What follows belongs to an exercise in optimizing a design on an open flow for small area and a short achievable clock period; a production flow would make more cautious choices. At most, simulation tests tie the RTL to the original design; equivalence was not proved. The series may have gaps, and a smaller design here may also do less where the tests do not look. The RTL of run 2 was laid out without a check of its function. The clock port is modelled as an ideal driver; clocking choices that lean on that would not hold on a real chip. Power is estimated from default activity; no workload was simulated.

[flow/config.mk]
export PLATFORM = sky130hd
export DESIGN_NAME = rv6_alu_top
export DESIGN_NICKNAME = rv6_alu_top
export VERILOG_FILES = /design/flow/design.v
export SDC_FILE = /design/flow/constraint.sdc
export NUM_CORES = 4
export LEC_CHECK = 0
export CAP_MARGIN = 20
export CORE_MARGIN = 2
export CORE_UTILIZATION = 30
export SETUP_SLACK_MARGIN = 0.5
export SLEW_MARGIN = 20
[flow/constraint.sdc]
create_clock -name core_clock -period 5.5 [get_ports {clk}]
set_input_delay 1.1000 -clock core_clock [delete_from_list [all_inputs] [get_ports {clk}]]
set_output_delay 1.1000 -clock core_clock [all_outputs]
set_load 0.01 [all_outputs]
[flow/design.v]
module rv6_alu_top (
    input             clk,
    input      [63:0] a,
    input      [63:0] b,
    input      [ 6:0] opcode,
    input      [ 2:0] op,
    input             mod,
    output reg [63:0] alu_out
);
    reg [63:0] a_q;
    reg [63:0] b_q;
    reg [ 6:0] opcode_q;
    reg [ 2:0] op_q;
    reg        mod_q;
    wire [63:0] alu_res;
    always @(posedge clk) begin
        a_q      <= a;
        b_q      <= b;
        opcode_q <= opcode;
        op_q     <= op;
        mod_q    <= mod;
        alu_out  <= alu_res;
    end
    alu u_alu (
        .a       (a_q      ),
        .b       (b_q      ),
        .alu_out (alu_res  ),
        .opcode  (opcode_q ),
        .op      (op_q     ),
        .mod     (mod_q    )
    );
endmodule

module alu (
    input      [63:0] a,
    input      [63:0] b,
    output reg [63:0] alu_out,
    input      [ 6:0] opcode,
    input      [ 2:0] op,
    input             mod
);
    wire w = opcode[3];
    wire mod_sub = mod && opcode[5];
    wire [63:0] op1 = w ? {{32{a[31]}}, a[31:0]} : a;
    wire [63:0] op2 = w ? {{32{b[31]}}, b[31:0]} : b;
    wire [5:0] shamt = {op2[5] & ~w, op2[4:0]};
    wire [63:0] d_add = mod_sub ? op1 - op2 : op1 + op2;
    wire [31:0] add_ext = w ? {32{d_add[31]}} : d_add[63:32];
    wire [63:0] d_sll = op1 << shamt;
    wire [31:0] sll_ext = w ? {32{d_sll[31]}} : d_sll[63:32];
    wire signed [63:0] op1_s = op1;
    wire signed [63:0] op2_s = op2;
    wire slt = op1_s < op2_s;
    wire [63:0] d_slt = {63'b0, slt};
    wire [31:0] slt_ext = 32'b0;
    wire [63:0] d_sltu = {63'b0, op1 < op2};
    wire [31:0] sltu_ext = 32'b0;
    wire [63:0] d_xor = op1 ^ op2;
    wire [31:0] xor_ext = d_xor[63:32];
    wire signed [63:0] op1_sd = a;
    wire signed [63:0] op2_sd = b;
    wire signed [31:0] op1_sw = a[31:0];
    wire signed [31:0] op2_sw = b[31:0];
    wire [63:0] srl     = op1_sd >>  shamt;
    wire [63:0] sra     = op1_sd >>> shamt;
    wire [31:0] srlw    = op1_sw >>  shamt;
    wire [31:0] sraw    = op1_sw >>> shamt;
    wire [63:0] shr_d   = mod ? sra  : srl;
    wire [31:0] shr_w   = mod ? sraw : srlw;
    wire [63:0] d_shr   = w ? shr_w : shr_d;
    wire [31:0] shr_ext = w ? {32{mod ? sraw[31] : srlw[31]}} : d_shr[63:32];
    wire [63:0] d_or = op1 | op2;
    wire [31:0] or_ext = d_or[63:32];
    wire [63:0] d_and = op1 & op2;
    wire [31:0] and_ext = d_and[63:32];
    wire [63:0] alu_out_mux [0:7];
    assign alu_out_mux[0] = d_add;
    assign alu_out_mux[1] = d_sll;
    assign alu_out_mux[2] = d_slt;
    assign alu_out_mux[3] = d_sltu;
    assign alu_out_mux[4] = d_xor;
    assign alu_out_mux[5] = d_shr;
    assign alu_out_mux[6] = d_or;
    assign alu_out_mux[7] = d_and;
    wire [31:0] alu_ext_mux [0:7];
    assign alu_ext_mux[0] = add_ext;
    assign alu_ext_mux[1] = sll_ext;
    assign alu_ext_mux[2] = slt_ext;
    assign alu_ext_mux[3] = sltu_ext;
    assign alu_ext_mux[4] = xor_ext;
    assign alu_ext_mux[5] = shr_ext;
    assign alu_ext_mux[6] = or_ext;
    assign alu_ext_mux[7] = and_ext;
    always @(*) begin
        case(opcode)
            7'b0010011, 7'b0110011, 7'b0011011, 7'b0111011: alu_out = {alu_ext_mux[op], alu_out_mux[op][31:0]};
            7'b0110111: alu_out = b;
            default: alu_out = a + b;
        endcase
    end
endmodule
[flow/run.sh]
#!/bin/bash
# synth_recipe.tcl (not shown) runs the flow's synth.tcl, then flattens the netlist and writes it again
# the make line also repeats each setting of config.mk as NAME=value (left out here)
make -C /OpenROAD-flow-scripts/flow DESIGN_CONFIG=/design/flow/config.mk WORK_HOME=/design/flow/orfs CLKGATE_MAP_FILE= SYNTH_SCRIPT=/design/flow/synth_recipe.tcl finish
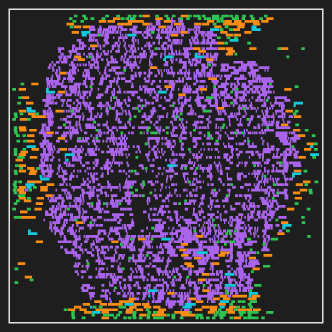
Fig. 1. Cells colored by class (run 1).
Scale: 1 px per micron.
legend:
  green:
    class: other buffers and delay cells
    cells: 327
    share_of_their_area: 9.8%
  orange:
    class: flip-flops
    cells: 203
    share_of_their_area: 13%
  cyan:
    class: clock drivers and dummy loads
    cells: 51
    share_of_their_area: 3.1%
  purple:
    class: all other logic
    cells: 3414
    share_of_their_area: 74%
core area: 93610 sq um
Seq/total area: 12.53%
FP Rows: 112

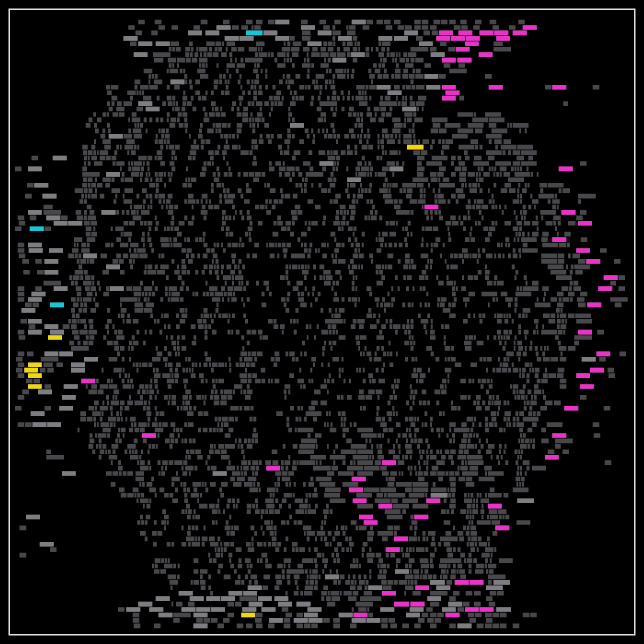
Fig. 2. Sequential cells colored by netlist name (run 1).
Scale: 2 px per micron. Other sequential cells in the stronger gray, the rest of the logic in the fainter gray.
legend:
  cyan:
    name_in_the_netlist: op_q
    placed_flops: 3
  yellow:
    name_in_the_netlist: opcode_q
    placed_flops: 7
  magenta:
    name_in_the_netlist: a_q
    placed_flops: 64
not colored: 129
sequential power: 0.00182 W
fin util: 34.87%
Seq. cell area: 4090 sq um

==> metrics.md, run 1 <==
| Metric | Value |
|---|---|
| Clk sinks | 203 |
| Crit. Startpoint | a_q[8]$_DFF_P_ |
| Yosys top cell area share | 14.28% |
| Buf/Inv on CP | 3 |
| Slowest CP cell | dfxtp_1 |
| # setup viols final | 0 |
| Share of layout cells above drive strength 1 | around a tenth |
| Highest Signal Layer | met5 |
| Syn-to-layout area delta | 14.71% |
| Fraction of area in multi-input gates | 67.77% |
| Period Utilization, post-route | between 90% and 100% |
| Xor-xnor portion of the synthesized cell area | 3.539% |
| Vert. Die Dim | 312.0 microns |
| Largest net degree at the start of global routing | ~140 |
| R2R Path Start | a_q[8]$_DFF_P_ |
| Ports | approximately 200 |
| Slew HR | between 20% and 30% |
| Die ar. | 97350 sq um |
| # diodes | 4 |
| Maximum VDD drop | 255.4 uV |
| Pre-antenna DRT Iters | 8 |
| TritonCTS Buffers | 29 |
| Synthesized Nets | 4296 |
| Area leader, netlist | dfxtp_1 |
| Met2 wire length | 67410 microns |
| Final Hold Fails | 0 |
| Fmax | 0.2013 GHz |
| Top class by area | multi-input gates |
| Yosys cell types | 96 |
| Met2 Use GR | between 40% and 50% |
| Vias in the first global route | 30.84k |
| Net count, final | roughly 4.3k |
| Most area-consuming cells after synthesis | dfxtp_1 (14%), ha_1 (9.9%), a21oi_1 (8.5%) |
| Crit-path cells | inv_1 > ha_1 > or4_1 > a211oi_2 > o21ai_0 > buf_4 > a21oi_1 > a211oi_1 > buf_4 > o21ai_0 > o21ai_0 > xor2_1 > o221ai_1 > o221ai_1 |
| Post-synthesis register bit count | 203 |
| Tap Count | 1254 |
| Area share of fa/ha/maj cells after synthesis | 10.03% |
| Hpwl dp | 124900 microns |
| Mux contribution to synthesized area | 14.54% |
| Inverters | 228 |
| First-pass GRT wire length | 226000 microns |
| Complex-gate fraction of the synthesized area | 32.76% |
| Startpoint types | flop |
| Largest family of logic cells by synthesized area | compound AO/OA/AOI/OAI gates |
| PortBufs | 203 |
| Clk tree area frac | under 10% |
| CTS tree | done |
| Routed Antenna Nets | 0 |
| Fin. max-slew vios | 0 |
| Post-synth top cells | a21oi_1 (482), nor2_1 (414), o21ai_0 (404), nand2_1 (312), ha_1 (225) |
| Wire per inst | 30.67 microns |
| Via-to-Cell Ratio | 6.327 |
| Status | finished clean |
| Synth Warn # | 2 |
| Non-clk bufs | 327 |
| Post-Syn Instances | 3929 |
| Mapped Area | 28460 sq um |
| Root buf cell | clkbuf_16 |
| Crit path capture type | flop |
| Total power | ~0.0076 W |
| Simple-Gate Fraction of Synth Area | 16.69% |
| GRT Resource Usage Total | 31.33% |
| Clock buffers | 36 |
| EDFF count, synth | 0 |
| Worst setup margin | 0.5332 ns |
| Hold_sp | b_q[56]$_DFF_P_ |
| Initial DRC Count | a little under 5k |
| CTS Buffer Depth | 3 |
| Worst Setup Path Type | flop to flop |
| Count leader, synth | a21oi_1 |
| Final wirelength | 161100 microns |
| Max-Cap Viols | 0 |
| Starting Density | 30.40% |
| Pre-CTS WS | 0.7478 ns |
| Met3 GRT Util | 8.401% |
| Hold buffers post-CTS | 0 |
| Commonest non-fill, non-tap cell in the layout | a21oi_1 |
| Initial antenna violation count | 13 |
| Grt met1 use | 42.69% |
| GPL Wtd Cong | about 1.1 |
| Critical Path Most Common Cell | o21ai_0 |
| Sequential cell area fraction in the yosys report | 14.28% |
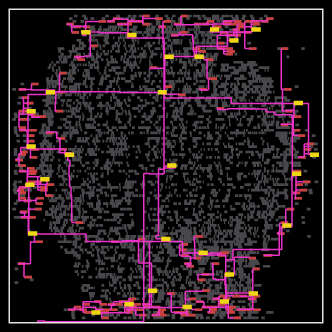
Fig. 3. Clock distribution (run 1).
Scale: 1 px per micron.
legend:
  yellow:
    item: cells driving clock nets
    count: 29
  magenta:
    item: clock wires
    length: 4460 microns
  red:
    item: flip-flops
    count: 203
flops lie: all over the die
routed clock nets: 30
Clk power: 0.00195 W
clock share of power: 25.8%
Clk Latency, worst-skew pair: 0.63 ns

==> run 1: report_power, final <==
group / internal (W) / switching (W) / leakage [nW] / total, W
Combinational: 0.00140 / 0.00240 / 10.8 / 0.00380
Sequential: 0.00164 / 0.000188 / 1.72 / 0.00182
Clock: 0.00112 / 0.000832 / 0.458 / 0.00195
Total: 0.00416 / 0.00342 / 13.0 / 0.00758
==> run 1: through the flow <==
step                hold WS (ns)  cell area, sq um
detailed placement        0.5119             31670
floorplan                 0.4673             28460
CTS                       0.5228             32620
global route              0.5397             32640
finish                    0.5224             32650
global placement          0.5168             31670
==> run 1: flip-flops by register name (all words and copies together) (netlist names) <==
| signal | flops |
|---|---|
| b_q | 64 |
| mod_q | 1 |
| op_q | 3 |
| a_q | 64 |
| opcode_q | 7 |
| alu_out | 64 |
==> run 1: final timing paths <==
path | depth (start not counted) | endpoint
worst max-delay path | 14 | alu_out[63]$_DFF_P_
worst min-delay path | 1 | alu_out[56]$_DFF_P_
worst min register to register | 1 | alu_out[56]$_DFF_P_
worst max register to register | 14 | alu_out[63]$_DFF_P_
Fig. 4: run 1, the worst timing path
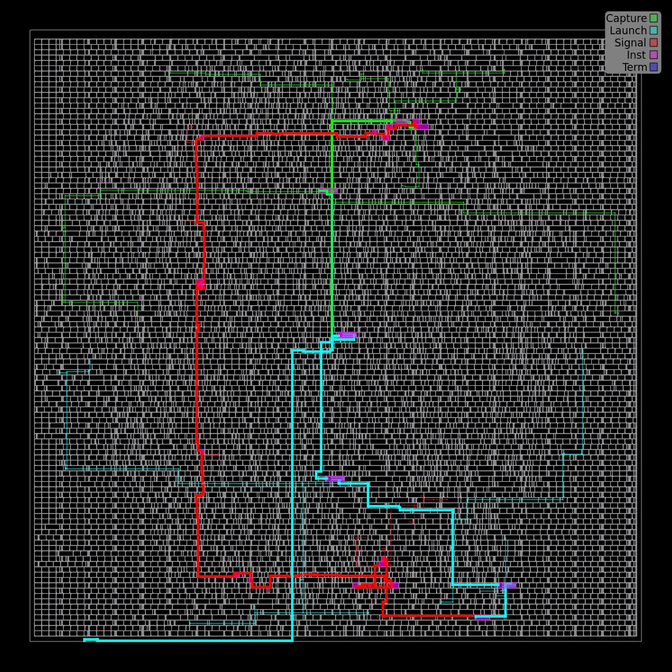

==> run 2, diff against run 1 <==
==> flow/design.v (replaced) <==
module rv6_alu_top (
    input             clk,
    input      [63:0] a,
    input      [63:0] b,
    input      [ 6:0] opcode,
    input      [ 2:0] op,
    input             mod,
    output reg [63:0] alu_out
);
    reg [63:0] a_q;
    reg [63:0] b_q;
    reg [ 6:0] opcode_q;
    reg [ 2:0] op_q;
    reg        mod_q;
    wire [63:0] alu_res;
    always @(posedge clk) begin
        a_q      <= a;
        b_q      <= b;
        opcode_q <= opcode;
        op_q     <= op;
        mod_q    <= mod;
        alu_out  <= alu_res;
    end
    alu u_alu (
        .a       (a_q      ),
        .b       (b_q      ),
        .alu_out (alu_res  ),
        .opcode  (opcode_q ),
        .op      (op_q     ),
        .mod     (mod_q    )
    );
endmodule

module alu (
    input      [63:0] a,
    input      [63:0] b,
    output     [63:0] alu_out,
    input      [ 6:0] opcode,
    input      [ 2:0] op,
    input             mod
);
    wire alu_op = ~opcode[6] & opcode[4] & ~opcode[2] & opcode[1] & opcode[0];
    wire lui    = (opcode == 7'b0110111);
    wire w      = opcode[3];
    wire wa     = alu_op & w;
    wire s_add  = alu_op ? (op == 3'd0) : ~lui;
    wire s_shl  = alu_op & (op == 3'd1);
    wire s_slt  = alu_op & (op[2:1] == 2'b01);
    wire s_xor  = alu_op & (op == 3'd4);
    wire s_shr  = alu_op & (op == 3'd5);
    wire s_or   = alu_op & (op == 3'd6);
    wire s_and  = alu_op & (op == 3'd7);
    wire s_lui  = ~alu_op & lui;
    wire sub = alu_op & (((op == 3'd0) & mod & opcode[5]) | (op[2:1] == 2'b01));
    wire [63:0] bx = b ^ {64{sub}};
    wire [65:0] s66 = {1'b0, a, 1'b1} + {1'b0, bx, sub};
    wire [63:0] sum = s66[64:1];
    wire        c64 = s66[65];
    wire        c32 = sum[32] ^ a[32] ^ bx[32];
    wire ltu = w ? ~c32 : ~c64;
    wire lt  = ltu ^ (op[0] ? 1'b0 : (w ? (a[31] ^ b[31]) : (a[63] ^ b[63])));
    wire [5:0] sh = {b[5] & ~w, b[4:0]};
    wire shl = ~op[2];
    wire [63:0] a_rev;
    genvar gi;
    generate
        for (gi = 0; gi < 64; gi = gi + 1) begin : g_rev
            assign a_rev[gi] = a[63 - gi];
        end
    endgenerate
    wire [31:0] hi_src = w ? {32{mod & a[31]}} : a[63:32];
    wire [63:0] src  = shl ? a_rev : {hi_src, a[31:0]};
    wire        fill = ~shl & mod & src[63];
    wire [63:0] t0 = sh[0] ? {fill,      src[63:1]}  : src;
    wire [63:0] t1 = sh[1] ? {{ 2{fill}}, t0[63:2]}  : t0;
    wire [63:0] t2 = sh[2] ? {{ 4{fill}}, t1[63:4]}  : t1;
    wire [63:0] t3 = sh[3] ? {{ 8{fill}}, t2[63:8]}  : t2;
    wire [63:0] t4 = sh[4] ? {{16{fill}}, t3[63:16]} : t3;
    wire [63:0] R  = sh[5] ? {{32{fill}}, t4[63:32]} : t4;
    wire [63:0] R_rev;
    generate
        for (gi = 0; gi < 64; gi = gi + 1) begin : g_rrev
            assign R_rev[gi] = R[63 - gi];
        end
    endgenerate
    wire [63:0] r = ({64{s_add}} & sum)
                  | ({64{s_shl}} & R_rev)
                  | ({64{s_shr}} & R)
                  | ({64{s_xor}} & (a ^ b))
                  | ({64{s_or }} & (a | b))
                  | ({64{s_and}} & (a & b))
                  | ({64{s_lui}} & b)
                  | {63'b0, s_slt & lt};
    assign alu_out = {wa ? {32{r[31]}} : r[63:32], r[31:0]};
endmodule
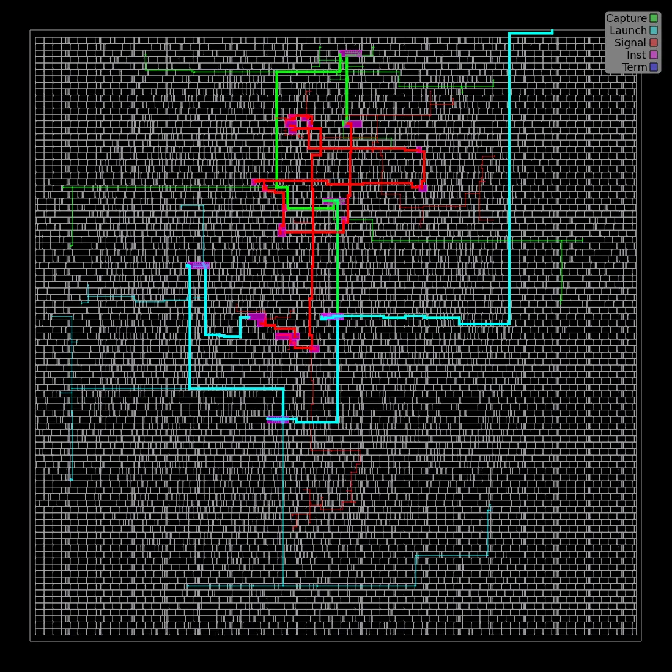
Fig. 5. The worst timing path (run 2).
Post-Route Setup TNS: 0 ns
worst setup margin: 0.7020 ns
fin util: 36.14%

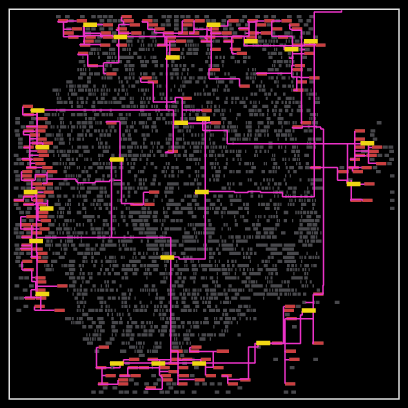
Fig. 6. Clock distribution (run 2).
Scale: 1.5 px per micron.
legend:
  red:
    item: flip-flops
    count: 203
  magenta:
    item: clock wires
    length: 3470 microns
  yellow:
    item: cells driving clock nets
    count: 25
routed clock nets: 26
Clk power: 0.00169 W
Clock Skews: 0.03196 ns

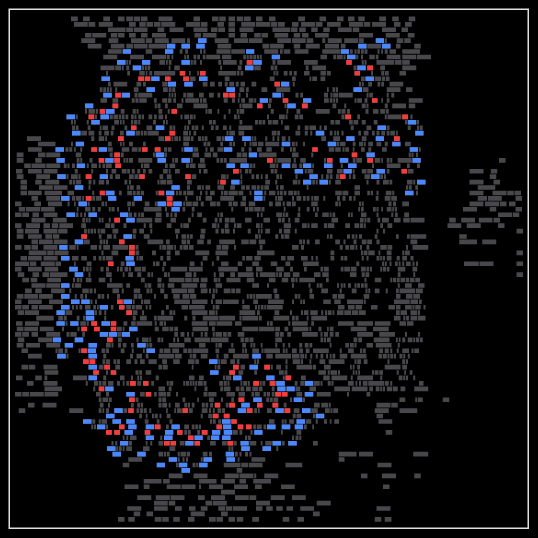
Fig. 7. Selected gate families (run 2).
Scale: 2 px per micron.
legend:
  red:
    family: XOR/XNOR gates
    cells: 114
  blue:
    family: adder and majority cells
    cells: 205
final non-filler cell total: 3448
commonest non-fill, non-tap cell in the layout: nand2_1

==> metrics.md, run 2 <==
| Metric | Value |
|---|---|
| Total power | 0.005796 W (-24%) |
| Met2 Use GR | 39.69% (-6.8 points) |
| CP peak stage delay | 0.47 ns |
| Inverters | 153 (-33%) |
| Syn Area/Cell | 7.929 sq um |
| Most frequent cells in the layout | nand2_1 (243), a21oi_1 (218), nor2_1 (208) |
| Final Instance Area | 23250 sq um (-29%) |
| Complex-gate fraction of the synthesized area | 25.10% (-7.7 points) |
| Grt met1 use | 34.33% (-8.4 points) |
| Area leader, netlist | dfxtp_1 |
| Crit-path max FO | 17 |
| Yosys top cell area share | 20.87% (+6.6 points) |
| Crit-path cells | nand3b_1 > a2111oi_4 > buf_4 > buf_6 > xnor2_1 > ha_1 > a21o_1 > a21o_1 > a21oi_1 > o21ai_0 > a211o_1 > nor3_1 > a21oi_1 > o21ai_0 > a22oi_1 > xor2_1 > o21ai_0 |
| Maximum VDD drop | 271.0 uV (+6.1%) |
| Post-synth ARST share | 0% |
| Die width | 258.8 microns |
| Top FF cell, synth | dfxtp_1 |
| EDFF count, synth | 0 (unchanged) |
| Core area | 64350 sq um (-31%) |
| Die ar. | 66960 sq um (-31%) |
| PortBufs | 203 (unchanged) |
| Highest Signal Layer | met5 |
| Post-Syn Instances | 2456 (-37%) |
| Crit path capture type | flop |
| Hold buffers post-CTS | 0 (unchanged) |
| Fill cell count | 6741 |
| Max H-tree Level | 1 |
| Vert. Die Dim | 258.8 microns (-17%) |
| First-pass GRT wire length | 130800 microns (-42%) |
| CTS Buffer Depth | 3 (unchanged) |
| Fraction of area in multi-input gates | 60.92% (-6.9 points) |
| # setup viols final | 0 (unchanged) |
| Pre-CTS WS | 0.6371 ns (-0.1107 ns) |
| Mux contribution to synthesized area | 14.05% (-0.49 points) |
| Starting Density | 30.26% (-0.14 points) |
| Grt total ovfl | 0 |
| Synthesized Nets | 2801 (-35%) |
| Via-to-Cell Ratio | 5.884 (-7.0%) |
| Tap Count | 855 (-32%) |
| Seq. cell area | 4078 sq um (-0.31%) |
| Most area-consuming cells after synthesis | dfxtp_1 (21%), ha_1 (13%), mux4_2 (7.7%) |
| Root buf cell | clkbuf_16 |
| Xor-xnor portion of the synthesized cell area | 5.128% (+1.6 points) |
| Area of the multi-input gates | 14170 sq um |
| Top class by area | multi-input gates |
| GRT Resource Usage Total | 26.26% (-5.1 points) |
| Net count, final | 2919 (-33%) |
| Leading registers by flop count | a_q: 64 flops, alu_out: 64 flops, b_q: 64 flops |
| Seq/total area | 17.53% (+5.0 points) |
| GPL Wtd Cong | 1.026 (-2.8%) |
| Leakage power total | 9.643 nW |
| Non-clk bufs | 266 (-19%) |
| Minimum clock period | about 4.8 ns |
| Clk sinks | 203 (unchanged) |
| Vias post-DR | ~20k |
| Clk tree area frac | 3.583% (+0.67 points) |
| Clk Latency, worst-skew pair | 0.58 ns (-0.05 ns) |
| WL met3 | 9229 microns |
| CP required | between 5 and 6 ns |
| Initial antenna violation count | 4 (-9) |
| Arr. time, crit path | 5.27 ns |
| Hold WC Path Type | flop to flop |
| Fmax | 0.2084 GHz (+3.5%) |
| Sequential cell area fraction in the yosys report | 20.87% (+6.6 points) |
| Post-CTS sizing | 0 |
| Simple-Gate Fraction of Synth Area | 14.89% (-1.8 points) |
| Post-CTS setup buffers | 0 |
| CTS tree | done |
| Yosys cell types | 78 (-19%) |
| Largest net degree at the start of global routing | 72 (-47%) |
| Dpl cell area | 22390 sq um (-29%) |
| Final sequential cell count | 203 |
| Mapped Area | 19470 sq um (-32%) |
| Critical Path Most Common Cell | o21ai_0 |
| Fin. max-slew vios | 0 (unchanged) |
| PwrDens | about 250 nW/um^2 |
| Post-synthesis register bit count | 203 (unchanged) |
| Worst slew pin tran | 1.033 ns |
| Clk pin slew, worst setup/hold paths | 0.07 ns |
| Count leader, synth | nand2_1 |
| Final wirelength | 90520 microns (-44%) |
| Synth Warn # | 1 (-1) |
| Vias in the first global route | 19.23k (-38%) |
| Pre-antenna DRT Iters | 6 (-2) |
| Syn-to-layout area delta | 19.42% |
| DRC | 0 |
| Post-synth top cells | nand2_1 (243), a21oi_1 (220), nor2_1 (211), ha_1 (205) |
| Period Utilization, post-route | 87.24% (-3.1 points) |
| Wire per inst | 26.25 microns (-14%) |
| Initial DRC Count | 2530 (-49%) |
| FP Rows | 93 (-17%) |
| RSZ-0062 raised after global routing | no |
| Final Hold Fails | 0 (unchanged) |
| Met3 GRT Util | 5.624% (-2.8 points) |
| Multi-input gates | between 1.5k and 2k |
| Ports | 204 (unchanged) |
| TritonCTS Buffers | 25 (-14%) |
| Met2 wire length | 38810 microns (-42%) |
| Slowest CP cell | a2111oi_4 |
| Status | finished clean |
| Max-Cap Viols | 0 (unchanged) |
| Share of layout cells above drive strength 1 | 8.716% (-1.3 points) |
| Routed Antenna Nets | 0 (unchanged) |
| Largest family of logic cells by synthesized area | compound AO/OA/AOI/OAI gates |
| Placed Instances | 3402 |
| # diodes | 0 (-4) |
| Area share of fa/ha/maj cells after synthesis | 13.17% (+3.1 points) |
| Clock buffers | 31 (-14%) |
| Hold slack | 0.6445 ns (+0.1221 ns) |
| Busiest grt layer | met2 |
| Slew HR | 31.05% (+5.1 points) |
| M1 WL | 36440 microns |
| Worst Setup Path Type | flop to flop |
| Hpwl dp | 71320 microns (-43%) |
| Startpoint types | flop |
| Fraction of area in non-clock buffers | 10.90% |
[run 2: power by group]
group | switching [W] | total (W) | internal, W
registers | 0.000167 | 0.00181 | 0.00164
clock network | 0.000738 | 0.00169 | 0.000956
logic | 0.00135 | 0.00229 | 0.000940
[run 2: cell families after synthesis]
| group | Yosys count |
|---|---|
| AOI/OAI and AO/OA | 773 |
| and+or+nand+nor | 645 |
| buffers and inverters | 328 |
| adders and majority gates | 205 |
| DFF | 203 |
| muxes | 188 |
| xor gates and xnor gates | 114 |
[run 2: critical path, delay by kind of cell, from the launching register on]
kind	cells	cell delay [ns]
xor+xnor	2	0.35
buf+inv	2	0.62
flops	1	0.46
fa+ha+maj	1	0.32
compound gates	10	2.42
simple gates	2	0.48
[run 2: final timing paths]
kind	end	from	slack [ns]	depth (start not counted)
worst min register to register	alu_out[24]$_DFF_P_	b_q[24]$_DFF_P_	0.64	2
worst max-delay path	alu_out[0]$_DFF_P_	mod_q$_DFF_P_	0.70	17
worst min-delay path	alu_out[24]$_DFF_P_	b_q[24]$_DFF_P_	0.64	2
worst max register to register	alu_out[0]$_DFF_P_	mod_q$_DFF_P_	0.70	17
Fig. 8: run 2, cells colored by class
Scale: 1.5 px per micron.
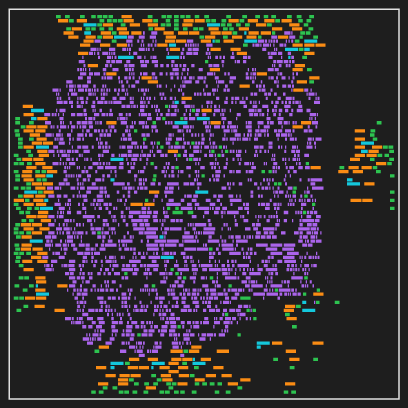

## Run 3: files that changed since run 2, shown whole
==> flow/design.v <==
module rv6_alu_top (
    input             clk,
    input      [63:0] a,
    input      [63:0] b,
    input      [ 6:0] opcode,
    input      [ 2:0] op,
    input             mod,
    output reg [63:0] alu_out
);
    reg [63:0] a_q;
    reg [63:0] b_q;
    reg [ 6:0] opcode_q;
    reg [ 2:0] op_q;
    reg        mod_q;
    wire [63:0] alu_res;
    always @(posedge clk) begin
        a_q      <= a;
        b_q      <= b;
        opcode_q <= opcode;
        op_q     <= op;
        mod_q    <= mod;
        alu_out  <= alu_res;
    end
    alu u_alu (
        .a       (a_q      ),
        .b       (b_q      ),
        .alu_out (alu_res  ),
        .opcode  (opcode_q ),
        .op      (op_q     ),
        .mod     (mod_q    )
    );
endmodule

module alu (
    input      [63:0] a,
    input      [63:0] b,
    output     [63:0] alu_out,
    input      [ 6:0] opcode,
    input      [ 2:0] op,
    input             mod
);
    wire alu_op = ~opcode[6] & opcode[4] & ~opcode[2] & opcode[1] & opcode[0];
    wire lui    = ~opcode[6] & opcode[5] & opcode[4] & ~opcode[3] & opcode[2] & opcode[1] & opcode[0];
    wire w      = opcode[3];
    wire wa     = alu_op & w;
    wire s_add  = alu_op ? (op == 3'd0) : ~lui;
    wire s_shl  = alu_op & (op == 3'd1);
    wire s_slt  = alu_op & (op[2:1] == 2'b01);
    wire s_shr  = alu_op & (op == 3'd5);
    wire s_p    = alu_op & op[2] & ~op[0];           
    wire s_g    = alu_op & op[2] & op[1];            
    wire s_lui  = ~alu_op & lui;
    wire sub = alu_op & ~op[2] & (op[1] | (~op[0] & mod & opcode[5]));
    wire [63:0] p  = a ^ b;
    wire [63:0] g  = a & b;
    wire [63:0] pa = p ^ {64{sub}};
    wire [63:0] ga = sub ? (a & ~b) : g;
    wire [64:0] c;
    alu_carry u_carry (.p(pa), .g(ga), .cin(sub), .c(c));
    wire ltu = w ? ~c[32] : ~c[64];
    wire lt  = ltu ^ (~op[0] & (w ? p[31] : p[63]));
    wire [5:0] sh = {b[5] & ~w, b[4:0]};
    wire shl = ~op[2];
    wire [63:0] a_rev;
    genvar gi;
    generate
        for (gi = 0; gi < 64; gi = gi + 1) begin : g_rev
            assign a_rev[gi] = a[63 - gi];
        end
    endgenerate
    wire [31:0] hi_src = w ? {32{mod & a[31]}} : a[63:32];
    wire [63:0] src  = shl ? a_rev : {hi_src, a[31:0]};
    wire        fill = ~shl & mod & src[63];
    wire [63:0] t0 = sh[0] ? {fill,      src[63:1]}  : src;
    wire [63:0] t1 = sh[1] ? {{ 2{fill}}, t0[63:2]}  : t0;
    wire [63:0] t2 = sh[2] ? {{ 4{fill}}, t1[63:4]}  : t1;
    wire [63:0] t3 = sh[3] ? {{ 8{fill}}, t2[63:8]}  : t2;
    wire [63:0] t4 = sh[4] ? {{16{fill}}, t3[63:16]} : t3;
    wire [63:0] R  = sh[5] ? {{32{fill}}, t4[63:32]} : t4;
    wire [63:0] R_rev;
    generate
        for (gi = 0; gi < 64; gi = gi + 1) begin : g_rrev
            assign R_rev[gi] = R[63 - gi];
        end
    endgenerate
    wire [63:0] o = ({64{s_shl}} & R_rev)
                  | ({64{s_shr}} & R)
                  | ({64{s_p}} & p)
                  | ({64{s_g}} & g)
                  | ({64{s_lui}} & b)
                  | {63'b0, s_slt & lt};
    wire [63:0] r1 = o | ({64{s_add}} & ~pa);    
    wire [63:0] r0 = o | ({64{s_add}} &  pa);    
    wire [63:0] r  = c[63:0] & r1 | ~c[63:0] & r0;
    wire [31:0] hi = wa ? (c[31] ? {32{r1[31]}} : {32{r0[31]}}) : r[63:32];
    assign alu_out = {hi, r[31:0]};
endmodule
module alu_carry (input [63:0] p, g, input cin, output [64:0] c);
    wire g0_0 = g[0] | (p[0] & cin);
    wire g1_1 = g[1] | (p[1] & g0_0);
    wire p1_1 = p[1] & p[0];
    wire g1_3 = g[3] | (p[3] & g[2]);
    wire p1_3 = p[3] & p[2];
    wire g1_5 = g[5] | (p[5] & g[4]);
    wire p1_5 = p[5] & p[4];
    wire g1_7 = g[7] | (p[7] & g[6]);
    wire p1_7 = p[7] & p[6];
    wire g1_9 = g[9] | (p[9] & g[8]);
    wire p1_9 = p[9] & p[8];
    wire g1_11 = g[11] | (p[11] & g[10]);
    wire p1_11 = p[11] & p[10];
    wire g1_13 = g[13] | (p[13] & g[12]);
    wire p1_13 = p[13] & p[12];
    wire g1_15 = g[15] | (p[15] & g[14]);
    wire p1_15 = p[15] & p[14];
    wire g1_17 = g[17] | (p[17] & g[16]);
    wire p1_17 = p[17] & p[16];
    wire g1_19 = g[19] | (p[19] & g[18]);
    wire p1_19 = p[19] & p[18];
    wire g1_21 = g[21] | (p[21] & g[20]);
    wire p1_21 = p[21] & p[20];
    wire g1_23 = g[23] | (p[23] & g[22]);
    wire p1_23 = p[23] & p[22];
    wire g1_25 = g[25] | (p[25] & g[24]);
    wire p1_25 = p[25] & p[24];
    wire g1_27 = g[27] | (p[27] & g[26]);
    wire p1_27 = p[27] & p[26];
    wire g1_29 = g[29] | (p[29] & g[28]);
    wire p1_29 = p[29] & p[28];
    wire g1_31 = g[31] | (p[31] & g[30]);
    wire p1_31 = p[31] & p[30];
    wire g1_33 = g[33] | (p[33] & g[32]);
    wire p1_33 = p[33] & p[32];
    wire g1_35 = g[35] | (p[35] & g[34]);
    wire p1_35 = p[35] & p[34];
    wire g1_37 = g[37] | (p[37] & g[36]);
    wire p1_37 = p[37] & p[36];
    wire g1_39 = g[39] | (p[39] & g[38]);
    wire p1_39 = p[39] & p[38];
    wire g1_41 = g[41] | (p[41] & g[40]);
    wire p1_41 = p[41] & p[40];
    wire g1_43 = g[43] | (p[43] & g[42]);
    wire p1_43 = p[43] & p[42];
    wire g1_45 = g[45] | (p[45] & g[44]);
    wire p1_45 = p[45] & p[44];
    wire g1_47 = g[47] | (p[47] & g[46]);
    wire p1_47 = p[47] & p[46];
    wire g1_49 = g[49] | (p[49] & g[48]);
    wire p1_49 = p[49] & p[48];
    wire g1_51 = g[51] | (p[51] & g[50]);
    wire p1_51 = p[51] & p[50];
    wire g1_53 = g[53] | (p[53] & g[52]);
    wire p1_53 = p[53] & p[52];
    wire g1_55 = g[55] | (p[55] & g[54]);
    wire p1_55 = p[55] & p[54];
    wire g1_57 = g[57] | (p[57] & g[56]);
    wire p1_57 = p[57] & p[56];
    wire g1_59 = g[59] | (p[59] & g[58]);
    wire p1_59 = p[59] & p[58];
    wire g1_61 = g[61] | (p[61] & g[60]);
    wire p1_61 = p[61] & p[60];
    wire g1_63 = g[63] | (p[63] & g[62]);
    wire p1_63 = p[63] & p[62];
    wire g2_3 = g1_3 | (p1_3 & g1_1);
    wire p2_3 = p1_3 & p1_1;
    wire g2_7 = g1_7 | (p1_7 & g1_5);
    wire p2_7 = p1_7 & p1_5;
    wire g2_11 = g1_11 | (p1_11 & g1_9);
    wire p2_11 = p1_11 & p1_9;
    wire g2_15 = g1_15 | (p1_15 & g1_13);
    wire p2_15 = p1_15 & p1_13;
    wire g2_19 = g1_19 | (p1_19 & g1_17);
    wire p2_19 = p1_19 & p1_17;
    wire g2_23 = g1_23 | (p1_23 & g1_21);
    wire p2_23 = p1_23 & p1_21;
    wire g2_27 = g1_27 | (p1_27 & g1_25);
    wire p2_27 = p1_27 & p1_25;
    wire g2_31 = g1_31 | (p1_31 & g1_29);
    wire p2_31 = p1_31 & p1_29;
    wire g2_35 = g1_35 | (p1_35 & g1_33);
    wire p2_35 = p1_35 & p1_33;
    wire g2_39 = g1_39 | (p1_39 & g1_37);
    wire p2_39 = p1_39 & p1_37;
    wire g2_43 = g1_43 | (p1_43 & g1_41);
    wire p2_43 = p1_43 & p1_41;
    wire g2_47 = g1_47 | (p1_47 & g1_45);
    wire p2_47 = p1_47 & p1_45;
    wire g2_51 = g1_51 | (p1_51 & g1_49);
    wire p2_51 = p1_51 & p1_49;
    wire g2_55 = g1_55 | (p1_55 & g1_53);
    wire p2_55 = p1_55 & p1_53;
    wire g2_59 = g1_59 | (p1_59 & g1_57);
    wire p2_59 = p1_59 & p1_57;
    wire g2_63 = g1_63 | (p1_63 & g1_61);
    wire p2_63 = p1_63 & p1_61;
    wire g3_7 = g2_7 | (p2_7 & g2_3);
    wire p3_7 = p2_7 & p2_3;
    wire g3_15 = g2_15 | (p2_15 & g2_11);
    wire p3_15 = p2_15 & p2_11;
    wire g3_23 = g2_23 | (p2_23 & g2_19);
    wire p3_23 = p2_23 & p2_19;
    wire g3_31 = g2_31 | (p2_31 & g2_27);
    wire p3_31 = p2_31 & p2_27;
    wire g3_39 = g2_39 | (p2_39 & g2_35);
    wire p3_39 = p2_39 & p2_35;
    wire g3_47 = g2_47 | (p2_47 & g2_43);
    wire p3_47 = p2_47 & p2_43;
    wire g3_55 = g2_55 | (p2_55 & g2_51);
    wire p3_55 = p2_55 & p2_51;
    wire g3_63 = g2_63 | (p2_63 & g2_59);
    wire p3_63 = p2_63 & p2_59;
    wire g4_15 = g3_15 | (p3_15 & g3_7);
    wire p4_15 = p3_15 & p3_7;
    wire g4_31 = g3_31 | (p3_31 & g3_23);
    wire p4_31 = p3_31 & p3_23;
    wire g4_47 = g3_47 | (p3_47 & g3_39);
    wire p4_47 = p3_47 & p3_39;
    wire g4_63 = g3_63 | (p3_63 & g3_55);
    wire p4_63 = p3_63 & p3_55;
    wire g5_31 = g4_31 | (p4_31 & g4_15);
    wire p5_31 = p4_31 & p4_15;
    wire g5_63 = g4_63 | (p4_63 & g4_47);
    wire p5_63 = p4_63 & p4_47;
    wire g6_63 = g5_63 | (p5_63 & g5_31);
    wire p6_63 = p5_63 & p5_31;
    wire g7_47 = g4_47 | (p4_47 & g5_31);
    wire p7_47 = p4_47 & p5_31;
    wire g8_23 = g3_23 | (p3_23 & g4_15);
    wire p8_23 = p3_23 & p4_15;
    wire g8_39 = g3_39 | (p3_39 & g5_31);
    wire p8_39 = p3_39 & p5_31;
    wire g8_55 = g3_55 | (p3_55 & g7_47);
    wire p8_55 = p3_55 & p7_47;
    wire g9_11 = g2_11 | (p2_11 & g3_7);
    wire p9_11 = p2_11 & p3_7;
    wire g9_19 = g2_19 | (p2_19 & g4_15);
    wire p9_19 = p2_19 & p4_15;
    wire g9_27 = g2_27 | (p2_27 & g8_23);
    wire p9_27 = p2_27 & p8_23;
    wire g9_35 = g2_35 | (p2_35 & g5_31);
    wire p9_35 = p2_35 & p5_31;
    wire g9_43 = g2_43 | (p2_43 & g8_39);
    wire p9_43 = p2_43 & p8_39;
    wire g9_51 = g2_51 | (p2_51 & g7_47);
    wire p9_51 = p2_51 & p7_47;
    wire g9_59 = g2_59 | (p2_59 & g8_55);
    wire p9_59 = p2_59 & p8_55;
    wire g10_5 = g1_5 | (p1_5 & g2_3);
    wire p10_5 = p1_5 & p2_3;
    wire g10_9 = g1_9 | (p1_9 & g3_7);
    wire p10_9 = p1_9 & p3_7;
    wire g10_13 = g1_13 | (p1_13 & g9_11);
    wire p10_13 = p1_13 & p9_11;
    wire g10_17 = g1_17 | (p1_17 & g4_15);
    wire p10_17 = p1_17 & p4_15;
    wire g10_21 = g1_21 | (p1_21 & g9_19);
    wire p10_21 = p1_21 & p9_19;
    wire g10_25 = g1_25 | (p1_25 & g8_23);
    wire p10_25 = p1_25 & p8_23;
    wire g10_29 = g1_29 | (p1_29 & g9_27);
    wire p10_29 = p1_29 & p9_27;
    wire g10_33 = g1_33 | (p1_33 & g5_31);
    wire p10_33 = p1_33 & p5_31;
    wire g10_37 = g1_37 | (p1_37 & g9_35);
    wire p10_37 = p1_37 & p9_35;
    wire g10_41 = g1_41 | (p1_41 & g8_39);
    wire p10_41 = p1_41 & p8_39;
    wire g10_45 = g1_45 | (p1_45 & g9_43);
    wire p10_45 = p1_45 & p9_43;
    wire g10_49 = g1_49 | (p1_49 & g7_47);
    wire p10_49 = p1_49 & p7_47;
    wire g10_53 = g1_53 | (p1_53 & g9_51);
    wire p10_53 = p1_53 & p9_51;
    wire g10_57 = g1_57 | (p1_57 & g8_55);
    wire p10_57 = p1_57 & p8_55;
    wire g10_61 = g1_61 | (p1_61 & g9_59);
    wire p10_61 = p1_61 & p9_59;
    wire g11_2 = g[2] | (p[2] & g1_1);
    wire p11_2 = p[2] & p1_1;
    wire g11_4 = g[4] | (p[4] & g2_3);
    wire p11_4 = p[4] & p2_3;
    wire g11_6 = g[6] | (p[6] & g10_5);
    wire p11_6 = p[6] & p10_5;
    wire g11_8 = g[8] | (p[8] & g3_7);
    wire p11_8 = p[8] & p3_7;
    wire g11_10 = g[10] | (p[10] & g10_9);
    wire p11_10 = p[10] & p10_9;
    wire g11_12 = g[12] | (p[12] & g9_11);
    wire p11_12 = p[12] & p9_11;
    wire g11_14 = g[14] | (p[14] & g10_13);
    wire p11_14 = p[14] & p10_13;
    wire g11_16 = g[16] | (p[16] & g4_15);
    wire p11_16 = p[16] & p4_15;
    wire g11_18 = g[18] | (p[18] & g10_17);
    wire p11_18 = p[18] & p10_17;
    wire g11_20 = g[20] | (p[20] & g9_19);
    wire p11_20 = p[20] & p9_19;
    wire g11_22 = g[22] | (p[22] & g10_21);
    wire p11_22 = p[22] & p10_21;
    wire g11_24 = g[24] | (p[24] & g8_23);
    wire p11_24 = p[24] & p8_23;
    wire g11_26 = g[26] | (p[26] & g10_25);
    wire p11_26 = p[26] & p10_25;
    wire g11_28 = g[28] | (p[28] & g9_27);
    wire p11_28 = p[28] & p9_27;
    wire g11_30 = g[30] | (p[30] & g10_29);
    wire p11_30 = p[30] & p10_29;
    wire g11_32 = g[32] | (p[32] & g5_31);
    wire p11_32 = p[32] & p5_31;
    wire g11_34 = g[34] | (p[34] & g10_33);
    wire p11_34 = p[34] & p10_33;
    wire g11_36 = g[36] | (p[36] & g9_35);
    wire p11_36 = p[36] & p9_35;
    wire g11_38 = g[38] | (p[38] & g10_37);
    wire p11_38 = p[38] & p10_37;
    wire g11_40 = g[40] | (p[40] & g8_39);
    wire p11_40 = p[40] & p8_39;
    wire g11_42 = g[42] | (p[42] & g10_41);
    wire p11_42 = p[42] & p10_41;
    wire g11_44 = g[44] | (p[44] & g9_43);
    wire p11_44 = p[44] & p9_43;
    wire g11_46 = g[46] | (p[46] & g10_45);
    wire p11_46 = p[46] & p10_45;
    wire g11_48 = g[48] | (p[48] & g7_47);
    wire p11_48 = p[48] & p7_47;
    wire g11_50 = g[50] | (p[50] & g10_49);
    wire p11_50 = p[50] & p10_49;
    wire g11_52 = g[52] | (p[52] & g9_51);
    wire p11_52 = p[52] & p9_51;
    wire g11_54 = g[54] | (p[54] & g10_53);
    wire p11_54 = p[54] & p10_53;
    wire g11_56 = g[56] | (p[56] & g8_55);
    wire p11_56 = p[56] & p8_55;
    wire g11_58 = g[58] | (p[58] & g10_57);
    wire p11_58 = p[58] & p10_57;
    wire g11_60 = g[60] | (p[60] & g9_59);
    wire p11_60 = p[60] & p9_59;
    wire g11_62 = g[62] | (p[62] & g10_61);
    wire p11_62 = p[62] & p10_61;
    assign c[0] = cin;
    assign c[1] = g0_0;
    assign c[2] = g1_1;
    assign c[3] = g11_2;
    assign c[4] = g2_3;
    assign c[5] = g11_4;
    assign c[6] = g10_5;
    assign c[7] = g11_6;
    assign c[8] = g3_7;
    assign c[9] = g11_8;
    assign c[10] = g10_9;
    assign c[11] = g11_10;
    assign c[12] = g9_11;
    assign c[13] = g11_12;
    assign c[14] = g10_13;
    assign c[15] = g11_14;
    assign c[16] = g4_15;
    assign c[17] = g11_16;
    assign c[18] = g10_17;
    assign c[19] = g11_18;
    assign c[20] = g9_19;
    assign c[21] = g11_20;
    assign c[22] = g10_21;
    assign c[23] = g11_22;
    assign c[24] = g8_23;
    assign c[25] = g11_24;
    assign c[26] = g10_25;
    assign c[27] = g11_26;
    assign c[28] = g9_27;
    assign c[29] = g11_28;
    assign c[30] = g10_29;
    assign c[31] = g11_30;
    assign c[32] = g5_31;
    assign c[33] = g11_32;
    assign c[34] = g10_33;
    assign c[35] = g11_34;
    assign c[36] = g9_35;
    assign c[37] = g11_36;
    assign c[38] = g10_37;
    assign c[39] = g11_38;
    assign c[40] = g8_39;
    assign c[41] = g11_40;
    assign c[42] = g10_41;
    assign c[43] = g11_42;
    assign c[44] = g9_43;
    assign c[45] = g11_44;
    assign c[46] = g10_45;
    assign c[47] = g11_46;
    assign c[48] = g7_47;
    assign c[49] = g11_48;
    assign c[50] = g10_49;
    assign c[51] = g11_50;
    assign c[52] = g9_51;
    assign c[53] = g11_52;
    assign c[54] = g10_53;
    assign c[55] = g11_54;
    assign c[56] = g8_55;
    assign c[57] = g11_56;
    assign c[58] = g10_57;
    assign c[59] = g11_58;
    assign c[60] = g9_59;
    assign c[61] = g11_60;
    assign c[62] = g10_61;
    assign c[63] = g11_62;
    assign c[64] = g6_63;
endmodule
==> flow/config.mk <==
export PLATFORM = sky130hd
export DESIGN_NAME = rv6_alu_top
export DESIGN_NICKNAME = rv6_alu_top
export VERILOG_FILES = /design/flow/design.v
export SDC_FILE = /design/flow/constraint.sdc
export NUM_CORES = 4
export LEC_CHECK = 0
export ABC_AREA = 1
export CAP_MARGIN = 20
export CORE_MARGIN = 2
export CORE_UTILIZATION = 30
export SETUP_SLACK_MARGIN = 2
export SLEW_MARGIN = 20
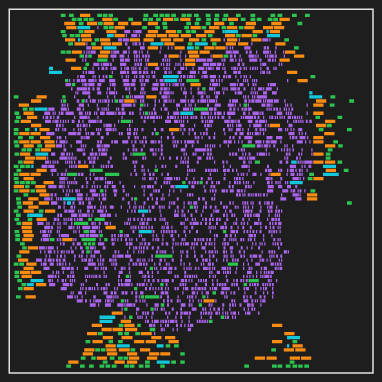
Fig. 9. Cells colored by class (run 3).
Scale: 1.5 px per micron.
legend:
  orange:
    class: flip-flops
    cells: 203
    share_of_their_area: 20%
  green:
    class: other buffers and delay cells
    cells: 271
    share_of_their_area: 14%
  purple:
    class: all other logic
    cells: 2330
    share_of_their_area: 62%
  cyan:
    class: clock drivers and dummy loads
    cells: 42
    share_of_their_area: 4.0%
fin util: 37.63%
Seq/total area: 19.32%
Final Instance Area: 21090 sq um
FP Rows: 87
core area: 56060 sq um

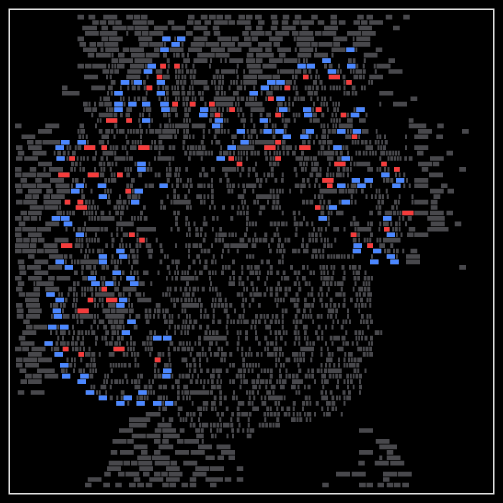
Fig. 10. Selected gate families (run 3).
Scale: 2 px per micron.
legend:
  blue:
    family: adder and majority cells
    cells: 127
  red:
    family: XOR/XNOR gates
    cells: 58
final non-filler cell total: 3605
fraction of area in multi-input gates: 54.57%

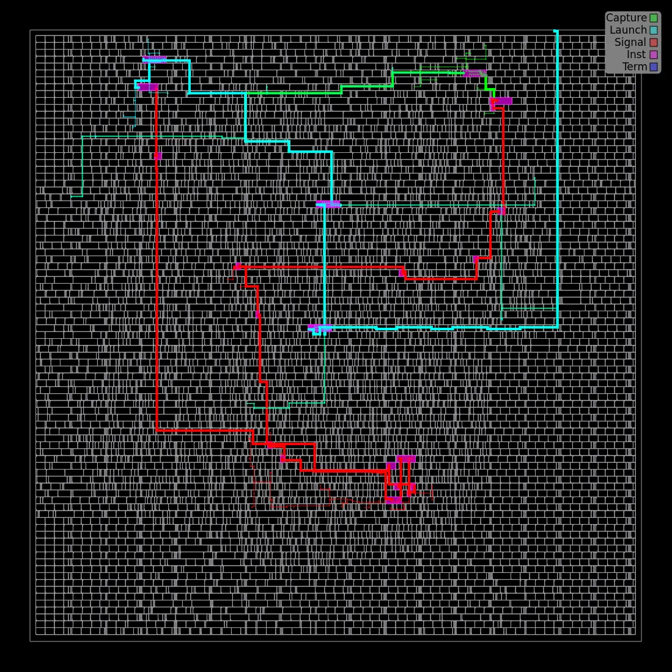
Fig. 11. The worst timing path (run 3).
worst setup margin: 2.107 ns
minimum clock period: 3.393 ns

==> metrics.md, run 3 <==
| Metric | Value |
|---|---|
| Clock share of power | 32.4% (+3.2 points) |
| Vias in the first global route | 17.62k (-8.4%) |
| Crit-path cells | clkinvlp_4 > o21ai_4 > buf_12 > nand2_1 > nand3_1 > o21ai_0 > mux2i_1 > o21ai_0 > o21ai_0 > nand2_1 > nand3_1 > nand3_1 > nand3_1 > o21bai_1 > nand2_1 > nand2_1 |
| WP depth | 16 (-1) |
| TritonCTS Buffers | 23 (-8.0%) |
| Worst Hold End | alu_out[12]$_DFF_P_ |
| Comb pwr share | 33.0% (-6.5 points) |
| Syn-to-layout area delta | 24.60% |
| M1 WL | 32110 microns (-12%) |
| CP required | 6.00 ns (+0.03 ns) |
| Initial DRC Count | 2148 (-15%) |
| Starting Density | 30.20% (-0.061 points) |
| Mux contribution to synthesized area | 1.833% (-12 points) |
| GRT Resource Usage Total | 25.93% (-0.34 points) |
| Total power | 0.005080 W (-12%) |
| Max-Cap Viols | 0 (unchanged) |
| Yosys cell types | 55 (-29%) |
| CP delay by family, top | compound AO/OA/AOI/OAI gates |
| Final Hold Fails | 0 (unchanged) |
| Sequential cell area fraction in the yosys report | 24.00% (+3.1 points) |
| Met3 GRT Util | 5.183% (-0.44 points) |
| Internal reg-to-reg setup slack | 2.11 ns (+1.40 ns) |
| Reg2Reg Depth | 16 (-1) |
| Critical R2R Capture | alu_out[45]$_DFF_P_ |
| Die width | 241.6 microns (-6.7%) |
| DRC | 0 (unchanged) |
| Crit. Startpoint | mod_q$_DFF_P_ |
| End point of the critical path | alu_out[45]$_DFF_P_ |
| Root buf cell | clkbuf_16 |
| Dpl cell area | 19500 sq um (-13%) |
| Initial antenna violation count | 5 (+1) |
| Post-synthesis register bit count | 203 (unchanged) |
| Hold WC Path Type | flop to flop |
| Worst Setup Path Type | flop to flop |
| Routed Antenna Nets | 0 (unchanged) |
| Clk pin slew, worst setup/hold paths | 0.06 ns (about the same) |
| Post-Syn Instances | 2694 (+9.7%) |
| Post-synth ARST share | 0% (unchanged) |
| Period Utilization, post-route | 61.70% (-26 points) |
| PwrDens | 240.8 nW/um^2 (-3.4%) |
| Commonest non-fill, non-tap cell in the layout | nand2_1 |
| Worst Hold Depth | 2 (unchanged) |
| Vias post-DR | 19.26k (-5.1%) |
| CP peak stage delay | 0.42 ns (-0.05 ns) |
| Mapped Area | 16930 sq um (-13%) |
| Switching portion of total power | 35.77% (-3.2 points) |
| Post-Route Setup TNS | 0 ns (unchanged) |
| Post-CTS setup buffers | 8 (+8) |
| Top FF cell, synth | dfxtp_1 |
| Via-to-Cell Ratio | 5.341 (-9.2%) |
| Startpoint types | flop |
| Max H-tree Level | 1 (unchanged) |
| Count leader, synth | nand2_1 |
| Fmax | 0.2947 GHz (+41%) |
| Area share of fa/ha/maj cells after synthesis | 9.386% (-3.8 points) |
| Largest family of logic cells by synthesized area | simple AND/OR/NAND/NOR gates |
| Fin. max-slew vios | 0 (unchanged) |
| # setup viols final | 0 (unchanged) |
| WL met3 | 7193 microns (-22%) |
| Xor-xnor portion of the synthesized cell area | 3.621% (-1.5 points) |
| Complex-gate fraction of the synthesized area | 18.73% (-6.4 points) |
| Most frequent cells in the layout | nand2_1 (856), o21ai_0 (226), inv_1 (225) |
| Int Power | 0.003263 W (-7.8%) |
| EDFF count, synth | 0 (unchanged) |
| R2R Path Start | mod_q$_DFF_P_ |
| Clk sinks | 203 (unchanged) |
| GPL Wtd Cong | 1.080 (+5.3%) |
| Hold buffers post-CTS | 0 (unchanged) |
| Pre-antenna DRT Iters | 7 (+1) |
| Status | finished clean |
| Simple-Gate Fraction of Synth Area | 32.45% (+18 points) |
| Busiest grt layer | met2 |
| Leakage power total | 10.07 nW (+4.4%) |
| Highest Signal Layer | met5 |
| Wire per inst | 22.05 microns (-16%) |
| First-pass GRT wire length | 114900 microns (-12%) |
| Area leader, netlist | dfxtp_1 |
| Grt total ovfl | 0 (unchanged) |
| Most area-consuming cells after synthesis | dfxtp_1 (24%), nand2_1 (19%), ha_1 (9.4%) |
| Sequential power share | 34.6% (+3.4 points) |
| Slew HR | 36.80% (+5.7 points) |
| Synth Warn # | 1 (unchanged) |
| RSZ-0062 raised after global routing | yes |
| Worst slew pin tran | 0.9469 ns (-0.08618 ns) |
| PortBufs | 203 (unchanged) |
| Met2 Use GR | 40.54% (+0.86 points) |
| CTS tree | done |
| Leading registers by flop count | a_q: 64 flops, alu_out: 64 flops, b_q: 64 flops |
| Hold_sp | b_q[12]$_DFF_P_ |
| Clk Latency, worst-skew pair | 0.57 ns (about the same) |
| Net count, final | 3096 (+6.1%) |
| Slowest CP cell | o21ai_0 |
| Buf/Inv on CP | 2 (unchanged) |
| Crit path capture type | flop |
| Synthesized Nets | 2961 (+5.7%) |
| Clock Skews | 0.02369 ns (-0.008266 ns) |
| Vert. Die Dim | 241.6 microns (-6.7%) |
| Largest net degree at the start of global routing | 73 (+1.4%) |
| Hpwl dp | 59990 microns (-16%) |
| Syn Area/Cell | 6.284 sq um (-21%) |
| Met2 wire length | 34150 microns (-12%) |
| Post-CTS sizing | 18 (+18) |
| Grt met1 use | 32.48% (-1.9 points) |
| Arr. time, crit path | 3.89 ns (-1.38 ns) |
| Hold slack | 0.5208 ns (-0.1237 ns) |
| Share of layout cells above drive strength 1 | 8.573% (-0.14 points) |
| Ports | 204 (unchanged) |
| CTS Buffer Depth | 3 (unchanged) |
| Maximum VDD drop | 220.5 uV (-19%) |
| Yosys top cell area share | 24.00% (+3.1 points) |
| Placed Instances | 3528 (+3.7%) |
| Crit-path max FO | 17 (unchanged) |
| Pre-CTS WS | 1.347 ns (+0.7096 ns) |
| Net Sw Power | 0.001817 W (-20%) |
| Final wirelength | 79500 microns (-12%) |
| Post-synth top cells | nand2_1 (874), o21ai_0 (250), inv_1 (229), nand3_1 (219), dfxtp_1 (203) |
| Die ar. | 58350 sq um (-13%) |
run 3: cell count changes in the layout (fill, tap and decap cells not counted), moves of 38 or more:
cell and delta:
inv_1 +77, a31oi_1 -38, mux2i_1 -78, nand2_1 +613, mux4_2 -67, nand3_1 +195
a21oi_1 -110, xnor2_1 -74, ha_1 -78, a221oi_1 -42, nor2_1 -79
run 3: layout make-up:
type,count,area (sq um)
clock buffers,32,649.4
fillers,6120,34970
clock inverters,10,156.4
multi-input cells,2088,11510
repair buffers,271,2824
well taps,756,945.9
diodes,3,7.507
inverters,241,918.4
repair inverters,1,5.005
flip-flops and latches,203,4076
run 3: power groups by stage:
| stage | Combinational (W) | Sequential (W) | Clock (W) |
|---|---|---|---|
| 3_3_place_gp | 0.00156 | 0.00179 | 0 |
| 4_1_cts | 0.00158 | 0.00176 | 0.00169 |
| 6_report | 0.00168 | 0.00176 | 0.00165 |
| 5_1_grt | 0.00183 | 0.00177 | 0.00176 |
| 3_5_place_dp | 0.00156 | 0.00179 | 0 |
| 2_1_floorplan | 0.000895 | 0.00176 | 0 |
Fig. 12: run 3, sequential cells colored by netlist name
Scale: 2 px per micron. Other sequential cells in the stronger gray, the rest of the logic in the fainter gray.
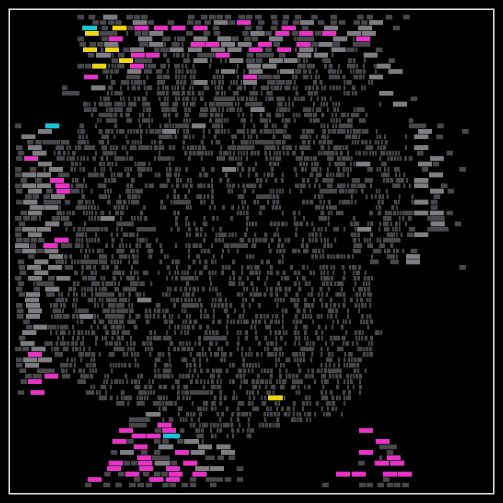

==> run 4, diff against run 3 <==
==> flow/flow/run.sh (new file) <==
#!/bin/bash
# The standard layout, except that the port buffers are buf_1 cells
# instead of the delay buffers buffer_ports picks by itself.
set -euo pipefail
export BUFFER_PORTS_ARGS="-buffer_cell sky130_fd_sc_hd__buf_1"
bash standard.sh > standard_flow.log 2>&1
==> flow/standard.sh (new file) <==
#!/bin/bash
# synth_recipe.tcl (not shown) runs the flow's synth.tcl, then flattens the netlist and writes it again
# the make line also repeats each setting of config.mk as NAME=value (left out here)
make -C /OpenROAD-flow-scripts/flow DESIGN_CONFIG=/design/flow/config.mk WORK_HOME=/design/flow/orfs CLKGATE_MAP_FILE= SYNTH_SCRIPT=/design/flow/synth_recipe.tcl "${@:-finish}"
removed: flow/run.sh
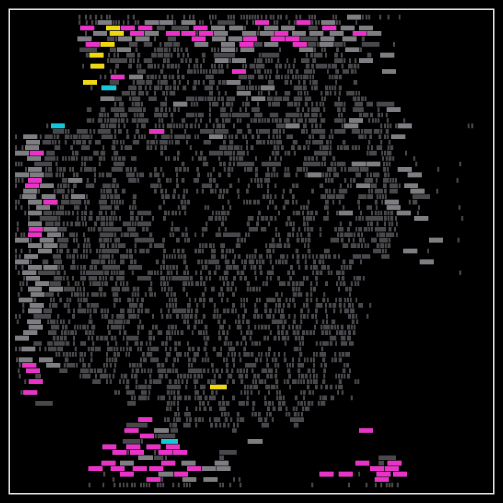
Fig. 13. Sequential cells colored by netlist name (run 4).
Scale: 2 px per micron. Other sequential cells in the stronger gray, the rest of the logic in the fainter gray.
legend:
  cyan:
    name_in_the_netlist: op_q
    placed_flops: 3
  magenta:
    name_in_the_netlist: a_q
    placed_flops: 64
    where: all over the die
  yellow:
    name_in_the_netlist: opcode_q
    placed_flops: 7
Seq/total area: 20.42%
Seq. cell area: 4079 sq um
sequential power: 0.00176 W
fin util: 35.63%

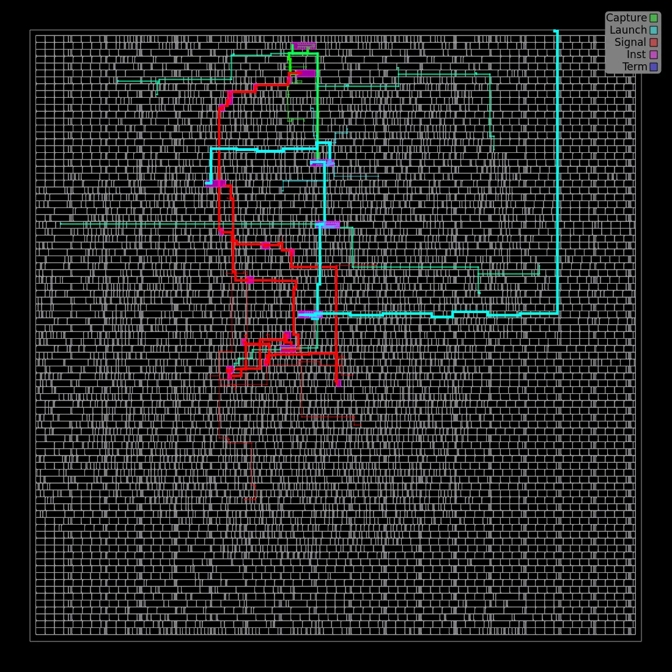
Fig. 14. The worst timing path (run 4).
minimum clock period: 3.481 ns
final non-filler cell total: 3619

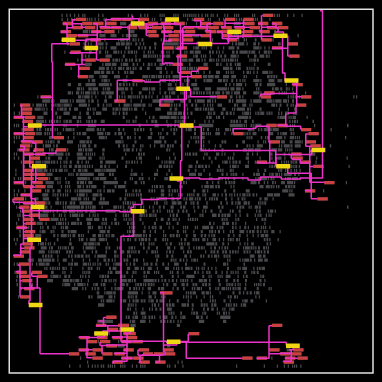
Fig. 15. Clock distribution (run 4).
Scale: 1.5 px per micron.
legend:
  yellow:
    item: cells driving clock nets
    count: 23
  magenta:
    item: clock wires
    length: 3090 microns
  red:
    item: flip-flops
    count: 203
routed clock nets: 24
flops lie: all over the die
clock share of power: 32.7%
Clk Latency, worst-skew pair: 0.58 ns
Clock Skews: 0.03379 ns

==> metrics.md, run 4 <==
| Metric | Value |
|---|---|
| Synthesized Nets | 2961 (unchanged) |
| Worst setup margin | 2.019 ns (-0.08807 ns) |
| Net count, final | 3111 (+0.48%) |
| Largest net degree at the start of global routing | 71 (-2.7%) |
| # setup viols final | 0 (unchanged) |
| Maximum VDD drop | 206.0 uV (-6.6%) |
| Comb pwr share | 31.3% (-1.7 points) |
| Die width | 241.6 microns (unchanged) |
| Syn-to-layout area delta | 18.00% |
| Yosys top cell area share | 24.00% (unchanged) |
| End point of the critical path | alu_out[62]$_DFF_P_ |
| Pre-CTS WS | 1.427 ns (+0.08036 ns) |
| Fmax | 0.2872 GHz (-2.5%) |
| Post-Route Setup TNS | 0 ns (unchanged) |
| Crit. Startpoint | a_q[31]$_DFF_P_ |
| Commonest non-fill, non-tap cell in the layout | nand2_1 |
| Core area | 56060 sq um (unchanged) |
| Worst Hold End | alu_out[12]$_DFF_P_ |
| Startpoint types | flop |
| Internal reg-to-reg setup slack | 2.02 ns (-0.09 ns) |
| Ports | 204 (unchanged) |
| Max H-tree Level | 1 (unchanged) |
| Crit path capture type | flop |
| Fin. max-slew vios | 0 (unchanged) |
| Worst Setup Path Type | flop to flop |
| Vias post-DR | 19.54k (+1.5%) |
| CP required | 6.01 ns (about the same) |
| Synth Warn # | 1 (unchanged) |
| EDFF count, synth | 0 (unchanged) |
| PortBufs | 203 (unchanged) |
| Initial DRC Count | 2504 (+17%) |
| Clk power | 0.00160 W (-3%) |
| Wire per inst | 22.22 microns (+0.77%) |
| Int Power | 0.003042 W (-6.8%) |
| Switching portion of total power | 37.80% (+2.0 points) |
| Pre-antenna DRT Iters | 7 (unchanged) |
| GRT Resource Usage Total | 26.08% (+0.15 points) |
| GPL Wtd Cong | 1.085 (+0.45%) |
| Crit-path max FO | 6 (-11) |
| Critical Path Most Common Cell | nand2_1 |
| Vert. Die Dim | 241.6 microns (unchanged) |
| Most frequent cells in the layout | nand2_1 (855), inv_1 (225), o21ai_0 (221) |
| Grt total ovfl | 0 (unchanged) |
| Total power | 0.004891 W (-3.7%) |
| Status | finished clean |
| Hpwl dp | 59590 microns (-0.67%) |
| Post-Syn Instances | 2694 (unchanged) |
| Arr. time, crit path | 3.99 ns (+0.10 ns) |
| Fill cell count | 6205 (+1.4%) |
| Clk pin slew, worst setup/hold paths | 0.07 ns (about the same) |
| RSZ-0062 raised after global routing | yes |
| Clk sinks | 203 (unchanged) |
| Via-to-Cell Ratio | 5.400 (+1.1%) |
| Final Instance Area | 19980 sq um (-5.3%) |
| Buf/Inv on CP | 4 (+2) |
| Worst Hold Depth | 2 (unchanged) |
| WP depth | 17 (+1) |
| PwrDens | 244.8 nW/um^2 (+1.7%) |
| Vias in the first global route | 17.84k (+1.2%) |
| FP Rows | 87 (unchanged) |
| Post-synthesis register bit count | 203 (unchanged) |
| DRC | 0 (unchanged) |
| Final wirelength | 80420 microns (+1.2%) |
| CP peak stage delay | 0.41 ns (about the same) |
| Top FF cell, synth | dfxtp_1 |
| Starting Density | 30.20% (unchanged) |
| Slowest CP cell | a21oi_1 |
| Slew HR | 29.77% (-7.0 points) |
| Dpl cell area | 18190 sq um (-6.7%) |
| Hold slack | 0.5260 ns (+0.005150 ns) |
| TritonCTS Buffers | 23 (unchanged) |
| Post-synth ARST share | 0% (unchanged) |
| Routed Antenna Nets | 0 (unchanged) |
| Comb group | 0.00153 W (-9%) |
| Area leader, netlist | dfxtp_1 |
| Final Hold Fails | 0 (unchanged) |
| Post-synth top cells | nand2_1 (874), o21ai_0 (250), inv_1 (229), nand3_1 (219), dfxtp_1 (203) |
| Syn Area/Cell | 6.284 sq um (unchanged) |
| First-pass GRT wire length | 115100 microns (+0.22%) |
| Critical R2R Capture | alu_out[62]$_DFF_P_ |
| Period Utilization, post-route | 63.30% (+1.6 points) |
| Most area-consuming cells after synthesis | dfxtp_1 (24%), nand2_1 (19%), ha_1 (9.4%) |
| Hold WC Path Type | flop to flop |
| Placed Instances | 3524 (-0.11%) |
| Biggest consumer | registers |
| Mapped Area | 16930 sq um (unchanged) |
| Die ar. | 58350 sq um (unchanged) |
| CP delay by family, top | compound AO/OA/AOI/OAI gates |
| Count leader, synth | nand2_1 |
| Worst slew pin tran | 1.052 ns (+0.1054 ns) |
| Sequential power share | 36.0% (+1.4 points) |
| Net Sw Power | 0.001849 W (+1.8%) |
| Hold_sp | b_q[12]$_DFF_P_ |
| Root buf cell | clkbuf_16 |
| CTS Buffer Depth | 3 (unchanged) |
| CTS tree | done |
| R2R Path Start | a_q[31]$_DFF_P_ |
| Crit-path cells | clkinvlp_4 > o21ai_4 > buf_4 > nand2_1 > nor2_1 > inv_1 > nand2_1 > inv_1 > a21oi_1 > o21ai_0 > a21oi_2 > nand2_1 > nand3_1 > a21oi_1 > o21ai_1 > nand2_1 > nand2_1 |
| Sequential cell area fraction in the yosys report | 24.00% (unchanged) |
| Max-Cap Viols | 0 (unchanged) |
| Leakage power total | 9.552 nW (-5.1%) |
| Leading registers by flop count | a_q: 64 flops, alu_out: 64 flops, b_q: 64 flops |
| Share of layout cells above drive strength 1 | 9.228% (+0.65 points) |
| Yosys cell types | 55 (unchanged) |
| Initial antenna violation count | 2 (-3) |
| Reg2Reg Depth | 17 (+1) |
-- run 4: cell counts after synthesis --
No cell type changed its count.
-- run 4: timing repair --
action	4_1_cts	5_1_grt
gates resized for setup	21	107
setup buffers	10	27
hold buffers	0	0
gates cloned	6	8
setup endpoints to repair	51	53
pin swaps	4	22
-- run 4: routing by layer --
layer	up-vias	global-route usage (%)	share of wire, %
li1	9233	-	-
met1	8934	32.91	39
met2	1121	39.77	43
met3	254	4.617	9.7
met4	2	19.36	8.4
met5	-	0	0.016
-- run 4: final cells by class --
cell class | instances | area (sq um) | share of cell area (%)
Sequential cell | 203 | 4079 | 20.42
Timing Repair inverter | 1 | 7.507 | 0.03758
Timing Repair Buffer | 282 | 1642 | 8.217
Clock inverter | 14 | 161.4 | 0.8080
Antenna cell | 2 | 5.005 | 0.02505
Multi-Input combinational cell | 2092 | 11580 | 57.95
Inverter | 241 | 935.9 | 4.685
Tap cell | 756 | 945.9 | 4.735
Clock buffer | 28 | 624.3 | 3.125
-- run 4: logic make-up after synthesis --
group | synth area share (%)
xor+xnor | 3.621
fa+ha+maj | 9.386
buf+inv | 9.970
compound gates | 18.73
flops | 24.00
mux | 1.833
simple gates | 32.45
Fig. 16: run 4, selected gate families
Scale: 2 px per micron.
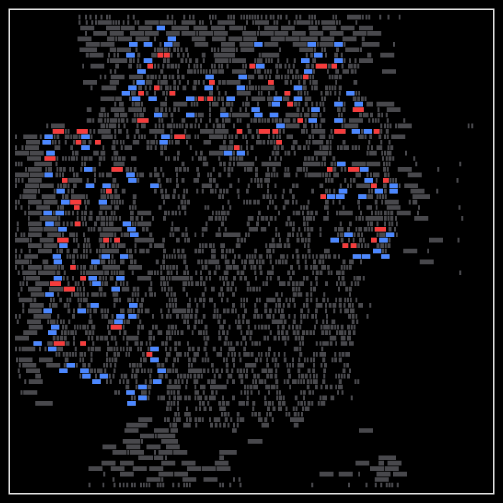

==> run 5, diff against run 4 <==
--- a/flow/design.v
+++ b/flow/design.v
@@ -54,9 +54,11 @@
     wire [63:0] p  = a ^ b;
     wire [63:0] g  = a & b;
+    wire [63:0] gs = a & ~b;
+    wire [64:0] ca, cs;
+    alu_carry u_cadd (.p(p),  .g(g),  .cin(1'b0), .c(ca));
+    alu_carry u_csub (.p(~p), .g(gs), .cin(1'b1), .c(cs));
+    wire [64:0] c  = sub ? cs : ca;
     wire [63:0] pa = p ^ {64{sub}};
-    wire [63:0] ga = sub ? (a & ~b) : g;
-    wire [64:0] c;
-    alu_carry u_carry (.p(pa), .g(ga), .cin(sub), .c(c));
-    wire ltu = w ? ~c[32] : ~c[64];
+    wire ltu = w ? ~cs[32] : ~cs[64];
     wire lt  = ltu ^ (~op[0] & (w ? p[31] : p[63]));
     wire [5:0] sh = {b[5] & ~w, b[4:0]};
@@ -77,13 +79,18 @@
     wire [63:0] t3 = sh[3] ? {{ 8{fill}}, t2[63:8]}  : t2;
     wire [63:0] t4 = sh[4] ? {{16{fill}}, t3[63:16]} : t3;
-    wire [63:0] R  = sh[5] ? {{32{fill}}, t4[63:32]} : t4;
-    wire [63:0] R_rev;
+    wire e0 = s_shr & ~sh[5];
+    wire e1 = s_shr &  sh[5];
+    wire e2 = s_shl & ~sh[5];
+    wire e3 = s_shl &  sh[5];
+    wire [63:0] sh_res;
     generate
-        for (gi = 0; gi < 64; gi = gi + 1) begin : g_rrev
-            assign R_rev[gi] = R[63 - gi];
+        for (gi = 0; gi < 32; gi = gi + 1) begin : g_sl
+            assign sh_res[gi] = e0 & t4[gi] | e1 & t4[gi + 32] | e2 & t4[63 - gi];
+        end
+        for (gi = 32; gi < 64; gi = gi + 1) begin : g_sh
+            assign sh_res[gi] = e0 & t4[gi] | e1 & fill | e2 & t4[63 - gi] | e3 & t4[95 - gi];
         end
     endgenerate
-    wire [63:0] o = ({64{s_shl}} & R_rev)
-                  | ({64{s_shr}} & R)
+    wire [63:0] o = sh_res
                   | ({64{s_p}} & p)
                   | ({64{s_g}} & g)
--- a/flow/config.mk
+++ b/flow/config.mk
@@ -10,4 +10,4 @@
 export CORE_MARGIN = 2
 export CORE_UTILIZATION = 30
-export SETUP_SLACK_MARGIN = 2
+export SETUP_SLACK_MARGIN = 2.5
 export SLEW_MARGIN = 20
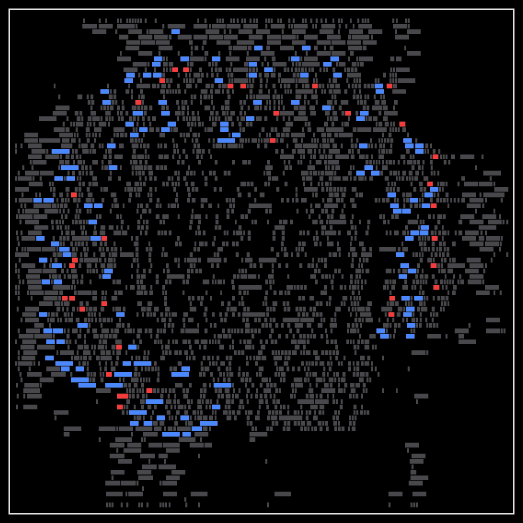
Fig. 17. Selected gate families (run 5).
Scale: 2 px per micron.
legend:
  blue:
    family: adder and majority cells
    cells: 128
    where: all over the die
  red:
    family: XOR/XNOR gates
    cells: 33
fraction of area in multi-input gates: 59.15%
final non-filler cell total: 3850

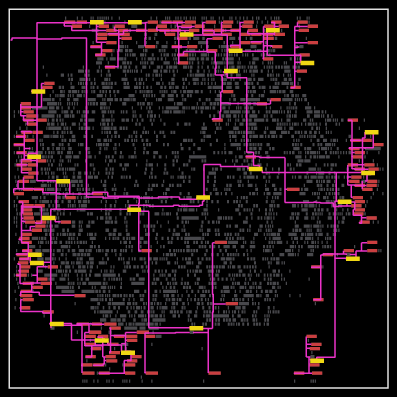
Fig. 18. Clock distribution (run 5).
Scale: 1.5 px per micron.
legend:
  yellow:
    item: cells driving clock nets
    count: 25
  magenta:
    item: clock wires
    length: 3470 microns
  red:
    item: flip-flops
    count: 203
flops lie: all over the die
routed clock nets: 26
Clk power: 0.00172 W
clock share of power: 33.2%

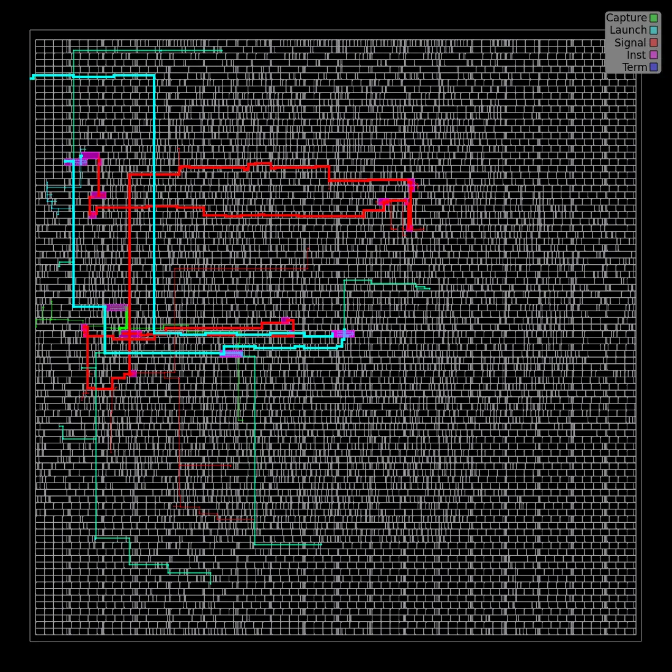
Fig. 19. The worst timing path (run 5).
minimum clock period: 3.102 ns
worst setup margin: 2.398 ns
fin util: 36.05%

==> metrics.md, run 5 <==
| Metric | Value |
|---|---|
| Synthesized Nets | 3159 (+6.7%) |
| Worst slew pin tran | 0.9837 ns (-0.06864 ns) |
| Most area-consuming cells after synthesis | dfxtp_1 (22%), nand3_1 (13%), nand2_1 (13%) |
| Yosys cell types | 71 (+29%) |
| Syn Area/Cell | 6.359 sq um (+1.2%) |
| Commonest non-fill, non-tap cell in the layout | nand2_1 |
| Comb group | 0.00170 W (+11%) |
| Crit. Startpoint | opcode_q[1]$_DFF_P_ |
| Final wirelength | 93720 microns (+17%) |
| Clock Skews | 0.03118 ns (-0.002607 ns) |
| Vias in the first global route | 19.82k (+11%) |
| Fill cell count | 6670 (+7.5%) |
| Worst Setup Path Type | flop to flop |
| Net Sw Power | 0.002010 W (+8.7%) |
| Clk Latency, worst-skew pair | 0.58 ns (about the same) |
| Share of layout cells above drive strength 1 | 13.47% (+4.2 points) |
| Slew HR | 34.35% (+4.6 points) |
| Fmax | 0.3224 GHz (+12%) |
| First-pass GRT wire length | 132500 microns (+15%) |
| Final Hold Fails | 0 (unchanged) |
| Met3 GRT Util | 5.334% (+0.72 points) |
| Area leader, netlist | dfxtp_1 |
| Hold_sp | b[20] |
| Buf/Inv on CP | 4 (unchanged) |
| Post-Syn Instances | 2891 (+7.3%) |
| Largest net degree at the start of global routing | 66 (-7.0%) |
| Vias post-DR | 21.91k (+12%) |
| Core area | 60470 sq um (+7.9%) |
| Ports | 204 (unchanged) |
| Placed Instances | 3750 (+6.4%) |
| Top FF cell, synth | dfxtp_1 |
| GPL Wtd Cong | 1.072 (-1.2%) |
| Dpl cell area | 19580 sq um (+7.7%) |
| Crit path capture type | flop |
| Switching portion of total power | 38.84% (+1.0 points) |
| EDFF count, synth | 0 (unchanged) |
| Max-Cap Viols | 0 (unchanged) |
| Largest family of logic cells by synthesized area | simple AND/OR/NAND/NOR gates |
| Slowest CP cell | a311oi_1 |
| Startpoint types | flop |
| Status | finished clean |
| Maximum VDD drop | 232.6 uV (+13%) |
| Net count, final | 3316 (+6.6%) |
| Met2 wire length | 39610 microns (+16%) |
| Busiest grt layer | met2 |
| CP required | 5.93 ns (-0.08 ns) |
| CP peak stage delay | 0.56 ns (+0.15 ns) |
| Arr. time, crit path | 3.53 ns (-0.46 ns) |
| CP delay by family, top | compound AO/OA/AOI/OAI gates |
| Complex-gate fraction of the synthesized area | 20.54% (+1.8 points) |
| Max H-tree Level | 1 (unchanged) |
| Simple-Gate Fraction of Synth Area | 35.14% (+2.7 points) |
| Die width | 251.5 microns (+4.1%) |
| Initial antenna violation count | 3 (+1) |
| Mux contribution to synthesized area | 0.2178% (-1.6 points) |
| Grt met1 use | 36.60% (+3.7 points) |
| PwrDens | 237.4 nW/um^2 (-3.0%) |
| CTS tree | done |
| Area of the multi-input gates | 12890 sq um (+11%) |
| Total power | 0.005175 W (+5.8%) |
-- run 5: cell type report --
type / count / share of cell area (%)
Tap cell: 782 / 4.489
Timing Repair Buffer: 295 / 7.778
Sequential cell: 203 / 18.97
Clock inverter: 15 / 0.7577
Inverter: 319 / 5.700
Antenna cell: 1 / 0.01148
Clock buffer: 31 / 3.111
Timing Repair inverter: 1 / 0.03444
Multi-Input combinational cell: 2203 / 59.15
-- run 5: path summary, 6_finish.rpt --
path | endpoint | slack [ns] | cells past startpoint
worst min-delay path | b_q[20]$_DFF_P_ | 0.61 | 1
worst min register to register | alu_out[29]$_DFF_P_ | 0.63 | 2
worst max register to register | alu_out[19]$_DFF_P_ | 2.40 | 14
worst max-delay path | alu_out[19]$_DFF_P_ | 2.40 | 14
-- run 5: kinds of logic after synthesis --
kind of cell,Yosys count
DFF,203
muxes,4
adders and majority gates,128
xor gates and xnor gates,33
buffers and inverters,490
AOI/OAI and AO/OA,621
and+or+nand+nor,1412
-- run 5: repair_timing --
action,CTS,global route
pin swaps,6,16
setup buffers,24,17
cloned,9,3
setup endpoints to repair,64,51
resized for setup,91,123
Fig. 20: run 5, sequential cells colored by netlist name
Scale: 2 px per micron. Other sequential cells in the stronger gray, the rest of the logic in the fainter gray.
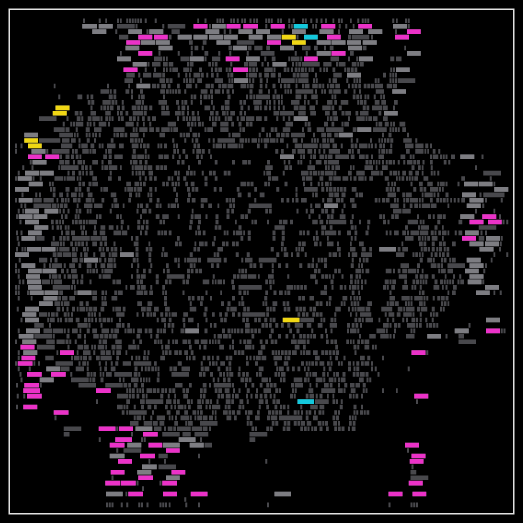

==> run 6, diff against run 5 <==
--- a/flow/config.mk
+++ b/flow/config.mk
@@ -10,4 +10,6 @@
 export CORE_MARGIN = 2
 export CORE_UTILIZATION = 30
+export CTS_CLUSTER_DIAMETER = 100
+export CTS_CLUSTER_SIZE = 30
 export SETUP_SLACK_MARGIN = 2.5
 export SLEW_MARGIN = 20
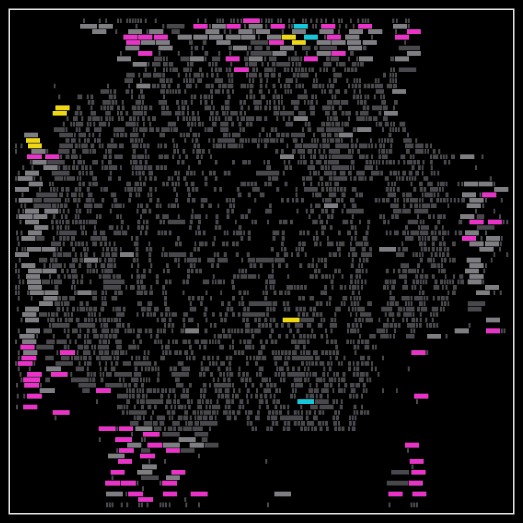
Fig. 21. Sequential cells colored by netlist name (run 6).
Scale: 2 px per micron. Other sequential cells in the stronger gray, the rest of the logic in the fainter gray.
legend:
  yellow:
    name_in_the_netlist: opcode_q
    placed_flops: 7
  cyan:
    name_in_the_netlist: op_q
    placed_flops: 3
  magenta:
    name_in_the_netlist: a_q
    placed_flops: 64
    where: all over the die
not colored: 129
Seq. cell area: 4163 sq um
sequential power: 0.00175 W
fin util: 36.17%
Seq/total area: 19.03%

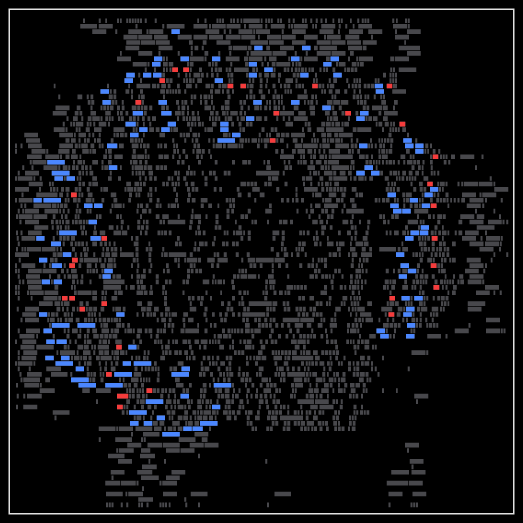
Fig. 22. Selected gate families (run 6).
Scale: 2 px per micron.
legend:
  red:
    family: XOR/XNOR gates
    cells: 33
  blue:
    family: adder and majority cells
    cells: 128
    where: all over the die
fraction of area in multi-input gates: 59.25%
final non-filler cell total: 3843

==> metrics.md, run 6 <==
| Metric | Value |
|---|---|
| Status | finished clean |
| Minimum clock period | 3.014 ns (-0.08804 ns) |
| Switching portion of total power | 41.29% (+2.5 points) |
| Max H-tree Level | 1 (unchanged) |
| Dpl cell area | 19580 sq um (unchanged) |
| Largest net degree at the start of global routing | 66 (unchanged) |
| Die width | 251.5 microns (unchanged) |
| Initial antenna violation count | 1 (-2) |
| Yosys top cell area share | 22.11% |
| Total power | 0.004929 W (-4.8%) |
| Fill cell count | 6648 (-0.33%) |
| Reg2Reg Depth | 13 (-1) |
| Synthesized Nets | 3159 (unchanged) |
| Slew HR | 33.45% (-0.89 points) |
| WP depth | 13 (-1) |
| CP required | 5.93 ns (about the same) |
| First-pass GRT wire length | 132400 microns (-0.10%) |
| Clk tree area frac | 3.129% (-0.74 points) |
| Net count, final | 3319 (+0.090%) |
| PwrDens | 225.4 nW/um^2 (-5.1%) |
| Top class by area | multi-input gates |
| Tap Count | 782 (unchanged) |
| Final Hold Fails | 0 (unchanged) |
| Area of the multi-input gates | 12960 sq um (+0.50%) |
| Worst Hold End | alu_out[29]$_DFF_P_ |
| Commonest non-fill, non-tap cell in the layout | nand2_1 |
| Final wirelength | 93800 microns (about the same) |
| Vias in the first global route | 19.85k (+0.17%) |
| Crit. Startpoint | a_q[31]$_DFF_P_ |
| Comb group | 0.00174 W (+2%) |
| Worst Setup Path Type | flop to flop |
| Startpoint types | flop |
| Fraction of area in non-clock buffers | 8.313% (+0.53 points) |
| Buf/Inv on CP | 2 (-2) |
| Vias post-DR | 21.87k (-0.22%) |
| Inverters | 321 (+0.31%) |
| Core area | 60470 sq um (unchanged) |
| Non-clk bufs | 306 (+3.7%) |
| Yosys cell types | 71 (unchanged) |
| Leakage power total | 9.968 nW |
| Worst Hold Depth | 2 (+1) |
| Top FF cell, synth | dfxtp_1 |
| CP peak stage delay | 0.40 ns (-0.16 ns) |
| Max-Cap Viols | 0 (unchanged) |
| Die ar. | 63270 sq um |
| Share of layout cells above drive strength 1 | 14.11% (+0.65 points) |
| Post-CTS sizing | 92 (+1.1%) |
| Area leader, netlist | dfxtp_1 |
| Ports | 204 (unchanged) |
| Post-Syn Instances | 2891 (unchanged) |
| Hold_sp | b_q[29]$_DFF_P_ |
| Syn Area/Cell | 6.359 sq um (unchanged) |
| Critical R2R Capture | alu_out[1]$_DFF_P_ |
| Internal reg-to-reg setup slack | 2.49 ns (+0.09 ns) |
| Multi-input gates | 2203 (unchanged) |
| End point of the critical path | alu_out[1]$_DFF_P_ |
| Arr. time, crit path | 3.44 ns (-0.09 ns) |
| EDFF count, synth | 0 (unchanged) |
| # diodes | 0 (-1) |
| Fmax | 0.3318 GHz (+2.9%) |
| Clock buffers | 19 (-39%) |
| Slowest CP cell | dfxtp_4 |
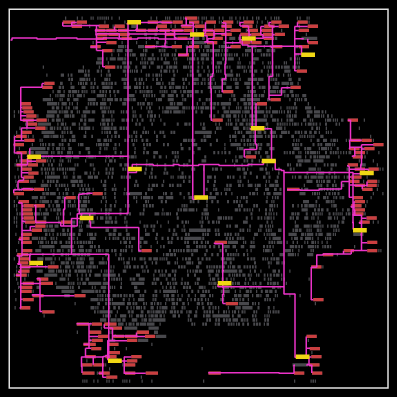
Fig. 23. Clock distribution (run 6).
Scale: 1.5 px per micron.
legend:
  yellow:
    item: cells driving clock nets
    count: 16
  red:
    item: flip-flops
    count: 203
  magenta:
    item: clock wires
    length: 3150 microns
routed clock nets: 17
clock share of power: 29.3%
Clk Latency, worst-skew pair: 0.56 ns
Clock Skews: 0.03427 ns
Clk power: 0.00144 W

[run 6: cell counts after synthesis]
Identical to the previous run, type by type.
[run 6: cells by family (layout without fill, tap and decap cells)]
kind of cell	count (synthesis)	in the layout	synth area share [%]
AO/OA/AOI/OAI	621	621	20.54
XOR/XNOR	33	33	1.572
adder cells (fa/ha/maj)	128	128	8.712
buffers and inverters	490	655	11.71
flip-flops	203	203	22.11
multiplexers	4	4	0.2178
AND/OR/NAND/NOR	1412	1417	35.14
[run 6: worst register-to-register path: cells and delay by family (launching register included)]
family | cells | cell delay [ns]
AND/OR/NAND/NOR | 8 | 1.51
flip-flops | 1 | 0.40
buffers and inverters | 2 | 0.34
AO/OA/AOI/OAI | 3 | 0.64
[run 6: through the flow]
| stage | std cells | setup WS, ns |
|---|---|---|
| after floorplan | 2891 | 2.511 |
| after global placement | 3750 | 1.804 |
| after detailed placement | 3750 | 1.847 |
| after CTS | 3815 | 2.450 |
| after global routing | 3843 | 2.437 |
| final | 3843 | 2.486 |
[run 6: routing by layer]
layer	global-route usage (%)	vias up	wire, microns
met2	43.88	1360	40480
li1	-	10130	-
met1	36.23	10100	36750
met5	0	-	0
met4	16.29	0	6635
met3	5.581	278	9935
Fig. 24: run 6, the worst timing path
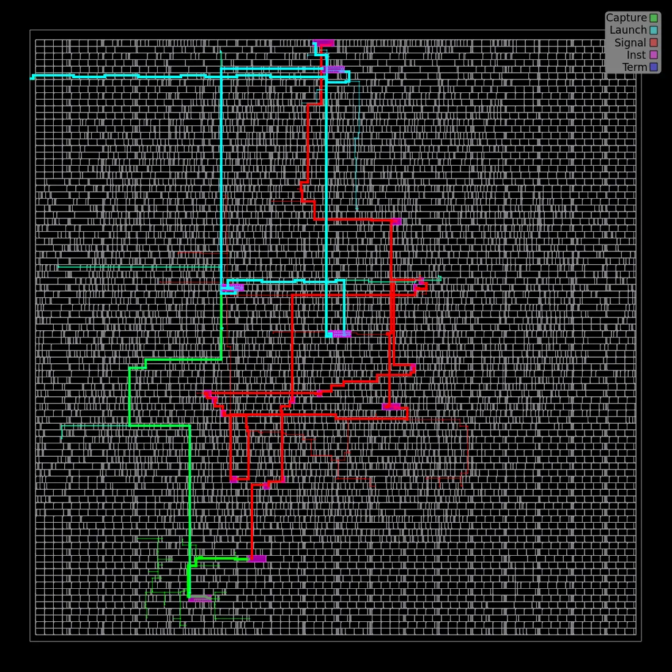

==> run 7, diff against run 6 <==
==> flow/flow/run.sh (replaced) <==
#!/bin/bash
# The standard layout with two changes:
#  - the port buffers are buf_1 cells instead of the delay buffers that
#    buffer_ports picks by itself;
#  - after clock tree synthesis, flow/skew.tcl gives the result registers
#    (alu_out, the endpoint of every register-to-register path) a later
#    clock through a chain of three extra buffers, and timing repair then runs once
#    after global routing with that skew in place.
set -euo pipefail
here=$(pwd)
export BUFFER_PORTS_ARGS="-buffer_cell sky130_fd_sc_hd__buf_1"
export SKIP_CTS_REPAIR_TIMING=1
export POST_CTS_TCL="$here/flow/skew.tcl"
bash standard.sh > standard_flow.log 2>&1
==> flow/flow/skew.tcl (new file) <==
# Useful skew for the register-to-register paths: the result registers
# (alu_out) get their clock through extra buffers, later than the input
# registers, since every internal path ends at them.
# buffers from the clock tree's leaf net down to the registers; the last
# one drives the registers
set skew_cells {sky130_fd_sc_hd__clkbuf_2 sky130_fd_sc_hd__clkbuf_2 sky130_fd_sc_hd__clkbuf_8}
if { [info exists ::env(SKEW_CELLS)] } { set skew_cells $::env(SKEW_CELLS) }
set stages [llength $skew_cells]
set block [ord::get_db_block]
array set groups {}
foreach inst [$block getInsts] {
  if { [string match {alu_out*} [$inst getName]] } {
    set it [$inst findITerm CLK]
    if { $it == "NULL" } { continue }
    set net [$it getNet]
    if { $net == "NULL" } { puts "skew: [$inst getName] has no CLK net"; continue }
    lappend groups([$net getName]) $inst
  }
}
set k 0
foreach netname [array names groups] {
  set insts $groups($netname)
  set sx 0; set sy 0; set pins {}
  foreach inst $insts {
    set bb [$inst getBBox]
    set sx [expr {$sx + ([$bb xMin] + [$bb xMax]) / 2}]
    set sy [expr {$sy + ([$bb yMin] + [$bb yMax]) / 2}]
  }
  foreach pin [get_pins -of_objects [get_nets $netname]] {
    set nm [get_full_name $pin]
    if { [string match {alu_out*} $nm] && [string match {*/CLK} $nm] } { lappend pins $pin }
  }
  set n [llength $insts]
  set cx [expr {$sx / $n / 1000.0}]
  set cy [expr {$sy / $n / 1000.0}]
  set cur $netname
  for { set s 0 } { $s < $stages } { incr s } {
    insert_buffer -buffer_cell [lindex $skew_cells $s] -net [get_nets $cur] -load_pins $pins \
      -location [list $cx $cy] -buffer_name skewbuf_${k}_$s -net_name skewclk_${k}_$s
    set cur [get_full_name [get_nets -of_objects [lindex $pins 0]]]
    [$block findNet $cur] setSigType CLOCK
  }
  incr k
}
puts "skew: $k groups, $stages stages"
detailed_placement
check_placement -verbose
--- a/flow/config.mk
+++ b/flow/config.mk
@@ -7,9 +7,9 @@
 export LEC_CHECK = 0
 export ABC_AREA = 1
-export CAP_MARGIN = 20
+export CAP_MARGIN = 40
 export CORE_MARGIN = 2
 export CORE_UTILIZATION = 30
 export CTS_CLUSTER_DIAMETER = 100
 export CTS_CLUSTER_SIZE = 30
-export SETUP_SLACK_MARGIN = 2.5
-export SLEW_MARGIN = 20
+export SETUP_SLACK_MARGIN = 3
+export SLEW_MARGIN = 40
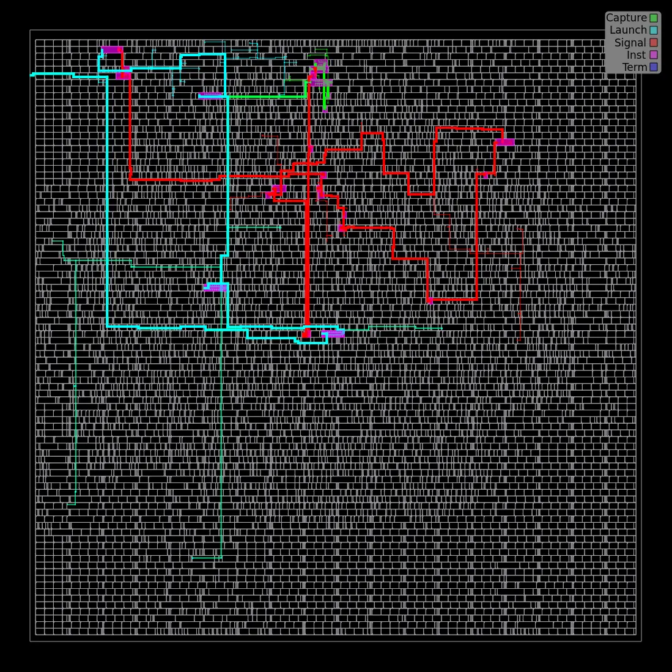
Fig. 25. The worst timing path (run 7).
fin util: 37.98%
final non-filler cell total: 3894
worst setup margin: 2.862 ns

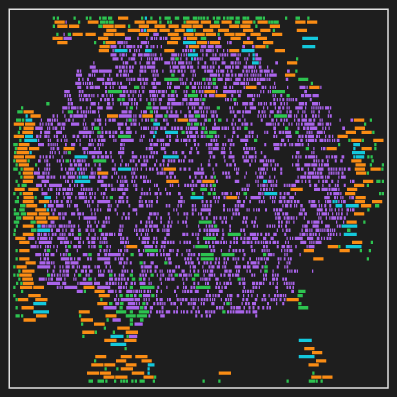
Fig. 26. Cells colored by class (run 7).
Scale: 1.5 px per micron.
legend:
  orange:
    class: flip-flops
    cells: 203
    share_of_their_area: 19%
  cyan:
    class: clock drivers and dummy loads
    cells: 60
    share_of_their_area: 4.4%
  green:
    class: other buffers and delay cells
    cells: 325
    share_of_their_area: 10%
  purple:
    class: all other logic
    cells: 2523
    share_of_their_area: 66%
Seq/total area: 18.40%
FP Rows: 90
core area: 60470 sq um
Final Instance Area: 22970 sq um

==> metrics.md, run 7 <==
| Metric | Value |
|---|---|
| Grt met1 use | 34.85% (-1.4 points) |
| Hold WC Path Type | flop to flop |
| Met2 wire length | 39590 microns (-2.2%) |
| Final wirelength | 95380 microns (+1.7%) |
| Max-Cap Viols | 0 (unchanged) |
| Ports | 204 (unchanged) |
| RSZ-0062 raised after global routing | yes |
| Biggest consumer | the clock network |
| Routed Antenna Nets | 0 |
| Net Sw Power | between 0.002 and 0.0025 W |
| Met2 Use GR | 40.78% (-3.1 points) |
| Die width | 251.5 microns (unchanged) |
| PwrDens | 239.1 nW/um^2 (+6.1%) |
| Slew HR | 32.16% (-1.3 points) |
| Starting Density | 30.40% |
| Yosys top cell area share | 22.11% (unchanged) |
| WL met3 | 11900 microns (+20%) |
| GRT Resource Usage Total | 26.91% |
| Fmax | 0.3791 GHz (+14%) |
| Pre-antenna DRT Iters | 10 |
| Arr. time, crit path | 3.39 ns (-0.05 ns) |
| Fill cell count | 6449 (-3.0%) |
| Final Hold Fails | 0 (unchanged) |
| Net count, final | 3368 (+1.5%) |
| Leakage power total | 10.54 nW (+5.7%) |
| Critical R2R Capture | alu_out[33]$_DFF_P_ |
| Crit-path max FO | 18 |
| Share of layout cells above drive strength 1 | 19.58% (+5.5 points) |
| Total power | 0.005493 W (+11%) |
| Post-Syn Instances | 2891 (unchanged) |
| Worst Hold End | alu_out[29]$_DFF_P_ |
| First-pass GRT wire length | 127200 microns (-3.9%) |
| Reg2Reg Depth | 16 (+3) |
| Vias in the first global route | 19.66k (-0.95%) |
| Clk pin slew, worst setup/hold paths | 0.10 ns |
| Largest net degree at the start of global routing | 80 (+21%) |
| # setup viols final | 0 |
| Sequential power share | 32.3% |
| Largest family of logic cells by synthesized area | simple AND/OR/NAND/NOR gates |
| Yosys cell types | 71 (unchanged) |
| Synth Warn # | 1 |
| Syn Area/Cell | 6.359 sq um (unchanged) |
| Startpoint types | flop |
| Crit-path cells | nand2_1 > nor3_4 > buf_4 > nand2_2 > clkinv_1 > nand2_2 > nor2_1 > nand2_2 > nor2_1 > inv_2 > buf_12 > o21ai_0 > a221oi_2 > nand4_1 > o21ai_0 > nand2_2 |
| Buf/Inv on CP | 4 (+2) |
| Fin. max-slew vios | 0 |
| Complex-gate fraction of the synthesized area | 20.54% (unchanged) |
| Grt total ovfl | 0 |
| Commonest non-fill, non-tap cell in the layout | nand2_1 |
| CP peak stage delay | 0.37 ns (-0.03 ns) |
| Critical Path Most Common Cell | nand2_2 |
| Initial antenna violation count | 2 (+1) |
| Worst Setup Path Type | flop to flop |
| Comb group | 0.00183 W (+5%) |
| Most area-consuming cells after synthesis | dfxtp_1 (22%), nand3_1 (13%), nand2_1 (13%) |
| Minimum clock period | 2.638 ns (-0.3762 ns) |
| Slowest CP cell | o21ai_0 |
| Count leader, synth | nand2_1 |
| Synthesized Nets | 3159 (unchanged) |
| Busiest grt layer | met2 |
| Crit path capture type | flop |
| CP required | 6.26 ns (+0.33 ns) |
| Worst Hold Depth | 2 (unchanged) |
| Internal reg-to-reg setup slack | 2.86 ns (+0.38 ns) |
| Die ar. | 63270 sq um (unchanged) |
| EDFF count, synth | 0 (unchanged) |
| Post-Route Setup TNS | 0 ns |
| R2R Path Start | opcode_q[1]$_DFF_P_ |
| PortBufs | slightly above 200 |
| Vias post-DR | 22.39k (+2.4%) |
| Period Utilization, post-route | 47.96% |
| Area leader, netlist | dfxtp_1 |
| Hold_sp | b_q[29]$_DFF_P_ |
| Met3 GRT Util | 5.385% (-0.20 points) |
| Status | finished clean |
| Top FF cell, synth | dfxtp_1 |
| Post-synth ARST share | 0% |
| Switching portion of total power | 41.10% (-0.19 points) |
| Highest Signal Layer | met5 |
| Area share of fa/ha/maj cells after synthesis | 8.712% (unchanged) |
| Xor-xnor portion of the synthesized cell area | 1.572% (unchanged) |
| M1 WL | 36130 microns (-1.7%) |
| Mux contribution to synthesized area | 0.2178% (unchanged) |
| Sequential power | 0.00177 W (about the same) |
| Simple-Gate Fraction of Synth Area | 35.14% (unchanged) |
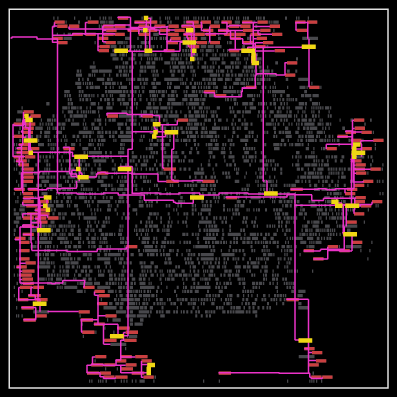
Fig. 27. Clock distribution (run 7).
Scale: 1.5 px per micron.
legend:
  magenta:
    item: clock wires
    length: 3920 microns
  red:
    item: flip-flops
    count: 203
  yellow:
    item: cells driving clock nets
    count: 47
flops lie: all over the die
Clock Skews: 0.4025 ns
clock share of power: 34.3%
Clk power: 0.00189 W
Clk Latency, worst-skew pair: 0.92 ns

## run 7: worst max path at each step
stage / start / end / depth (start not counted)
5_1_grt: b_q[12]$_DFF_P_ / alu_out[63]$_DFF_P_ / 23
6_report: opcode_q[1]$_DFF_P_ / alu_out[33]$_DFF_P_ / 16
2_1_floorplan: b_q[3]$_DFF_P_ / alu_out[32]$_DFF_P_ / 28
3_5_place_dp: opcode_q[4]$_DFF_P_ / alu_out[63]$_DFF_P_ / 17
3_3_place_gp: opcode_q[4]$_DFF_P_ / alu_out[63]$_DFF_P_ / 17
## run 7: layout make-up, clock buffers not listed
type	instances	area [sq um]	share of cell area, %
multi-input cells	2202	13210	57.52
repair buffers	325	2285	9.947
repair inverters	2	17.52	0.07626
well taps	782	978.4	4.260
flip-flops and latches	203	4227	18.40
inverters	319	1275	5.551
diodes	1	2.502	0.01089
clock inverters	13	309.0	1.345
## run 7: stage by stage
stage / area, sq um / utilization (%) / worst slack, ns / std cells
2_1_floorplan: 18530 / - / 2.750 / 2891
3_3_place_gp: 19590 / 32.40 / 1.634 / 3742
3_5_place_dp: 19620 / 32.44 / 1.581 / 3744
5_1_grt: 22970 / 37.98 / 2.813 / 3893
6_report: 22970 / 37.98 / 2.862 / 3894
Fig. 28: run 7, selected gate families
Scale: 2 px per micron.
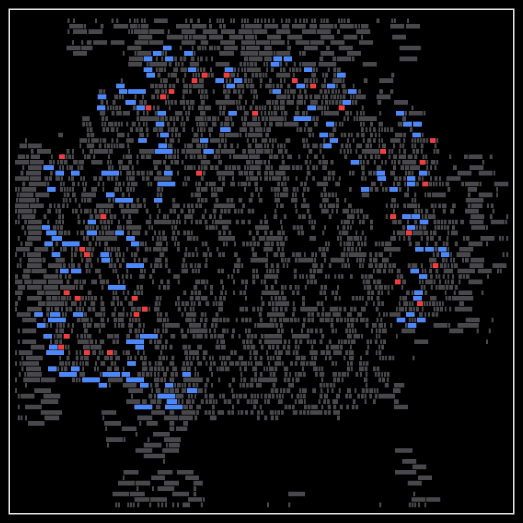

--- run 8: outline of the changes from run 7 ---
flow/design.v: 412 -> 556 lines; modules unchanged: 2
  alu_carry: edited, 308 -> 452 lines
--- a/flow/flow/run.sh
+++ b/flow/flow/run.sh
@@ -5,5 +5,5 @@
 #  - after clock tree synthesis, flow/skew.tcl gives the result registers
 #    (alu_out, the endpoint of every register-to-register path) a later
-#    clock through a chain of three extra buffers, and timing repair then runs once
+#    clock through a chain of four extra buffers, and timing repair then runs once
 #    after global routing with that skew in place.
 set -euo pipefail
--- a/flow/flow/skew.tcl
+++ b/flow/flow/skew.tcl
@@ -4,5 +4,5 @@
 # buffers from the clock tree's leaf net down to the registers; the last
 # one drives the registers
-set skew_cells {sky130_fd_sc_hd__clkbuf_2 sky130_fd_sc_hd__clkbuf_2 sky130_fd_sc_hd__clkbuf_8}
+set skew_cells {sky130_fd_sc_hd__clkbuf_2 sky130_fd_sc_hd__clkbuf_2 sky130_fd_sc_hd__clkbuf_2 sky130_fd_sc_hd__clkbuf_8}
 if { [info exists ::env(SKEW_CELLS)] } { set skew_cells $::env(SKEW_CELLS) }
 set stages [llength $skew_cells]
--- a/flow/config.mk
+++ b/flow/config.mk
@@ -12,4 +12,4 @@
 export CTS_CLUSTER_DIAMETER = 100
 export CTS_CLUSTER_SIZE = 30
-export SETUP_SLACK_MARGIN = 3
+export SETUP_SLACK_MARGIN = 2.9
 export SLEW_MARGIN = 40
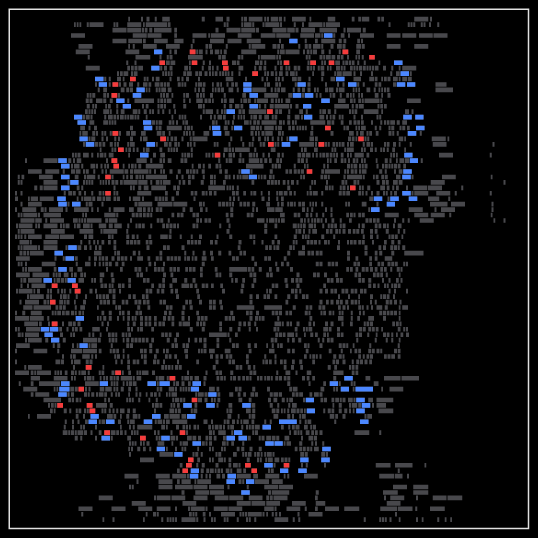
Fig. 29. Selected gate families (run 8).
Scale: 2 px per micron.
legend:
  blue:
    family: adder and majority cells
    cells: 128
    where: all over the die
  red:
    family: XOR/XNOR gates
    cells: 51
commonest non-fill, non-tap cell in the layout: nand3_1
final non-filler cell total: 4215
fraction of area in multi-input gates: 61.68%

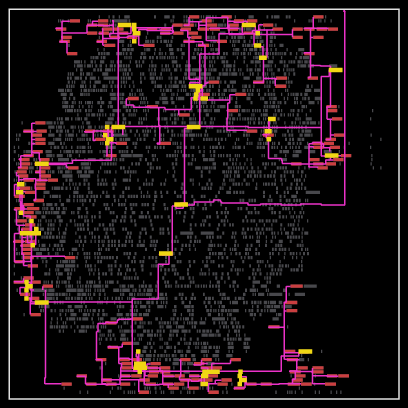
Fig. 30. Clock distribution (run 8).
Scale: 1.5 px per micron.
legend:
  red:
    item: flip-flops
    count: 203
  yellow:
    item: cells driving clock nets
    count: 59
  magenta:
    item: clock wires
    length: 3660 microns
routed clock nets: 60
flops lie: all over the die
Clk Latency, worst-skew pair: 0.98 ns
clock share of power: 33.5%

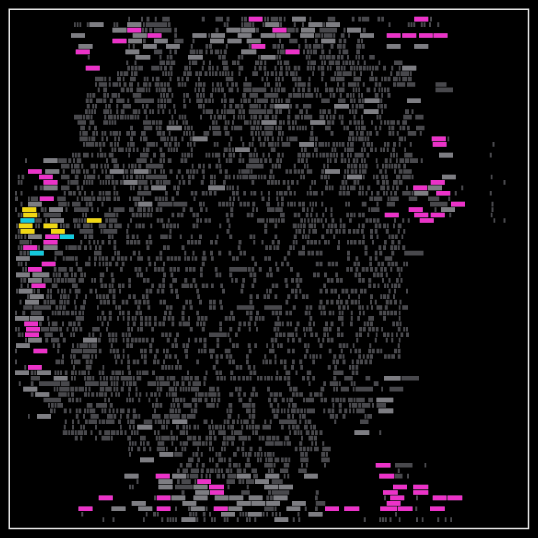
Fig. 31. Sequential cells colored by netlist name (run 8).
Scale: 2 px per micron. Other sequential cells in the stronger gray, the rest of the logic in the fainter gray.
legend:
  magenta:
    name_in_the_netlist: a_q
    placed_flops: 64
    where: all over the die
  yellow:
    name_in_the_netlist: opcode_q
    placed_flops: 7
    where: west
  cyan:
    name_in_the_netlist: op_q
    placed_flops: 3
Seq/total area: 18.52%
Seq. cell area: 4125 sq um

==> metrics.md, run 8 <==
| Metric | Value |
|---|---|
| Crit path capture type | flop |
| Critical Path Most Common Cell | nand2_1 |
| Net Sw Power | 0.002145 W (-5.0%) |
| Slowest CP cell | ha_4 |
| Clock Skews | 0.4768 ns (+0.07421 ns) |
| Sequential cell area fraction in the yosys report | 20.85% |
| CP required | 6.38 ns (+0.12 ns) |
| Total power | 0.005282 W (-3.8%) |
| Leakage power total | 10.69 nW (+1.5%) |
| Die ar. | 67040 sq um (+5.9%) |
| Crit-path cells | inv_1 > ha_4 > inv_1 > o21bai_1 > a21oi_1 > nand2_1 > nand2_1 > nand2_4 > nand2_4 > nand2_4 > nand2_1 > or3_1 > nand2_1 > nand2_1 > nand3_1 > nand2_1 |
| Placed Instances | 4131 (+10%) |
| Minimum clock period | 2.611 ns (-0.02650 ns) |
| Synth Warn # | 1 (unchanged) |
| Sequential power | 0.00176 W (about the same) |
| Status | finished clean |
| PwrDens | 237.2 nW/um^2 (-0.82%) |
| Complex-gate fraction of the synthesized area | 12.64% (-7.9 points) |
| Most area-consuming cells after synthesis | nand3_1 (24%), dfxtp_1 (21%), nand2_1 (15%) |
| Mux contribution to synthesized area | 0.05134% (-0.17 points) |
| Final sequential cell count | 203 (unchanged) |
| Sequential power share | 33.3% (+1.0 points) |
| Share of layout cells above drive strength 1 | 9.107% (-10 points) |
| Worst Hold End | alu_out[15]$_DFF_P_ |
| Wire per inst | 22.78 microns |
| Die width | 258.9 microns (+2.9%) |
| Hpwl dp | 70610 microns |
| Worst Hold Depth | 2 (unchanged) |
| Final Hold Fails | 0 (unchanged) |
| Max-Cap Viols | 0 (unchanged) |
| Int Power | 0.003136 W |
| Fin. max-slew vios | 0 (unchanged) |
| Final Instance Area | 22270 sq um (-3.0%) |
| Ports | 204 (unchanged) |
| Maximum VDD drop | 320.3 uV |
| EDFF count, synth | 0 (unchanged) |
| CP peak stage delay | 0.37 ns (about the same) |
| GRT Resource Usage Total | 26.90% (about the same) |
| Largest family of logic cells by synthesized area | simple AND/OR/NAND/NOR gates |
| Vias post-DR | 23.98k (+7.1%) |
| # diodes | 0 (-1) |
| Fmax | 0.3829 GHz (+1.0%) |
| RSZ-0062 raised after global routing | yes |
| Post-Route Setup TNS | 0 ns (unchanged) |
| Inverters | 282 (-12%) |
| Switching portion of total power | 40.62% (-0.48 points) |
| Top FF cell, synth | dfxtp_1 |
| # setup viols final | 0 (unchanged) |
| Grt total ovfl | 0 (unchanged) |
| Hold_sp | b_q[15]$_DFF_P_ |
| Reg2Reg Depth | 16 (unchanged) |
| Area share of fa/ha/maj cells after synthesis | 8.215% (-0.50 points) |
| Hold slack | 0.1989 ns |
| Buf/Inv on CP | 2 (-2) |
| Syn Area/Cell | 6.034 sq um (-5.1%) |
| Crit-path max FO | 16 (-2) |
| Top class by area | multi-input gates |
| Critical R2R Capture | alu_out[0]$_DFF_P_ |
| Largest net degree at the start of global routing | 87 (+8.8%) |
| Core area | 64350 sq um (+6.4%) |
| Most frequent cells in the layout | nand3_1 (911), nand2_1 (749), inv_1 (262) |
| Comb group | 0.00176 W (-4%) |
| First-pass GRT wire length | 137400 microns (+8.1%) |
| Starting Density | 30.30% (-0.11 points) |
| Xor-xnor portion of the synthesized cell area | 2.291% (+0.72 points) |
| Internal reg-to-reg setup slack | 2.89 ns (+0.03 ns) |
| Startpoint types | flop |
| Synthesized Nets | 3499 (+11%) |
| Biggest consumer | the clock network |
| Routed Antenna Nets | 0 (unchanged) |
| Area leader, netlist | nand3_1 |
| Tap Count | 855 (+9.3%) |
| Pre-antenna DRT Iters | 6 (-4) |
| Net count, final | 3619 (+7.5%) |
| Post-synth ARST share | 0% (unchanged) |
| Slew HR | 17.35% (-15 points) |
| Final wirelength | 96000 microns (+0.65%) |
| PortBufs | 203 (unchanged) |
| R2R Path Start | b_q[5]$_DFF_P_ |
| Fill cell count | 7193 (+12%) |
| Arr. time, crit path | 3.49 ns (+0.10 ns) |
| Vias in the first global route | 21.95k (+12%) |
| Dpl cell area | 20690 sq um (+5.5%) |
| DRC | 0 |
| Count leader, synth | nand3_1 |
| Hold WC Path Type | flop to flop |
| Vert. Die Dim | 258.9 microns |
| Worst Setup Path Type | flop to flop |
| Initial DRC Count | 3070 |
| Initial antenna violation count | 0 (-2) |
| Yosys cell types | 56 (-21%) |
| Post-Syn Instances | 3231 (+12%) |
| Pre-CTS WS | 1.913 ns (+0.3321 ns) |
| Period Utilization, post-route | 47.48% (-0.48 points) |
| Clk pin slew, worst setup/hold paths | 0.12 ns (+0.02 ns) |
| Clk power | 0.00177 W (-6%) |
| FP Rows | 93 (+3.3%) |
| Multi-input gates | 2561 (+16%) |
| Yosys top cell area share | 23.54% (+1.4 points) |
| Worst setup margin | 2.889 ns (+0.02650 ns) |
| Simple-Gate Fraction of Synth Area | 45.70% (+11 points) |
| Fin util | 34.61% (-3.4 points) |
| Area of the multi-input gates | 13740 sq um (+4.0%) |
run 8: cell types whose count changed in the layout (fill, tap and decap cells not counted), sizes merged, moves of 13 or more:
cell and change:
a211oi +19, buf -70, inv -34, nand2 +87
nand3 +415, nand3b +24, nor2 +33, o2111ai -13
o211ai -71, o21ai -137, xor2 +18
run 8: routing by layer:
layer | up-vias | routed length [microns] | GRT usage, %
met3 | 285 | 9055 | 4.247
met4 | 0 | 6827 | 16.89
met1 | 11090 | 39190 | 35.09
met2 | 1376 | 40920 | 41.38
met5 | - | 0 | 0
li1 | 11230 | - | -
run 8: worst max-delay path by stage:
stage	depth (start not counted)	endpoint	from
final	16	alu_out[0]$_DFF_P_	b_q[5]$_DFF_P_
after detailed placement	16	alu_out[36]$_DFF_P_	b_q[0]$_DFF_P_
after global routing	1	alu_out[0]	alu_out[0]$_DFF_P_
after global placement	16	alu_out[36]$_DFF_P_	b_q[0]$_DFF_P_
after floorplan	25	alu_out[41]$_DFF_P_	b_q[1]$_DFF_P_
Fig. 32: run 8, cells colored by class
Scale: 1.5 px per micron.
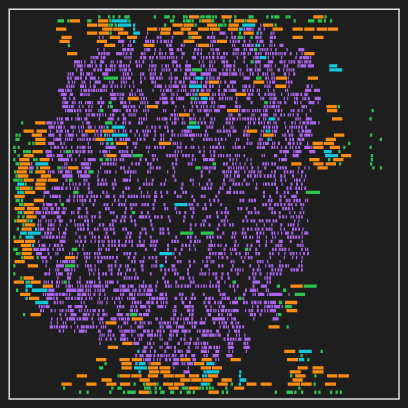

==> run 9, diff against run 8 <==
--- a/flow/flow/run.sh
+++ b/flow/flow/run.sh
@@ -5,5 +5,5 @@
 #  - after clock tree synthesis, flow/skew.tcl gives the result registers
 #    (alu_out, the endpoint of every register-to-register path) a later
-#    clock through a chain of four extra buffers, and timing repair then runs once
+#    clock through a chain of three extra buffers, and timing repair then runs once
 #    after global routing with that skew in place.
 set -euo pipefail
--- a/flow/flow/skew.tcl
+++ b/flow/flow/skew.tcl
@@ -4,5 +4,5 @@
 # buffers from the clock tree's leaf net down to the registers; the last
 # one drives the registers
-set skew_cells {sky130_fd_sc_hd__clkbuf_2 sky130_fd_sc_hd__clkbuf_2 sky130_fd_sc_hd__clkbuf_2 sky130_fd_sc_hd__clkbuf_8}
+set skew_cells {sky130_fd_sc_hd__clkbuf_2 sky130_fd_sc_hd__clkbuf_2 sky130_fd_sc_hd__clkbuf_8}
 if { [info exists ::env(SKEW_CELLS)] } { set skew_cells $::env(SKEW_CELLS) }
 set stages [llength $skew_cells]
--- a/flow/config.mk
+++ b/flow/config.mk
@@ -9,7 +9,7 @@
 export CAP_MARGIN = 40
 export CORE_MARGIN = 2
-export CORE_UTILIZATION = 30
+export CORE_UTILIZATION = 40
 export CTS_CLUSTER_DIAMETER = 100
 export CTS_CLUSTER_SIZE = 30
-export SETUP_SLACK_MARGIN = 2.9
+export SETUP_SLACK_MARGIN = 3
 export SLEW_MARGIN = 40
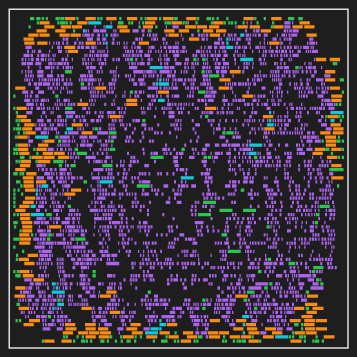
Fig. 33. Cells colored by class (run 9).
Scale: 1.5 px per micron.
legend:
  cyan:
    class: clock drivers and dummy loads
    cells: 47
    share_of_their_area: 2.7%
  green:
    class: other buffers and delay cells
    cells: 276
    share_of_their_area: 7.6%
  orange:
    class: flip-flops
    cells: 203
    share_of_their_area: 19%
  purple:
    class: all other logic
    cells: 2845
    share_of_their_area: 71%
core area: 47950 sq um
Final Instance Area: 22890 sq um

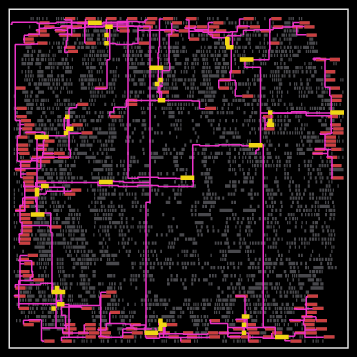
Fig. 34. Clock distribution (run 9).
Scale: 1.5 px per micron.
legend:
  red:
    item: flip-flops
    count: 203
  magenta:
    item: clock wires
    length: 3630 microns
  yellow:
    item: cells driving clock nets
    count: 39
flops lie: all over the die
routed clock nets: 40
Clock Skews: 0.4297 ns
clock share of power: 27.5%

==> metrics.md, run 9 <==
| Metric | Value |
|---|---|
| Status | finished clean |
| Multi-input gates | 2563 (+0.078%) |
| WL met3 | 11180 microns (+24%) |
| Met2 Use GR | 56.02% (+15 points) |
| Area leader, netlist | nand3_1 |
| Area of the multi-input gates | 14580 sq um (+6.1%) |
| CTS tree | done |
| Vias post-DR | 24.85k (+3.6%) |
| Most frequent cells in the layout | nand3_1 (853), nand2_1 (721), inv_1 (258) |
| Post-synth ARST share | 0% (unchanged) |
| Top FF cell, synth | dfxtp_1 |
| Post-Syn Instances | 3231 (unchanged) |
| Share of layout cells above drive strength 1 | 14.68% (+5.6 points) |
| Period Utilization, post-route | 46.33% (-1.1 points) |
| Final wirelength | 104000 microns (+8.4%) |
| Net Sw Power | 0.002168 W (+1.1%) |
| Busiest grt layer | met2 |
| Seq. cell area | 4151 sq um (+0.64%) |
| Wire per inst | 26.10 microns (+15%) |
| Comb pwr share | 38.0% |
| GPL Wtd Cong | 1.028 |
| Post-synth top cells | nand3_1 (917), nand2_1 (760), inv_1 (266), dfxtp_1 (203), nor2_1 (163) |
| Maximum VDD drop | 270.7 uV (-15%) |
| Clk sinks | around 200 |
| R2R Path Start | op_q[2]$_DFF_P_ |
| Biggest consumer | combinational cells |
| Vias in the first global route | 22.31k (+1.7%) |
| Leading registers by flop count | a_q: 64 flops, alu_out: 64 flops, b_q: 64 flops |
| Starting Density | 40.66% (+10 points) |
| PortBufs | 203 (unchanged) |
| Crit path capture type | flop |
| Fraction of area in multi-input gates | 63.71% (+2.0 points) |
| Syn Area/Cell | 6.034 sq um (unchanged) |
| Fill cell count | 5092 (-29%) |
| Crit-path max FO | 24 (+8) |
| Fin. max-slew vios | 0 (unchanged) |
| Yosys top cell area share | 23.54% (unchanged) |
| Syn-to-layout area delta | 17.40% |
| Grt met1 use | 51.69% (+17 points) |
| PwrDens | 222.1 nW/um^2 (-6.4%) |
| FP Rows | 80 (-14%) |
| Tap Count | 615 (-28%) |
| Vert. Die Dim | 224.8 microns (-13%) |
| Top class by area | multi-input gates |
| Final sequential cell count | 203 (unchanged) |
| Die width | 224.8 microns (-13%) |
| CP peak stage delay | 0.40 ns (+0.03 ns) |
| Slew HR | 15.06% (-2.3 points) |
| Slowest CP cell | dfxtp_4 |
| Synth Warn # | 1 (unchanged) |
| Hold_sp | b_q[9]$_DFF_P_ |
| Critical Path Most Common Cell | nand3_1 |
| Count leader, synth | nand3_1 |
| Largest net degree at the start of global routing | 97 (+11%) |
| Total power | 0.005083 W (-3.8%) |
| EDFF count, synth | 0 (unchanged) |
| Startpoint types | flop |
| # diodes | 0 (unchanged) |
| First-pass GRT wire length | 142700 microns (+3.8%) |
| M1 WL | 43150 microns (+10%) |
| Post-synthesis register bit count | just over 200 |
| Highest Signal Layer | met5 |
| Sequential cell area fraction in the yosys report | 20.85% (unchanged) |
| Net count, final | 3633 (+0.39%) |
| Comb group | 0.00193 W (+9.7%) |
| Inverters | 282 (unchanged) |
| Mapped Area | ~20000 sq um |
| Most area-consuming cells after synthesis | nand3_1 (24%), dfxtp_1 (21%), nand2_1 (15%) |
| Minimum clock period | 2.548 ns (-0.06312 ns) |
| DRC | 0 (unchanged) |
| Via-to-Cell Ratio | just over 6 |
| Post-Route Setup TNS | 0 ns (unchanged) |
| Leakage power total | 10.91 nW (+2.0%) |
| CP required | 6.30 ns (-0.08 ns) |
| Crit. Startpoint | op_q[2]$_DFF_P_ |
| Yosys cell types | 56 (unchanged) |
| # setup viols final | 0 (unchanged) |
| Routed Antenna Nets | 0 (unchanged) |
| Worst slew pin tran | 1.269 ns |
| Sequential power | 0.00175 W (about the same) |
| Commonest non-fill, non-tap cell in the layout | nand3_1 |
| Clk pin slew, worst setup/hold paths | 0.09 ns (-0.03 ns) |
| Hold WC Path Type | flop to flop |
| RSZ-0062 raised after global routing | yes |
| Worst Setup Path Type | flop to flop |
| Synthesized Nets | 3499 (unchanged) |
| Switching portion of total power | 42.66% (+2.0 points) |
| Hpwl dp | 74570 microns (+5.6%) |
| Max-Cap Viols | 0 (unchanged) |
| Initial antenna violation count | 4 (+4) |
| Pre-antenna DRT Iters | 9 (+3) |
| Arr. time, crit path | 3.35 ns (-0.14 ns) |
| Grt total ovfl | 0 (unchanged) |
| Die ar. | 50520 sq um (-25%) |
| Ports | 204 (unchanged) |
| Initial DRC Count | 3471 (+13%) |
| Clk Latency, worst-skew pair | 0.93 ns (-0.05 ns) |
| Crit-path cells | buf_12 > inv_6 > clkbuf_16 > o21ai_2 > nand2_1 > nand3_1 > nand3_1 > nand3_1 > nand3_1 > nand3_2 > nand2_1 > nor2_1 > nand3_1 > nand2_1 > nand2_1 |
| GRT Resource Usage Total | 37.74% (+11 points) |
| Sequential power share | 34.5% (+1.2 points) |
| Final Hold Fails | 0 (unchanged) |
| Met2 wire length | 43030 microns (+5.2%) |
| Fmax | 0.3924 GHz (+2.5%) |
| Clk power | 0.00140 W (-21%) |
| Int Power | 0.002915 W (-7.1%) |
| Met3 GRT Util | 6.702% (+2.5 points) |
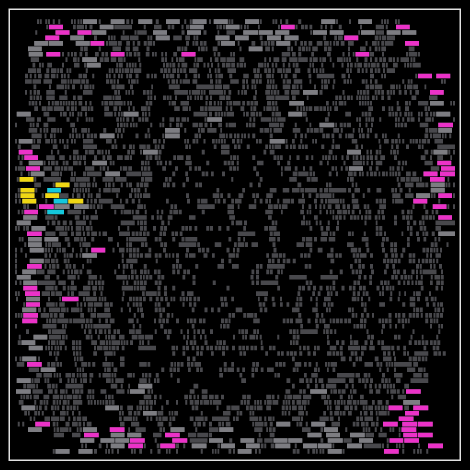
Fig. 35. Sequential cells colored by netlist name (run 9).
Scale: 2 px per micron. Other sequential cells in the stronger gray, the rest of the logic in the fainter gray.
legend:
  yellow:
    name_in_the_netlist: opcode_q
    placed_flops: 7
    where: west
  cyan:
    name_in_the_netlist: op_q
    placed_flops: 3
  magenta:
    name_in_the_netlist: a_q
    placed_flops: 64
    where: all over the die
not colored: 129
fin util: 47.73%
Seq/total area: 18.14%

-- run 9: cell counts after synthesis --
No cell type changed its count.
-- run 9: cell families after synthesis --
| group | synth area share [%] |
|---|---|
| xor+xnor | 2.291 |
| buf+inv | 10.25 |
| flops | 20.85 |
| mux | 0.05135 |
| fa+ha+maj | 8.215 |
| compound gates | 12.64 |
| simple gates | 45.70 |
-- run 9: final timing paths --
path | slack [ns] | to | depth (start not counted)
min | 0.24 | alu_out[9]$_DFF_P_ | 2
max | 2.95 | alu_out[34]$_DFF_P_ | 15
max reg2reg | 2.95 | alu_out[34]$_DFF_P_ | 15
min reg2reg | 0.24 | alu_out[9]$_DFF_P_ | 2
-- run 9: stage by stage --
stage	instances	hold slack, ns	area [sq um]	utilization [%]	setup slack (ns)
3_3_place_gp	3896	0.5698	20450	42.65	1.768
5_1_grt	3986	0.2588	22890	47.73	2.865
6_report	3986	0.2393	22890	47.73	2.952
2_1_floorplan	3231	0.5106	19600	-	3.002
3_5_place_dp	3899	0.5572	20490	42.74	1.718
-- run 9: critical path, delay by kind of cell, from the launching register on --
kind	cells	cell delay [ns]
buffers and inverters	3	0.50
DFF	1	0.40
AOI/OAI and AO/OA	1	0.19
and+or+nand+nor	11	1.67
Fig. 36: run 9, selected gate families
Scale: 2 px per micron.
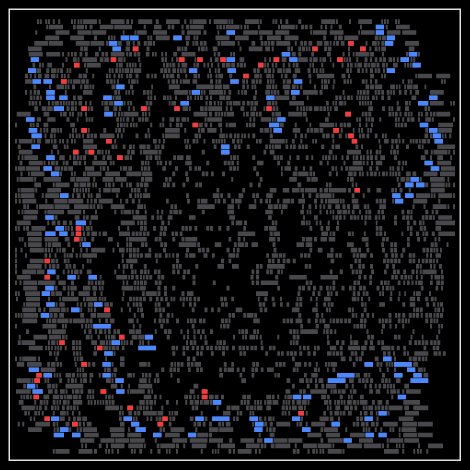

==> run 10, diff against run 9 <==
--- a/flow/config.mk
+++ b/flow/config.mk
@@ -9,7 +9,8 @@
 export CAP_MARGIN = 40
 export CORE_MARGIN = 2
-export CORE_UTILIZATION = 40
-export CTS_CLUSTER_DIAMETER = 100
-export CTS_CLUSTER_SIZE = 30
+export CORE_UTILIZATION = 50
+export CTS_CLUSTER_DIAMETER = 80
+export CTS_CLUSTER_SIZE = 20
+export PLACE_DENSITY = 0.75
 export SETUP_SLACK_MARGIN = 3
 export SLEW_MARGIN = 40
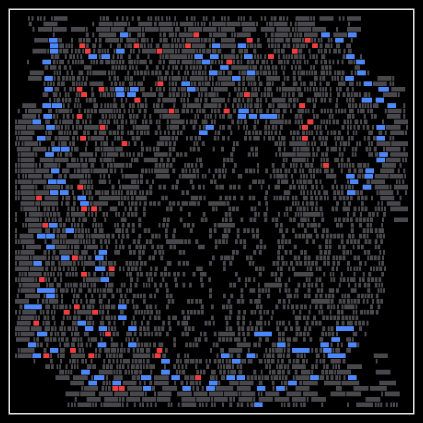
Fig. 37. Selected gate families (run 10).
Scale: 2 px per micron.
legend:
  red:
    family: XOR/XNOR gates
    cells: 51
  blue:
    family: adder and majority cells
    cells: 128
    where: all over the die
final non-filler cell total: 3889
fraction of area in multi-input gates: 63.53%

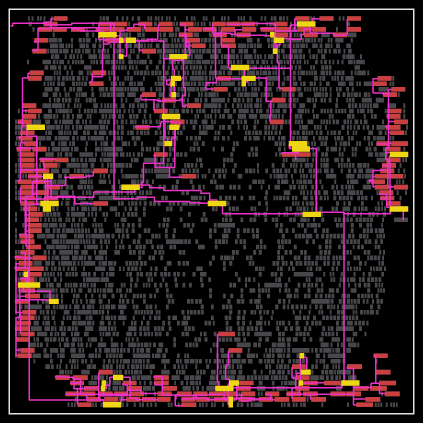
Fig. 38. Clock distribution (run 10).
Scale: 2 px per micron.
legend:
  red:
    item: flip-flops
    count: 203
  yellow:
    item: cells driving clock nets
    count: 50
  magenta:
    item: clock wires
    length: 3210 microns
routed clock nets: 51
Clock Skews: 0.3527 ns
Clk power: 0.00163 W

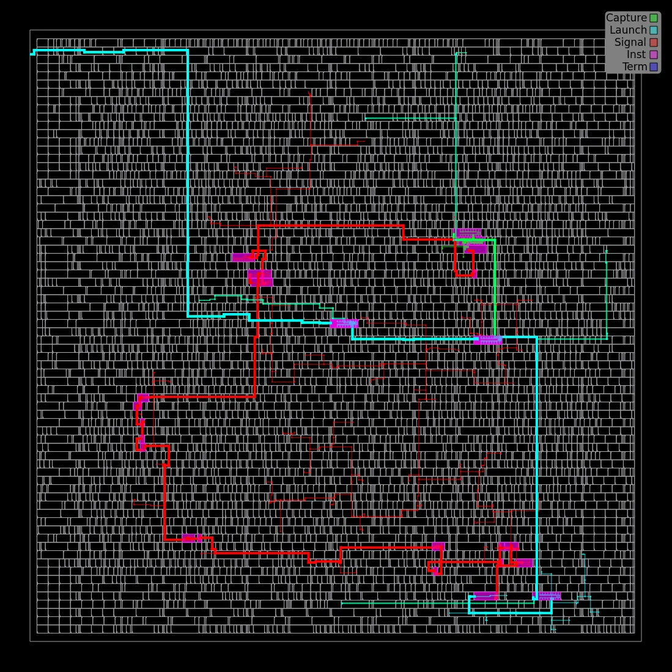
Fig. 39. The worst timing path (run 10).
fin util: 58.09%
minimum clock period: 2.518 ns

==> metrics.md, run 10 <==
| Metric | Value |
|---|---|
| Largest net degree at the start of global routing | 72 (-26%) |
| Internal reg-to-reg setup slack | 2.98 ns (+0.03 ns) |
| Clk sinks | 203 (unchanged) |
| Worst slew pin tran | 1.382 ns (+0.1127 ns) |
| Final Hold Fails | 0 (unchanged) |
| EDFF count, synth | 0 (unchanged) |
| Commonest non-fill, non-tap cell in the layout | nand3_1 |
| PwrDens | 231.6 nW/um^2 (+4.3%) |
| Worst Hold End | alu_out[15]$_DFF_P_ |
| Multi-input gates | 2565 (+0.078%) |
| Worst Setup Path Type | flop to flop |
| Status | finished clean |
| Worst Hold Depth | 2 (unchanged) |
| # setup viols final | 0 (unchanged) |
| Critical Path Most Common Cell | nand2_1 |
| First-pass GRT wire length | 129700 microns (-9.1%) |
| WL met3 | 12910 microns (+15%) |
| Syn-to-layout area delta | 14.88% |
| Hold_sp | b_q[15]$_DFF_P_ |
| Post-Route Setup TNS | 0 ns (unchanged) |
| Busiest grt layer | met2 |
| DRC | 0 (unchanged) |
| Slew HR | 7.522% (-7.5 points) |
| Placed Instances | 3795 (-2.7%) |
| Grt total ovfl | 0 (unchanged) |
| Period Utilization, post-route | 45.78% (-0.55 points) |
| CTS tree | done |
| Comb group | 0.00181 W (-6%) |
| R2R Path Start | b_q[3]$_DFF_P_ |
| M1 WL | 33970 microns (-21%) |
| Crit path capture type | flop |
| Slowest CP cell | dfxtp_2 |
| Initial antenna violation count | 1 (-3) |
| Clk pin slew, worst setup/hold paths | 0.07 ns (-0.02 ns) |
| Vert. Die Dim | 201.5 microns (-10%) |
| Switching portion of total power | 40.31% (-2.3 points) |
| Most frequent cells in the layout | nand3_1 (896), nand2_1 (741), inv_1 (252) |
| Seq/total area | 18.42% (+0.29 points) |
| Reg2Reg Depth | 17 (+2) |
| Fill cell count | 3878 (-24%) |
| Pre-antenna DRT Iters | 8 (-1) |
| Clk Latency, worst-skew pair | 0.86 ns (-0.07 ns) |
| Total power | 0.005187 W (+2.0%) |
| Hpwl dp | 64690 microns (-13%) |
| Synth Warn # | 1 (unchanged) |
| Grt met1 use | 54.33% (+2.6 points) |
| Mapped Area | 19490 sq um (unchanged) |
| Critical R2R Capture | alu_out[61]$_DFF_P_ |
| CP peak stage delay | 0.36 ns (-0.04 ns) |
| Met2 Use GR | 59.83% (+3.8 points) |
| Die ar. | 40590 sq um (-20%) |
| Dpl cell area | 20300 sq um (-0.93%) |
| Post-synth top cells | nand3_1 (917), nand2_1 (760), inv_1 (266), dfxtp_1 (203), nor2_1 (163) |
| Seq. cell area | 4126 sq um (-0.60%) |
| Comb pwr share | 34.9% (-3.1 points) |
| GRT Resource Usage Total | 41.40% (+3.7 points) |
| PortBufs | 203 (unchanged) |
| Clock share of power | 31.5% (+4.0 points) |
| # diodes | 2 (+2) |
| Yosys top cell area share | 23.54% (unchanged) |
| Yosys cell types | 56 (unchanged) |
| Starting Density | 50.56% (+9.9 points) |
| Via-to-Cell Ratio | 6.358 (+2.0%) |
| Synthesized Nets | 3499 (unchanged) |
| Initial DRC Count | 3504 (+0.95%) |
| Crit. Startpoint | b_q[3]$_DFF_P_ |
| Fin. max-slew vios | 0 (unchanged) |
| Leakage power total | 10.75 nW (-1.5%) |
| Area leader, netlist | nand3_1 |
| FP Rows | 72 (-10%) |
| Sequential power share | 33.7% (-0.8 points) |
| Tap Count | 518 (-16%) |
| Ports | 204 (unchanged) |
| Final Instance Area | 22400 sq um (-2.1%) |
| Crit-path max FO | 59 (+150%) |
| Post-synthesis register bit count | 203 (unchanged) |
| Highest Signal Layer | met5 |
| Top class by area | multi-input gates |
| Fmax | 0.3971 GHz (+1.2%) |
| Sequential cell area fraction in the yosys report | 20.85% (unchanged) |
| Pre-CTS WS | 2.060 ns (+0.3420 ns) |
| Vias in the first global route | 21.90k (-1.8%) |
| Syn Area/Cell | 6.034 sq um (unchanged) |
| Core area | 38560 sq um (-20%) |
| Final sequential cell count | 203 (unchanged) |
| Net count, final | 3631 (-0.055%) |
| Vias post-DR | 24.73k (-0.51%) |
| RSZ-0062 raised after global routing | yes |
| Int Power | 0.003096 W (+6.2%) |
| GPL Wtd Cong | 1.113 (+8.2%) |
| Leading registers by flop count | a_q: 64 flops, alu_out: 64 flops, b_q: 64 flops |
| Sequential power | 0.00175 W (about the same) |
| Met2 wire length | 36260 microns (-16%) |
| Final wirelength | 91150 microns (-12%) |
[run 10: cell counts after synthesis]
No cell type changed its count.
[run 10: worst max path at each step]
stage	to	slack, ns	cells past startpoint
after floorplan	alu_out[41]$_DFF_P_	3.00	22
after global placement	alu_out[33]$_DFF_P_	2.10	13
after detailed placement	alu_out[43]$_DFF_P_	2.06	17
after global routing	alu_out[0]$_DFF_P_	2.93	14
final	alu_out[61]$_DFF_P_	2.98	17
[run 10: cells by family after synthesis]
family / after synthesis / synth area share, %
adder cells (fa/ha/maj): 128 / 8.215
buffers and inverters: 470 / 10.25
XOR/XNOR: 51 / 2.291
flip-flops: 203 / 20.85
AO/OA/AOI/OAI: 412 / 12.64
multiplexers: 1 / 0.05135
AND/OR/NAND/NOR: 1966 / 45.70
[run 10: critical path: cells and delay by family (launching register included)]
| family | cells | cell delay [ns] |
|---|---|---|
| adders and majority gates | 1 | 0.25 |
| and+or+nand+nor | 13 | 1.53 |
| buffers and inverters | 2 | 0.52 |
| AOI/OAI and AO/OA | 1 | 0.05 |
| DFF | 1 | 0.36 |

## separate check: timing with driven ports
The results above use ideal ports. As a check the final layouts listed here were re-extracted and re-timed, cells and wires unchanged. Step 1 (the two cells are an assumption about what drives the block):
set clk [get_ports {clk}]
set_driving_cell -lib_cell sky130_fd_sc_hd__clkbuf_16 $clk
set_driving_cell -lib_cell sky130_fd_sc_hd__buf_2 [delete_from_list [all_inputs] $clk]
Step 2, shift: input delay + t, output delay - t, t = (earliest + latest rising clock arrival at the registers) / 2. This alone moves slack from input paths to output paths. Slacks: ideal ports / drivers / drivers and shift; pairs: ideal ports / drivers.
| run | t, ns | setup slack, ns | hold slack, ns | worst setup path at the end | clock arrival spread, ns |
|---|---|---|---|---|---|
| run 1 | 0.687 | 0.533 / 0.533 / 0.533 | 0.522 / 0.522 / 0.522 | register to register | 0.021 / 0.022 |
| run 2 | 0.627 | 0.702 / 0.702 / 0.702 | 0.645 / 0.645 / 0.645 | register to register | 0.032 / 0.032 |
| run 3 | 0.617 | 2.107 / 2.107 / 2.107 | 0.521 / 0.521 / 0.521 | register to register | 0.024 / 0.024 |
| run 4 | 0.619 | 2.019 / 2.019 / 2.019 | 0.526 / 0.526 / 0.526 | register to register | 0.034 / 0.033 |
| run 5 | 0.633 | 2.398 / 2.398 / 2.398 | 0.606 / 0.561 / 0.633 | register to register | 0.031 / 0.032 |
| run 6 | 0.605 | 2.486 / 2.486 / 2.486 | 0.570 / 0.570 / 0.570 | register to register | 0.034 / 0.034 |
| run 7 | 0.784 | 2.862 / 2.862 / 2.862 | 0.229 / 0.229 / 0.229 | register to register | 0.403 / 0.403 |
| run 8 | 0.803 | 2.889 / 2.842 / 2.889 | 0.199 / 0.199 / 0.199 | register to register | 0.477 / 0.477 |
| run 9 | 0.778 | 2.952 / 2.938 / 2.952 | 0.239 / 0.239 / 0.239 | register to register | 0.430 / 0.430 |
| run 10 | 0.741 | 2.982 / 2.951 / 2.982 | 0.221 / 0.221 / 0.221 | register to register | 0.353 / 0.352 |
Clock arrivals are far apart in run 7, run 8, run 9 and run 10, so t is only a midpoint there and step 2 fits no single register.
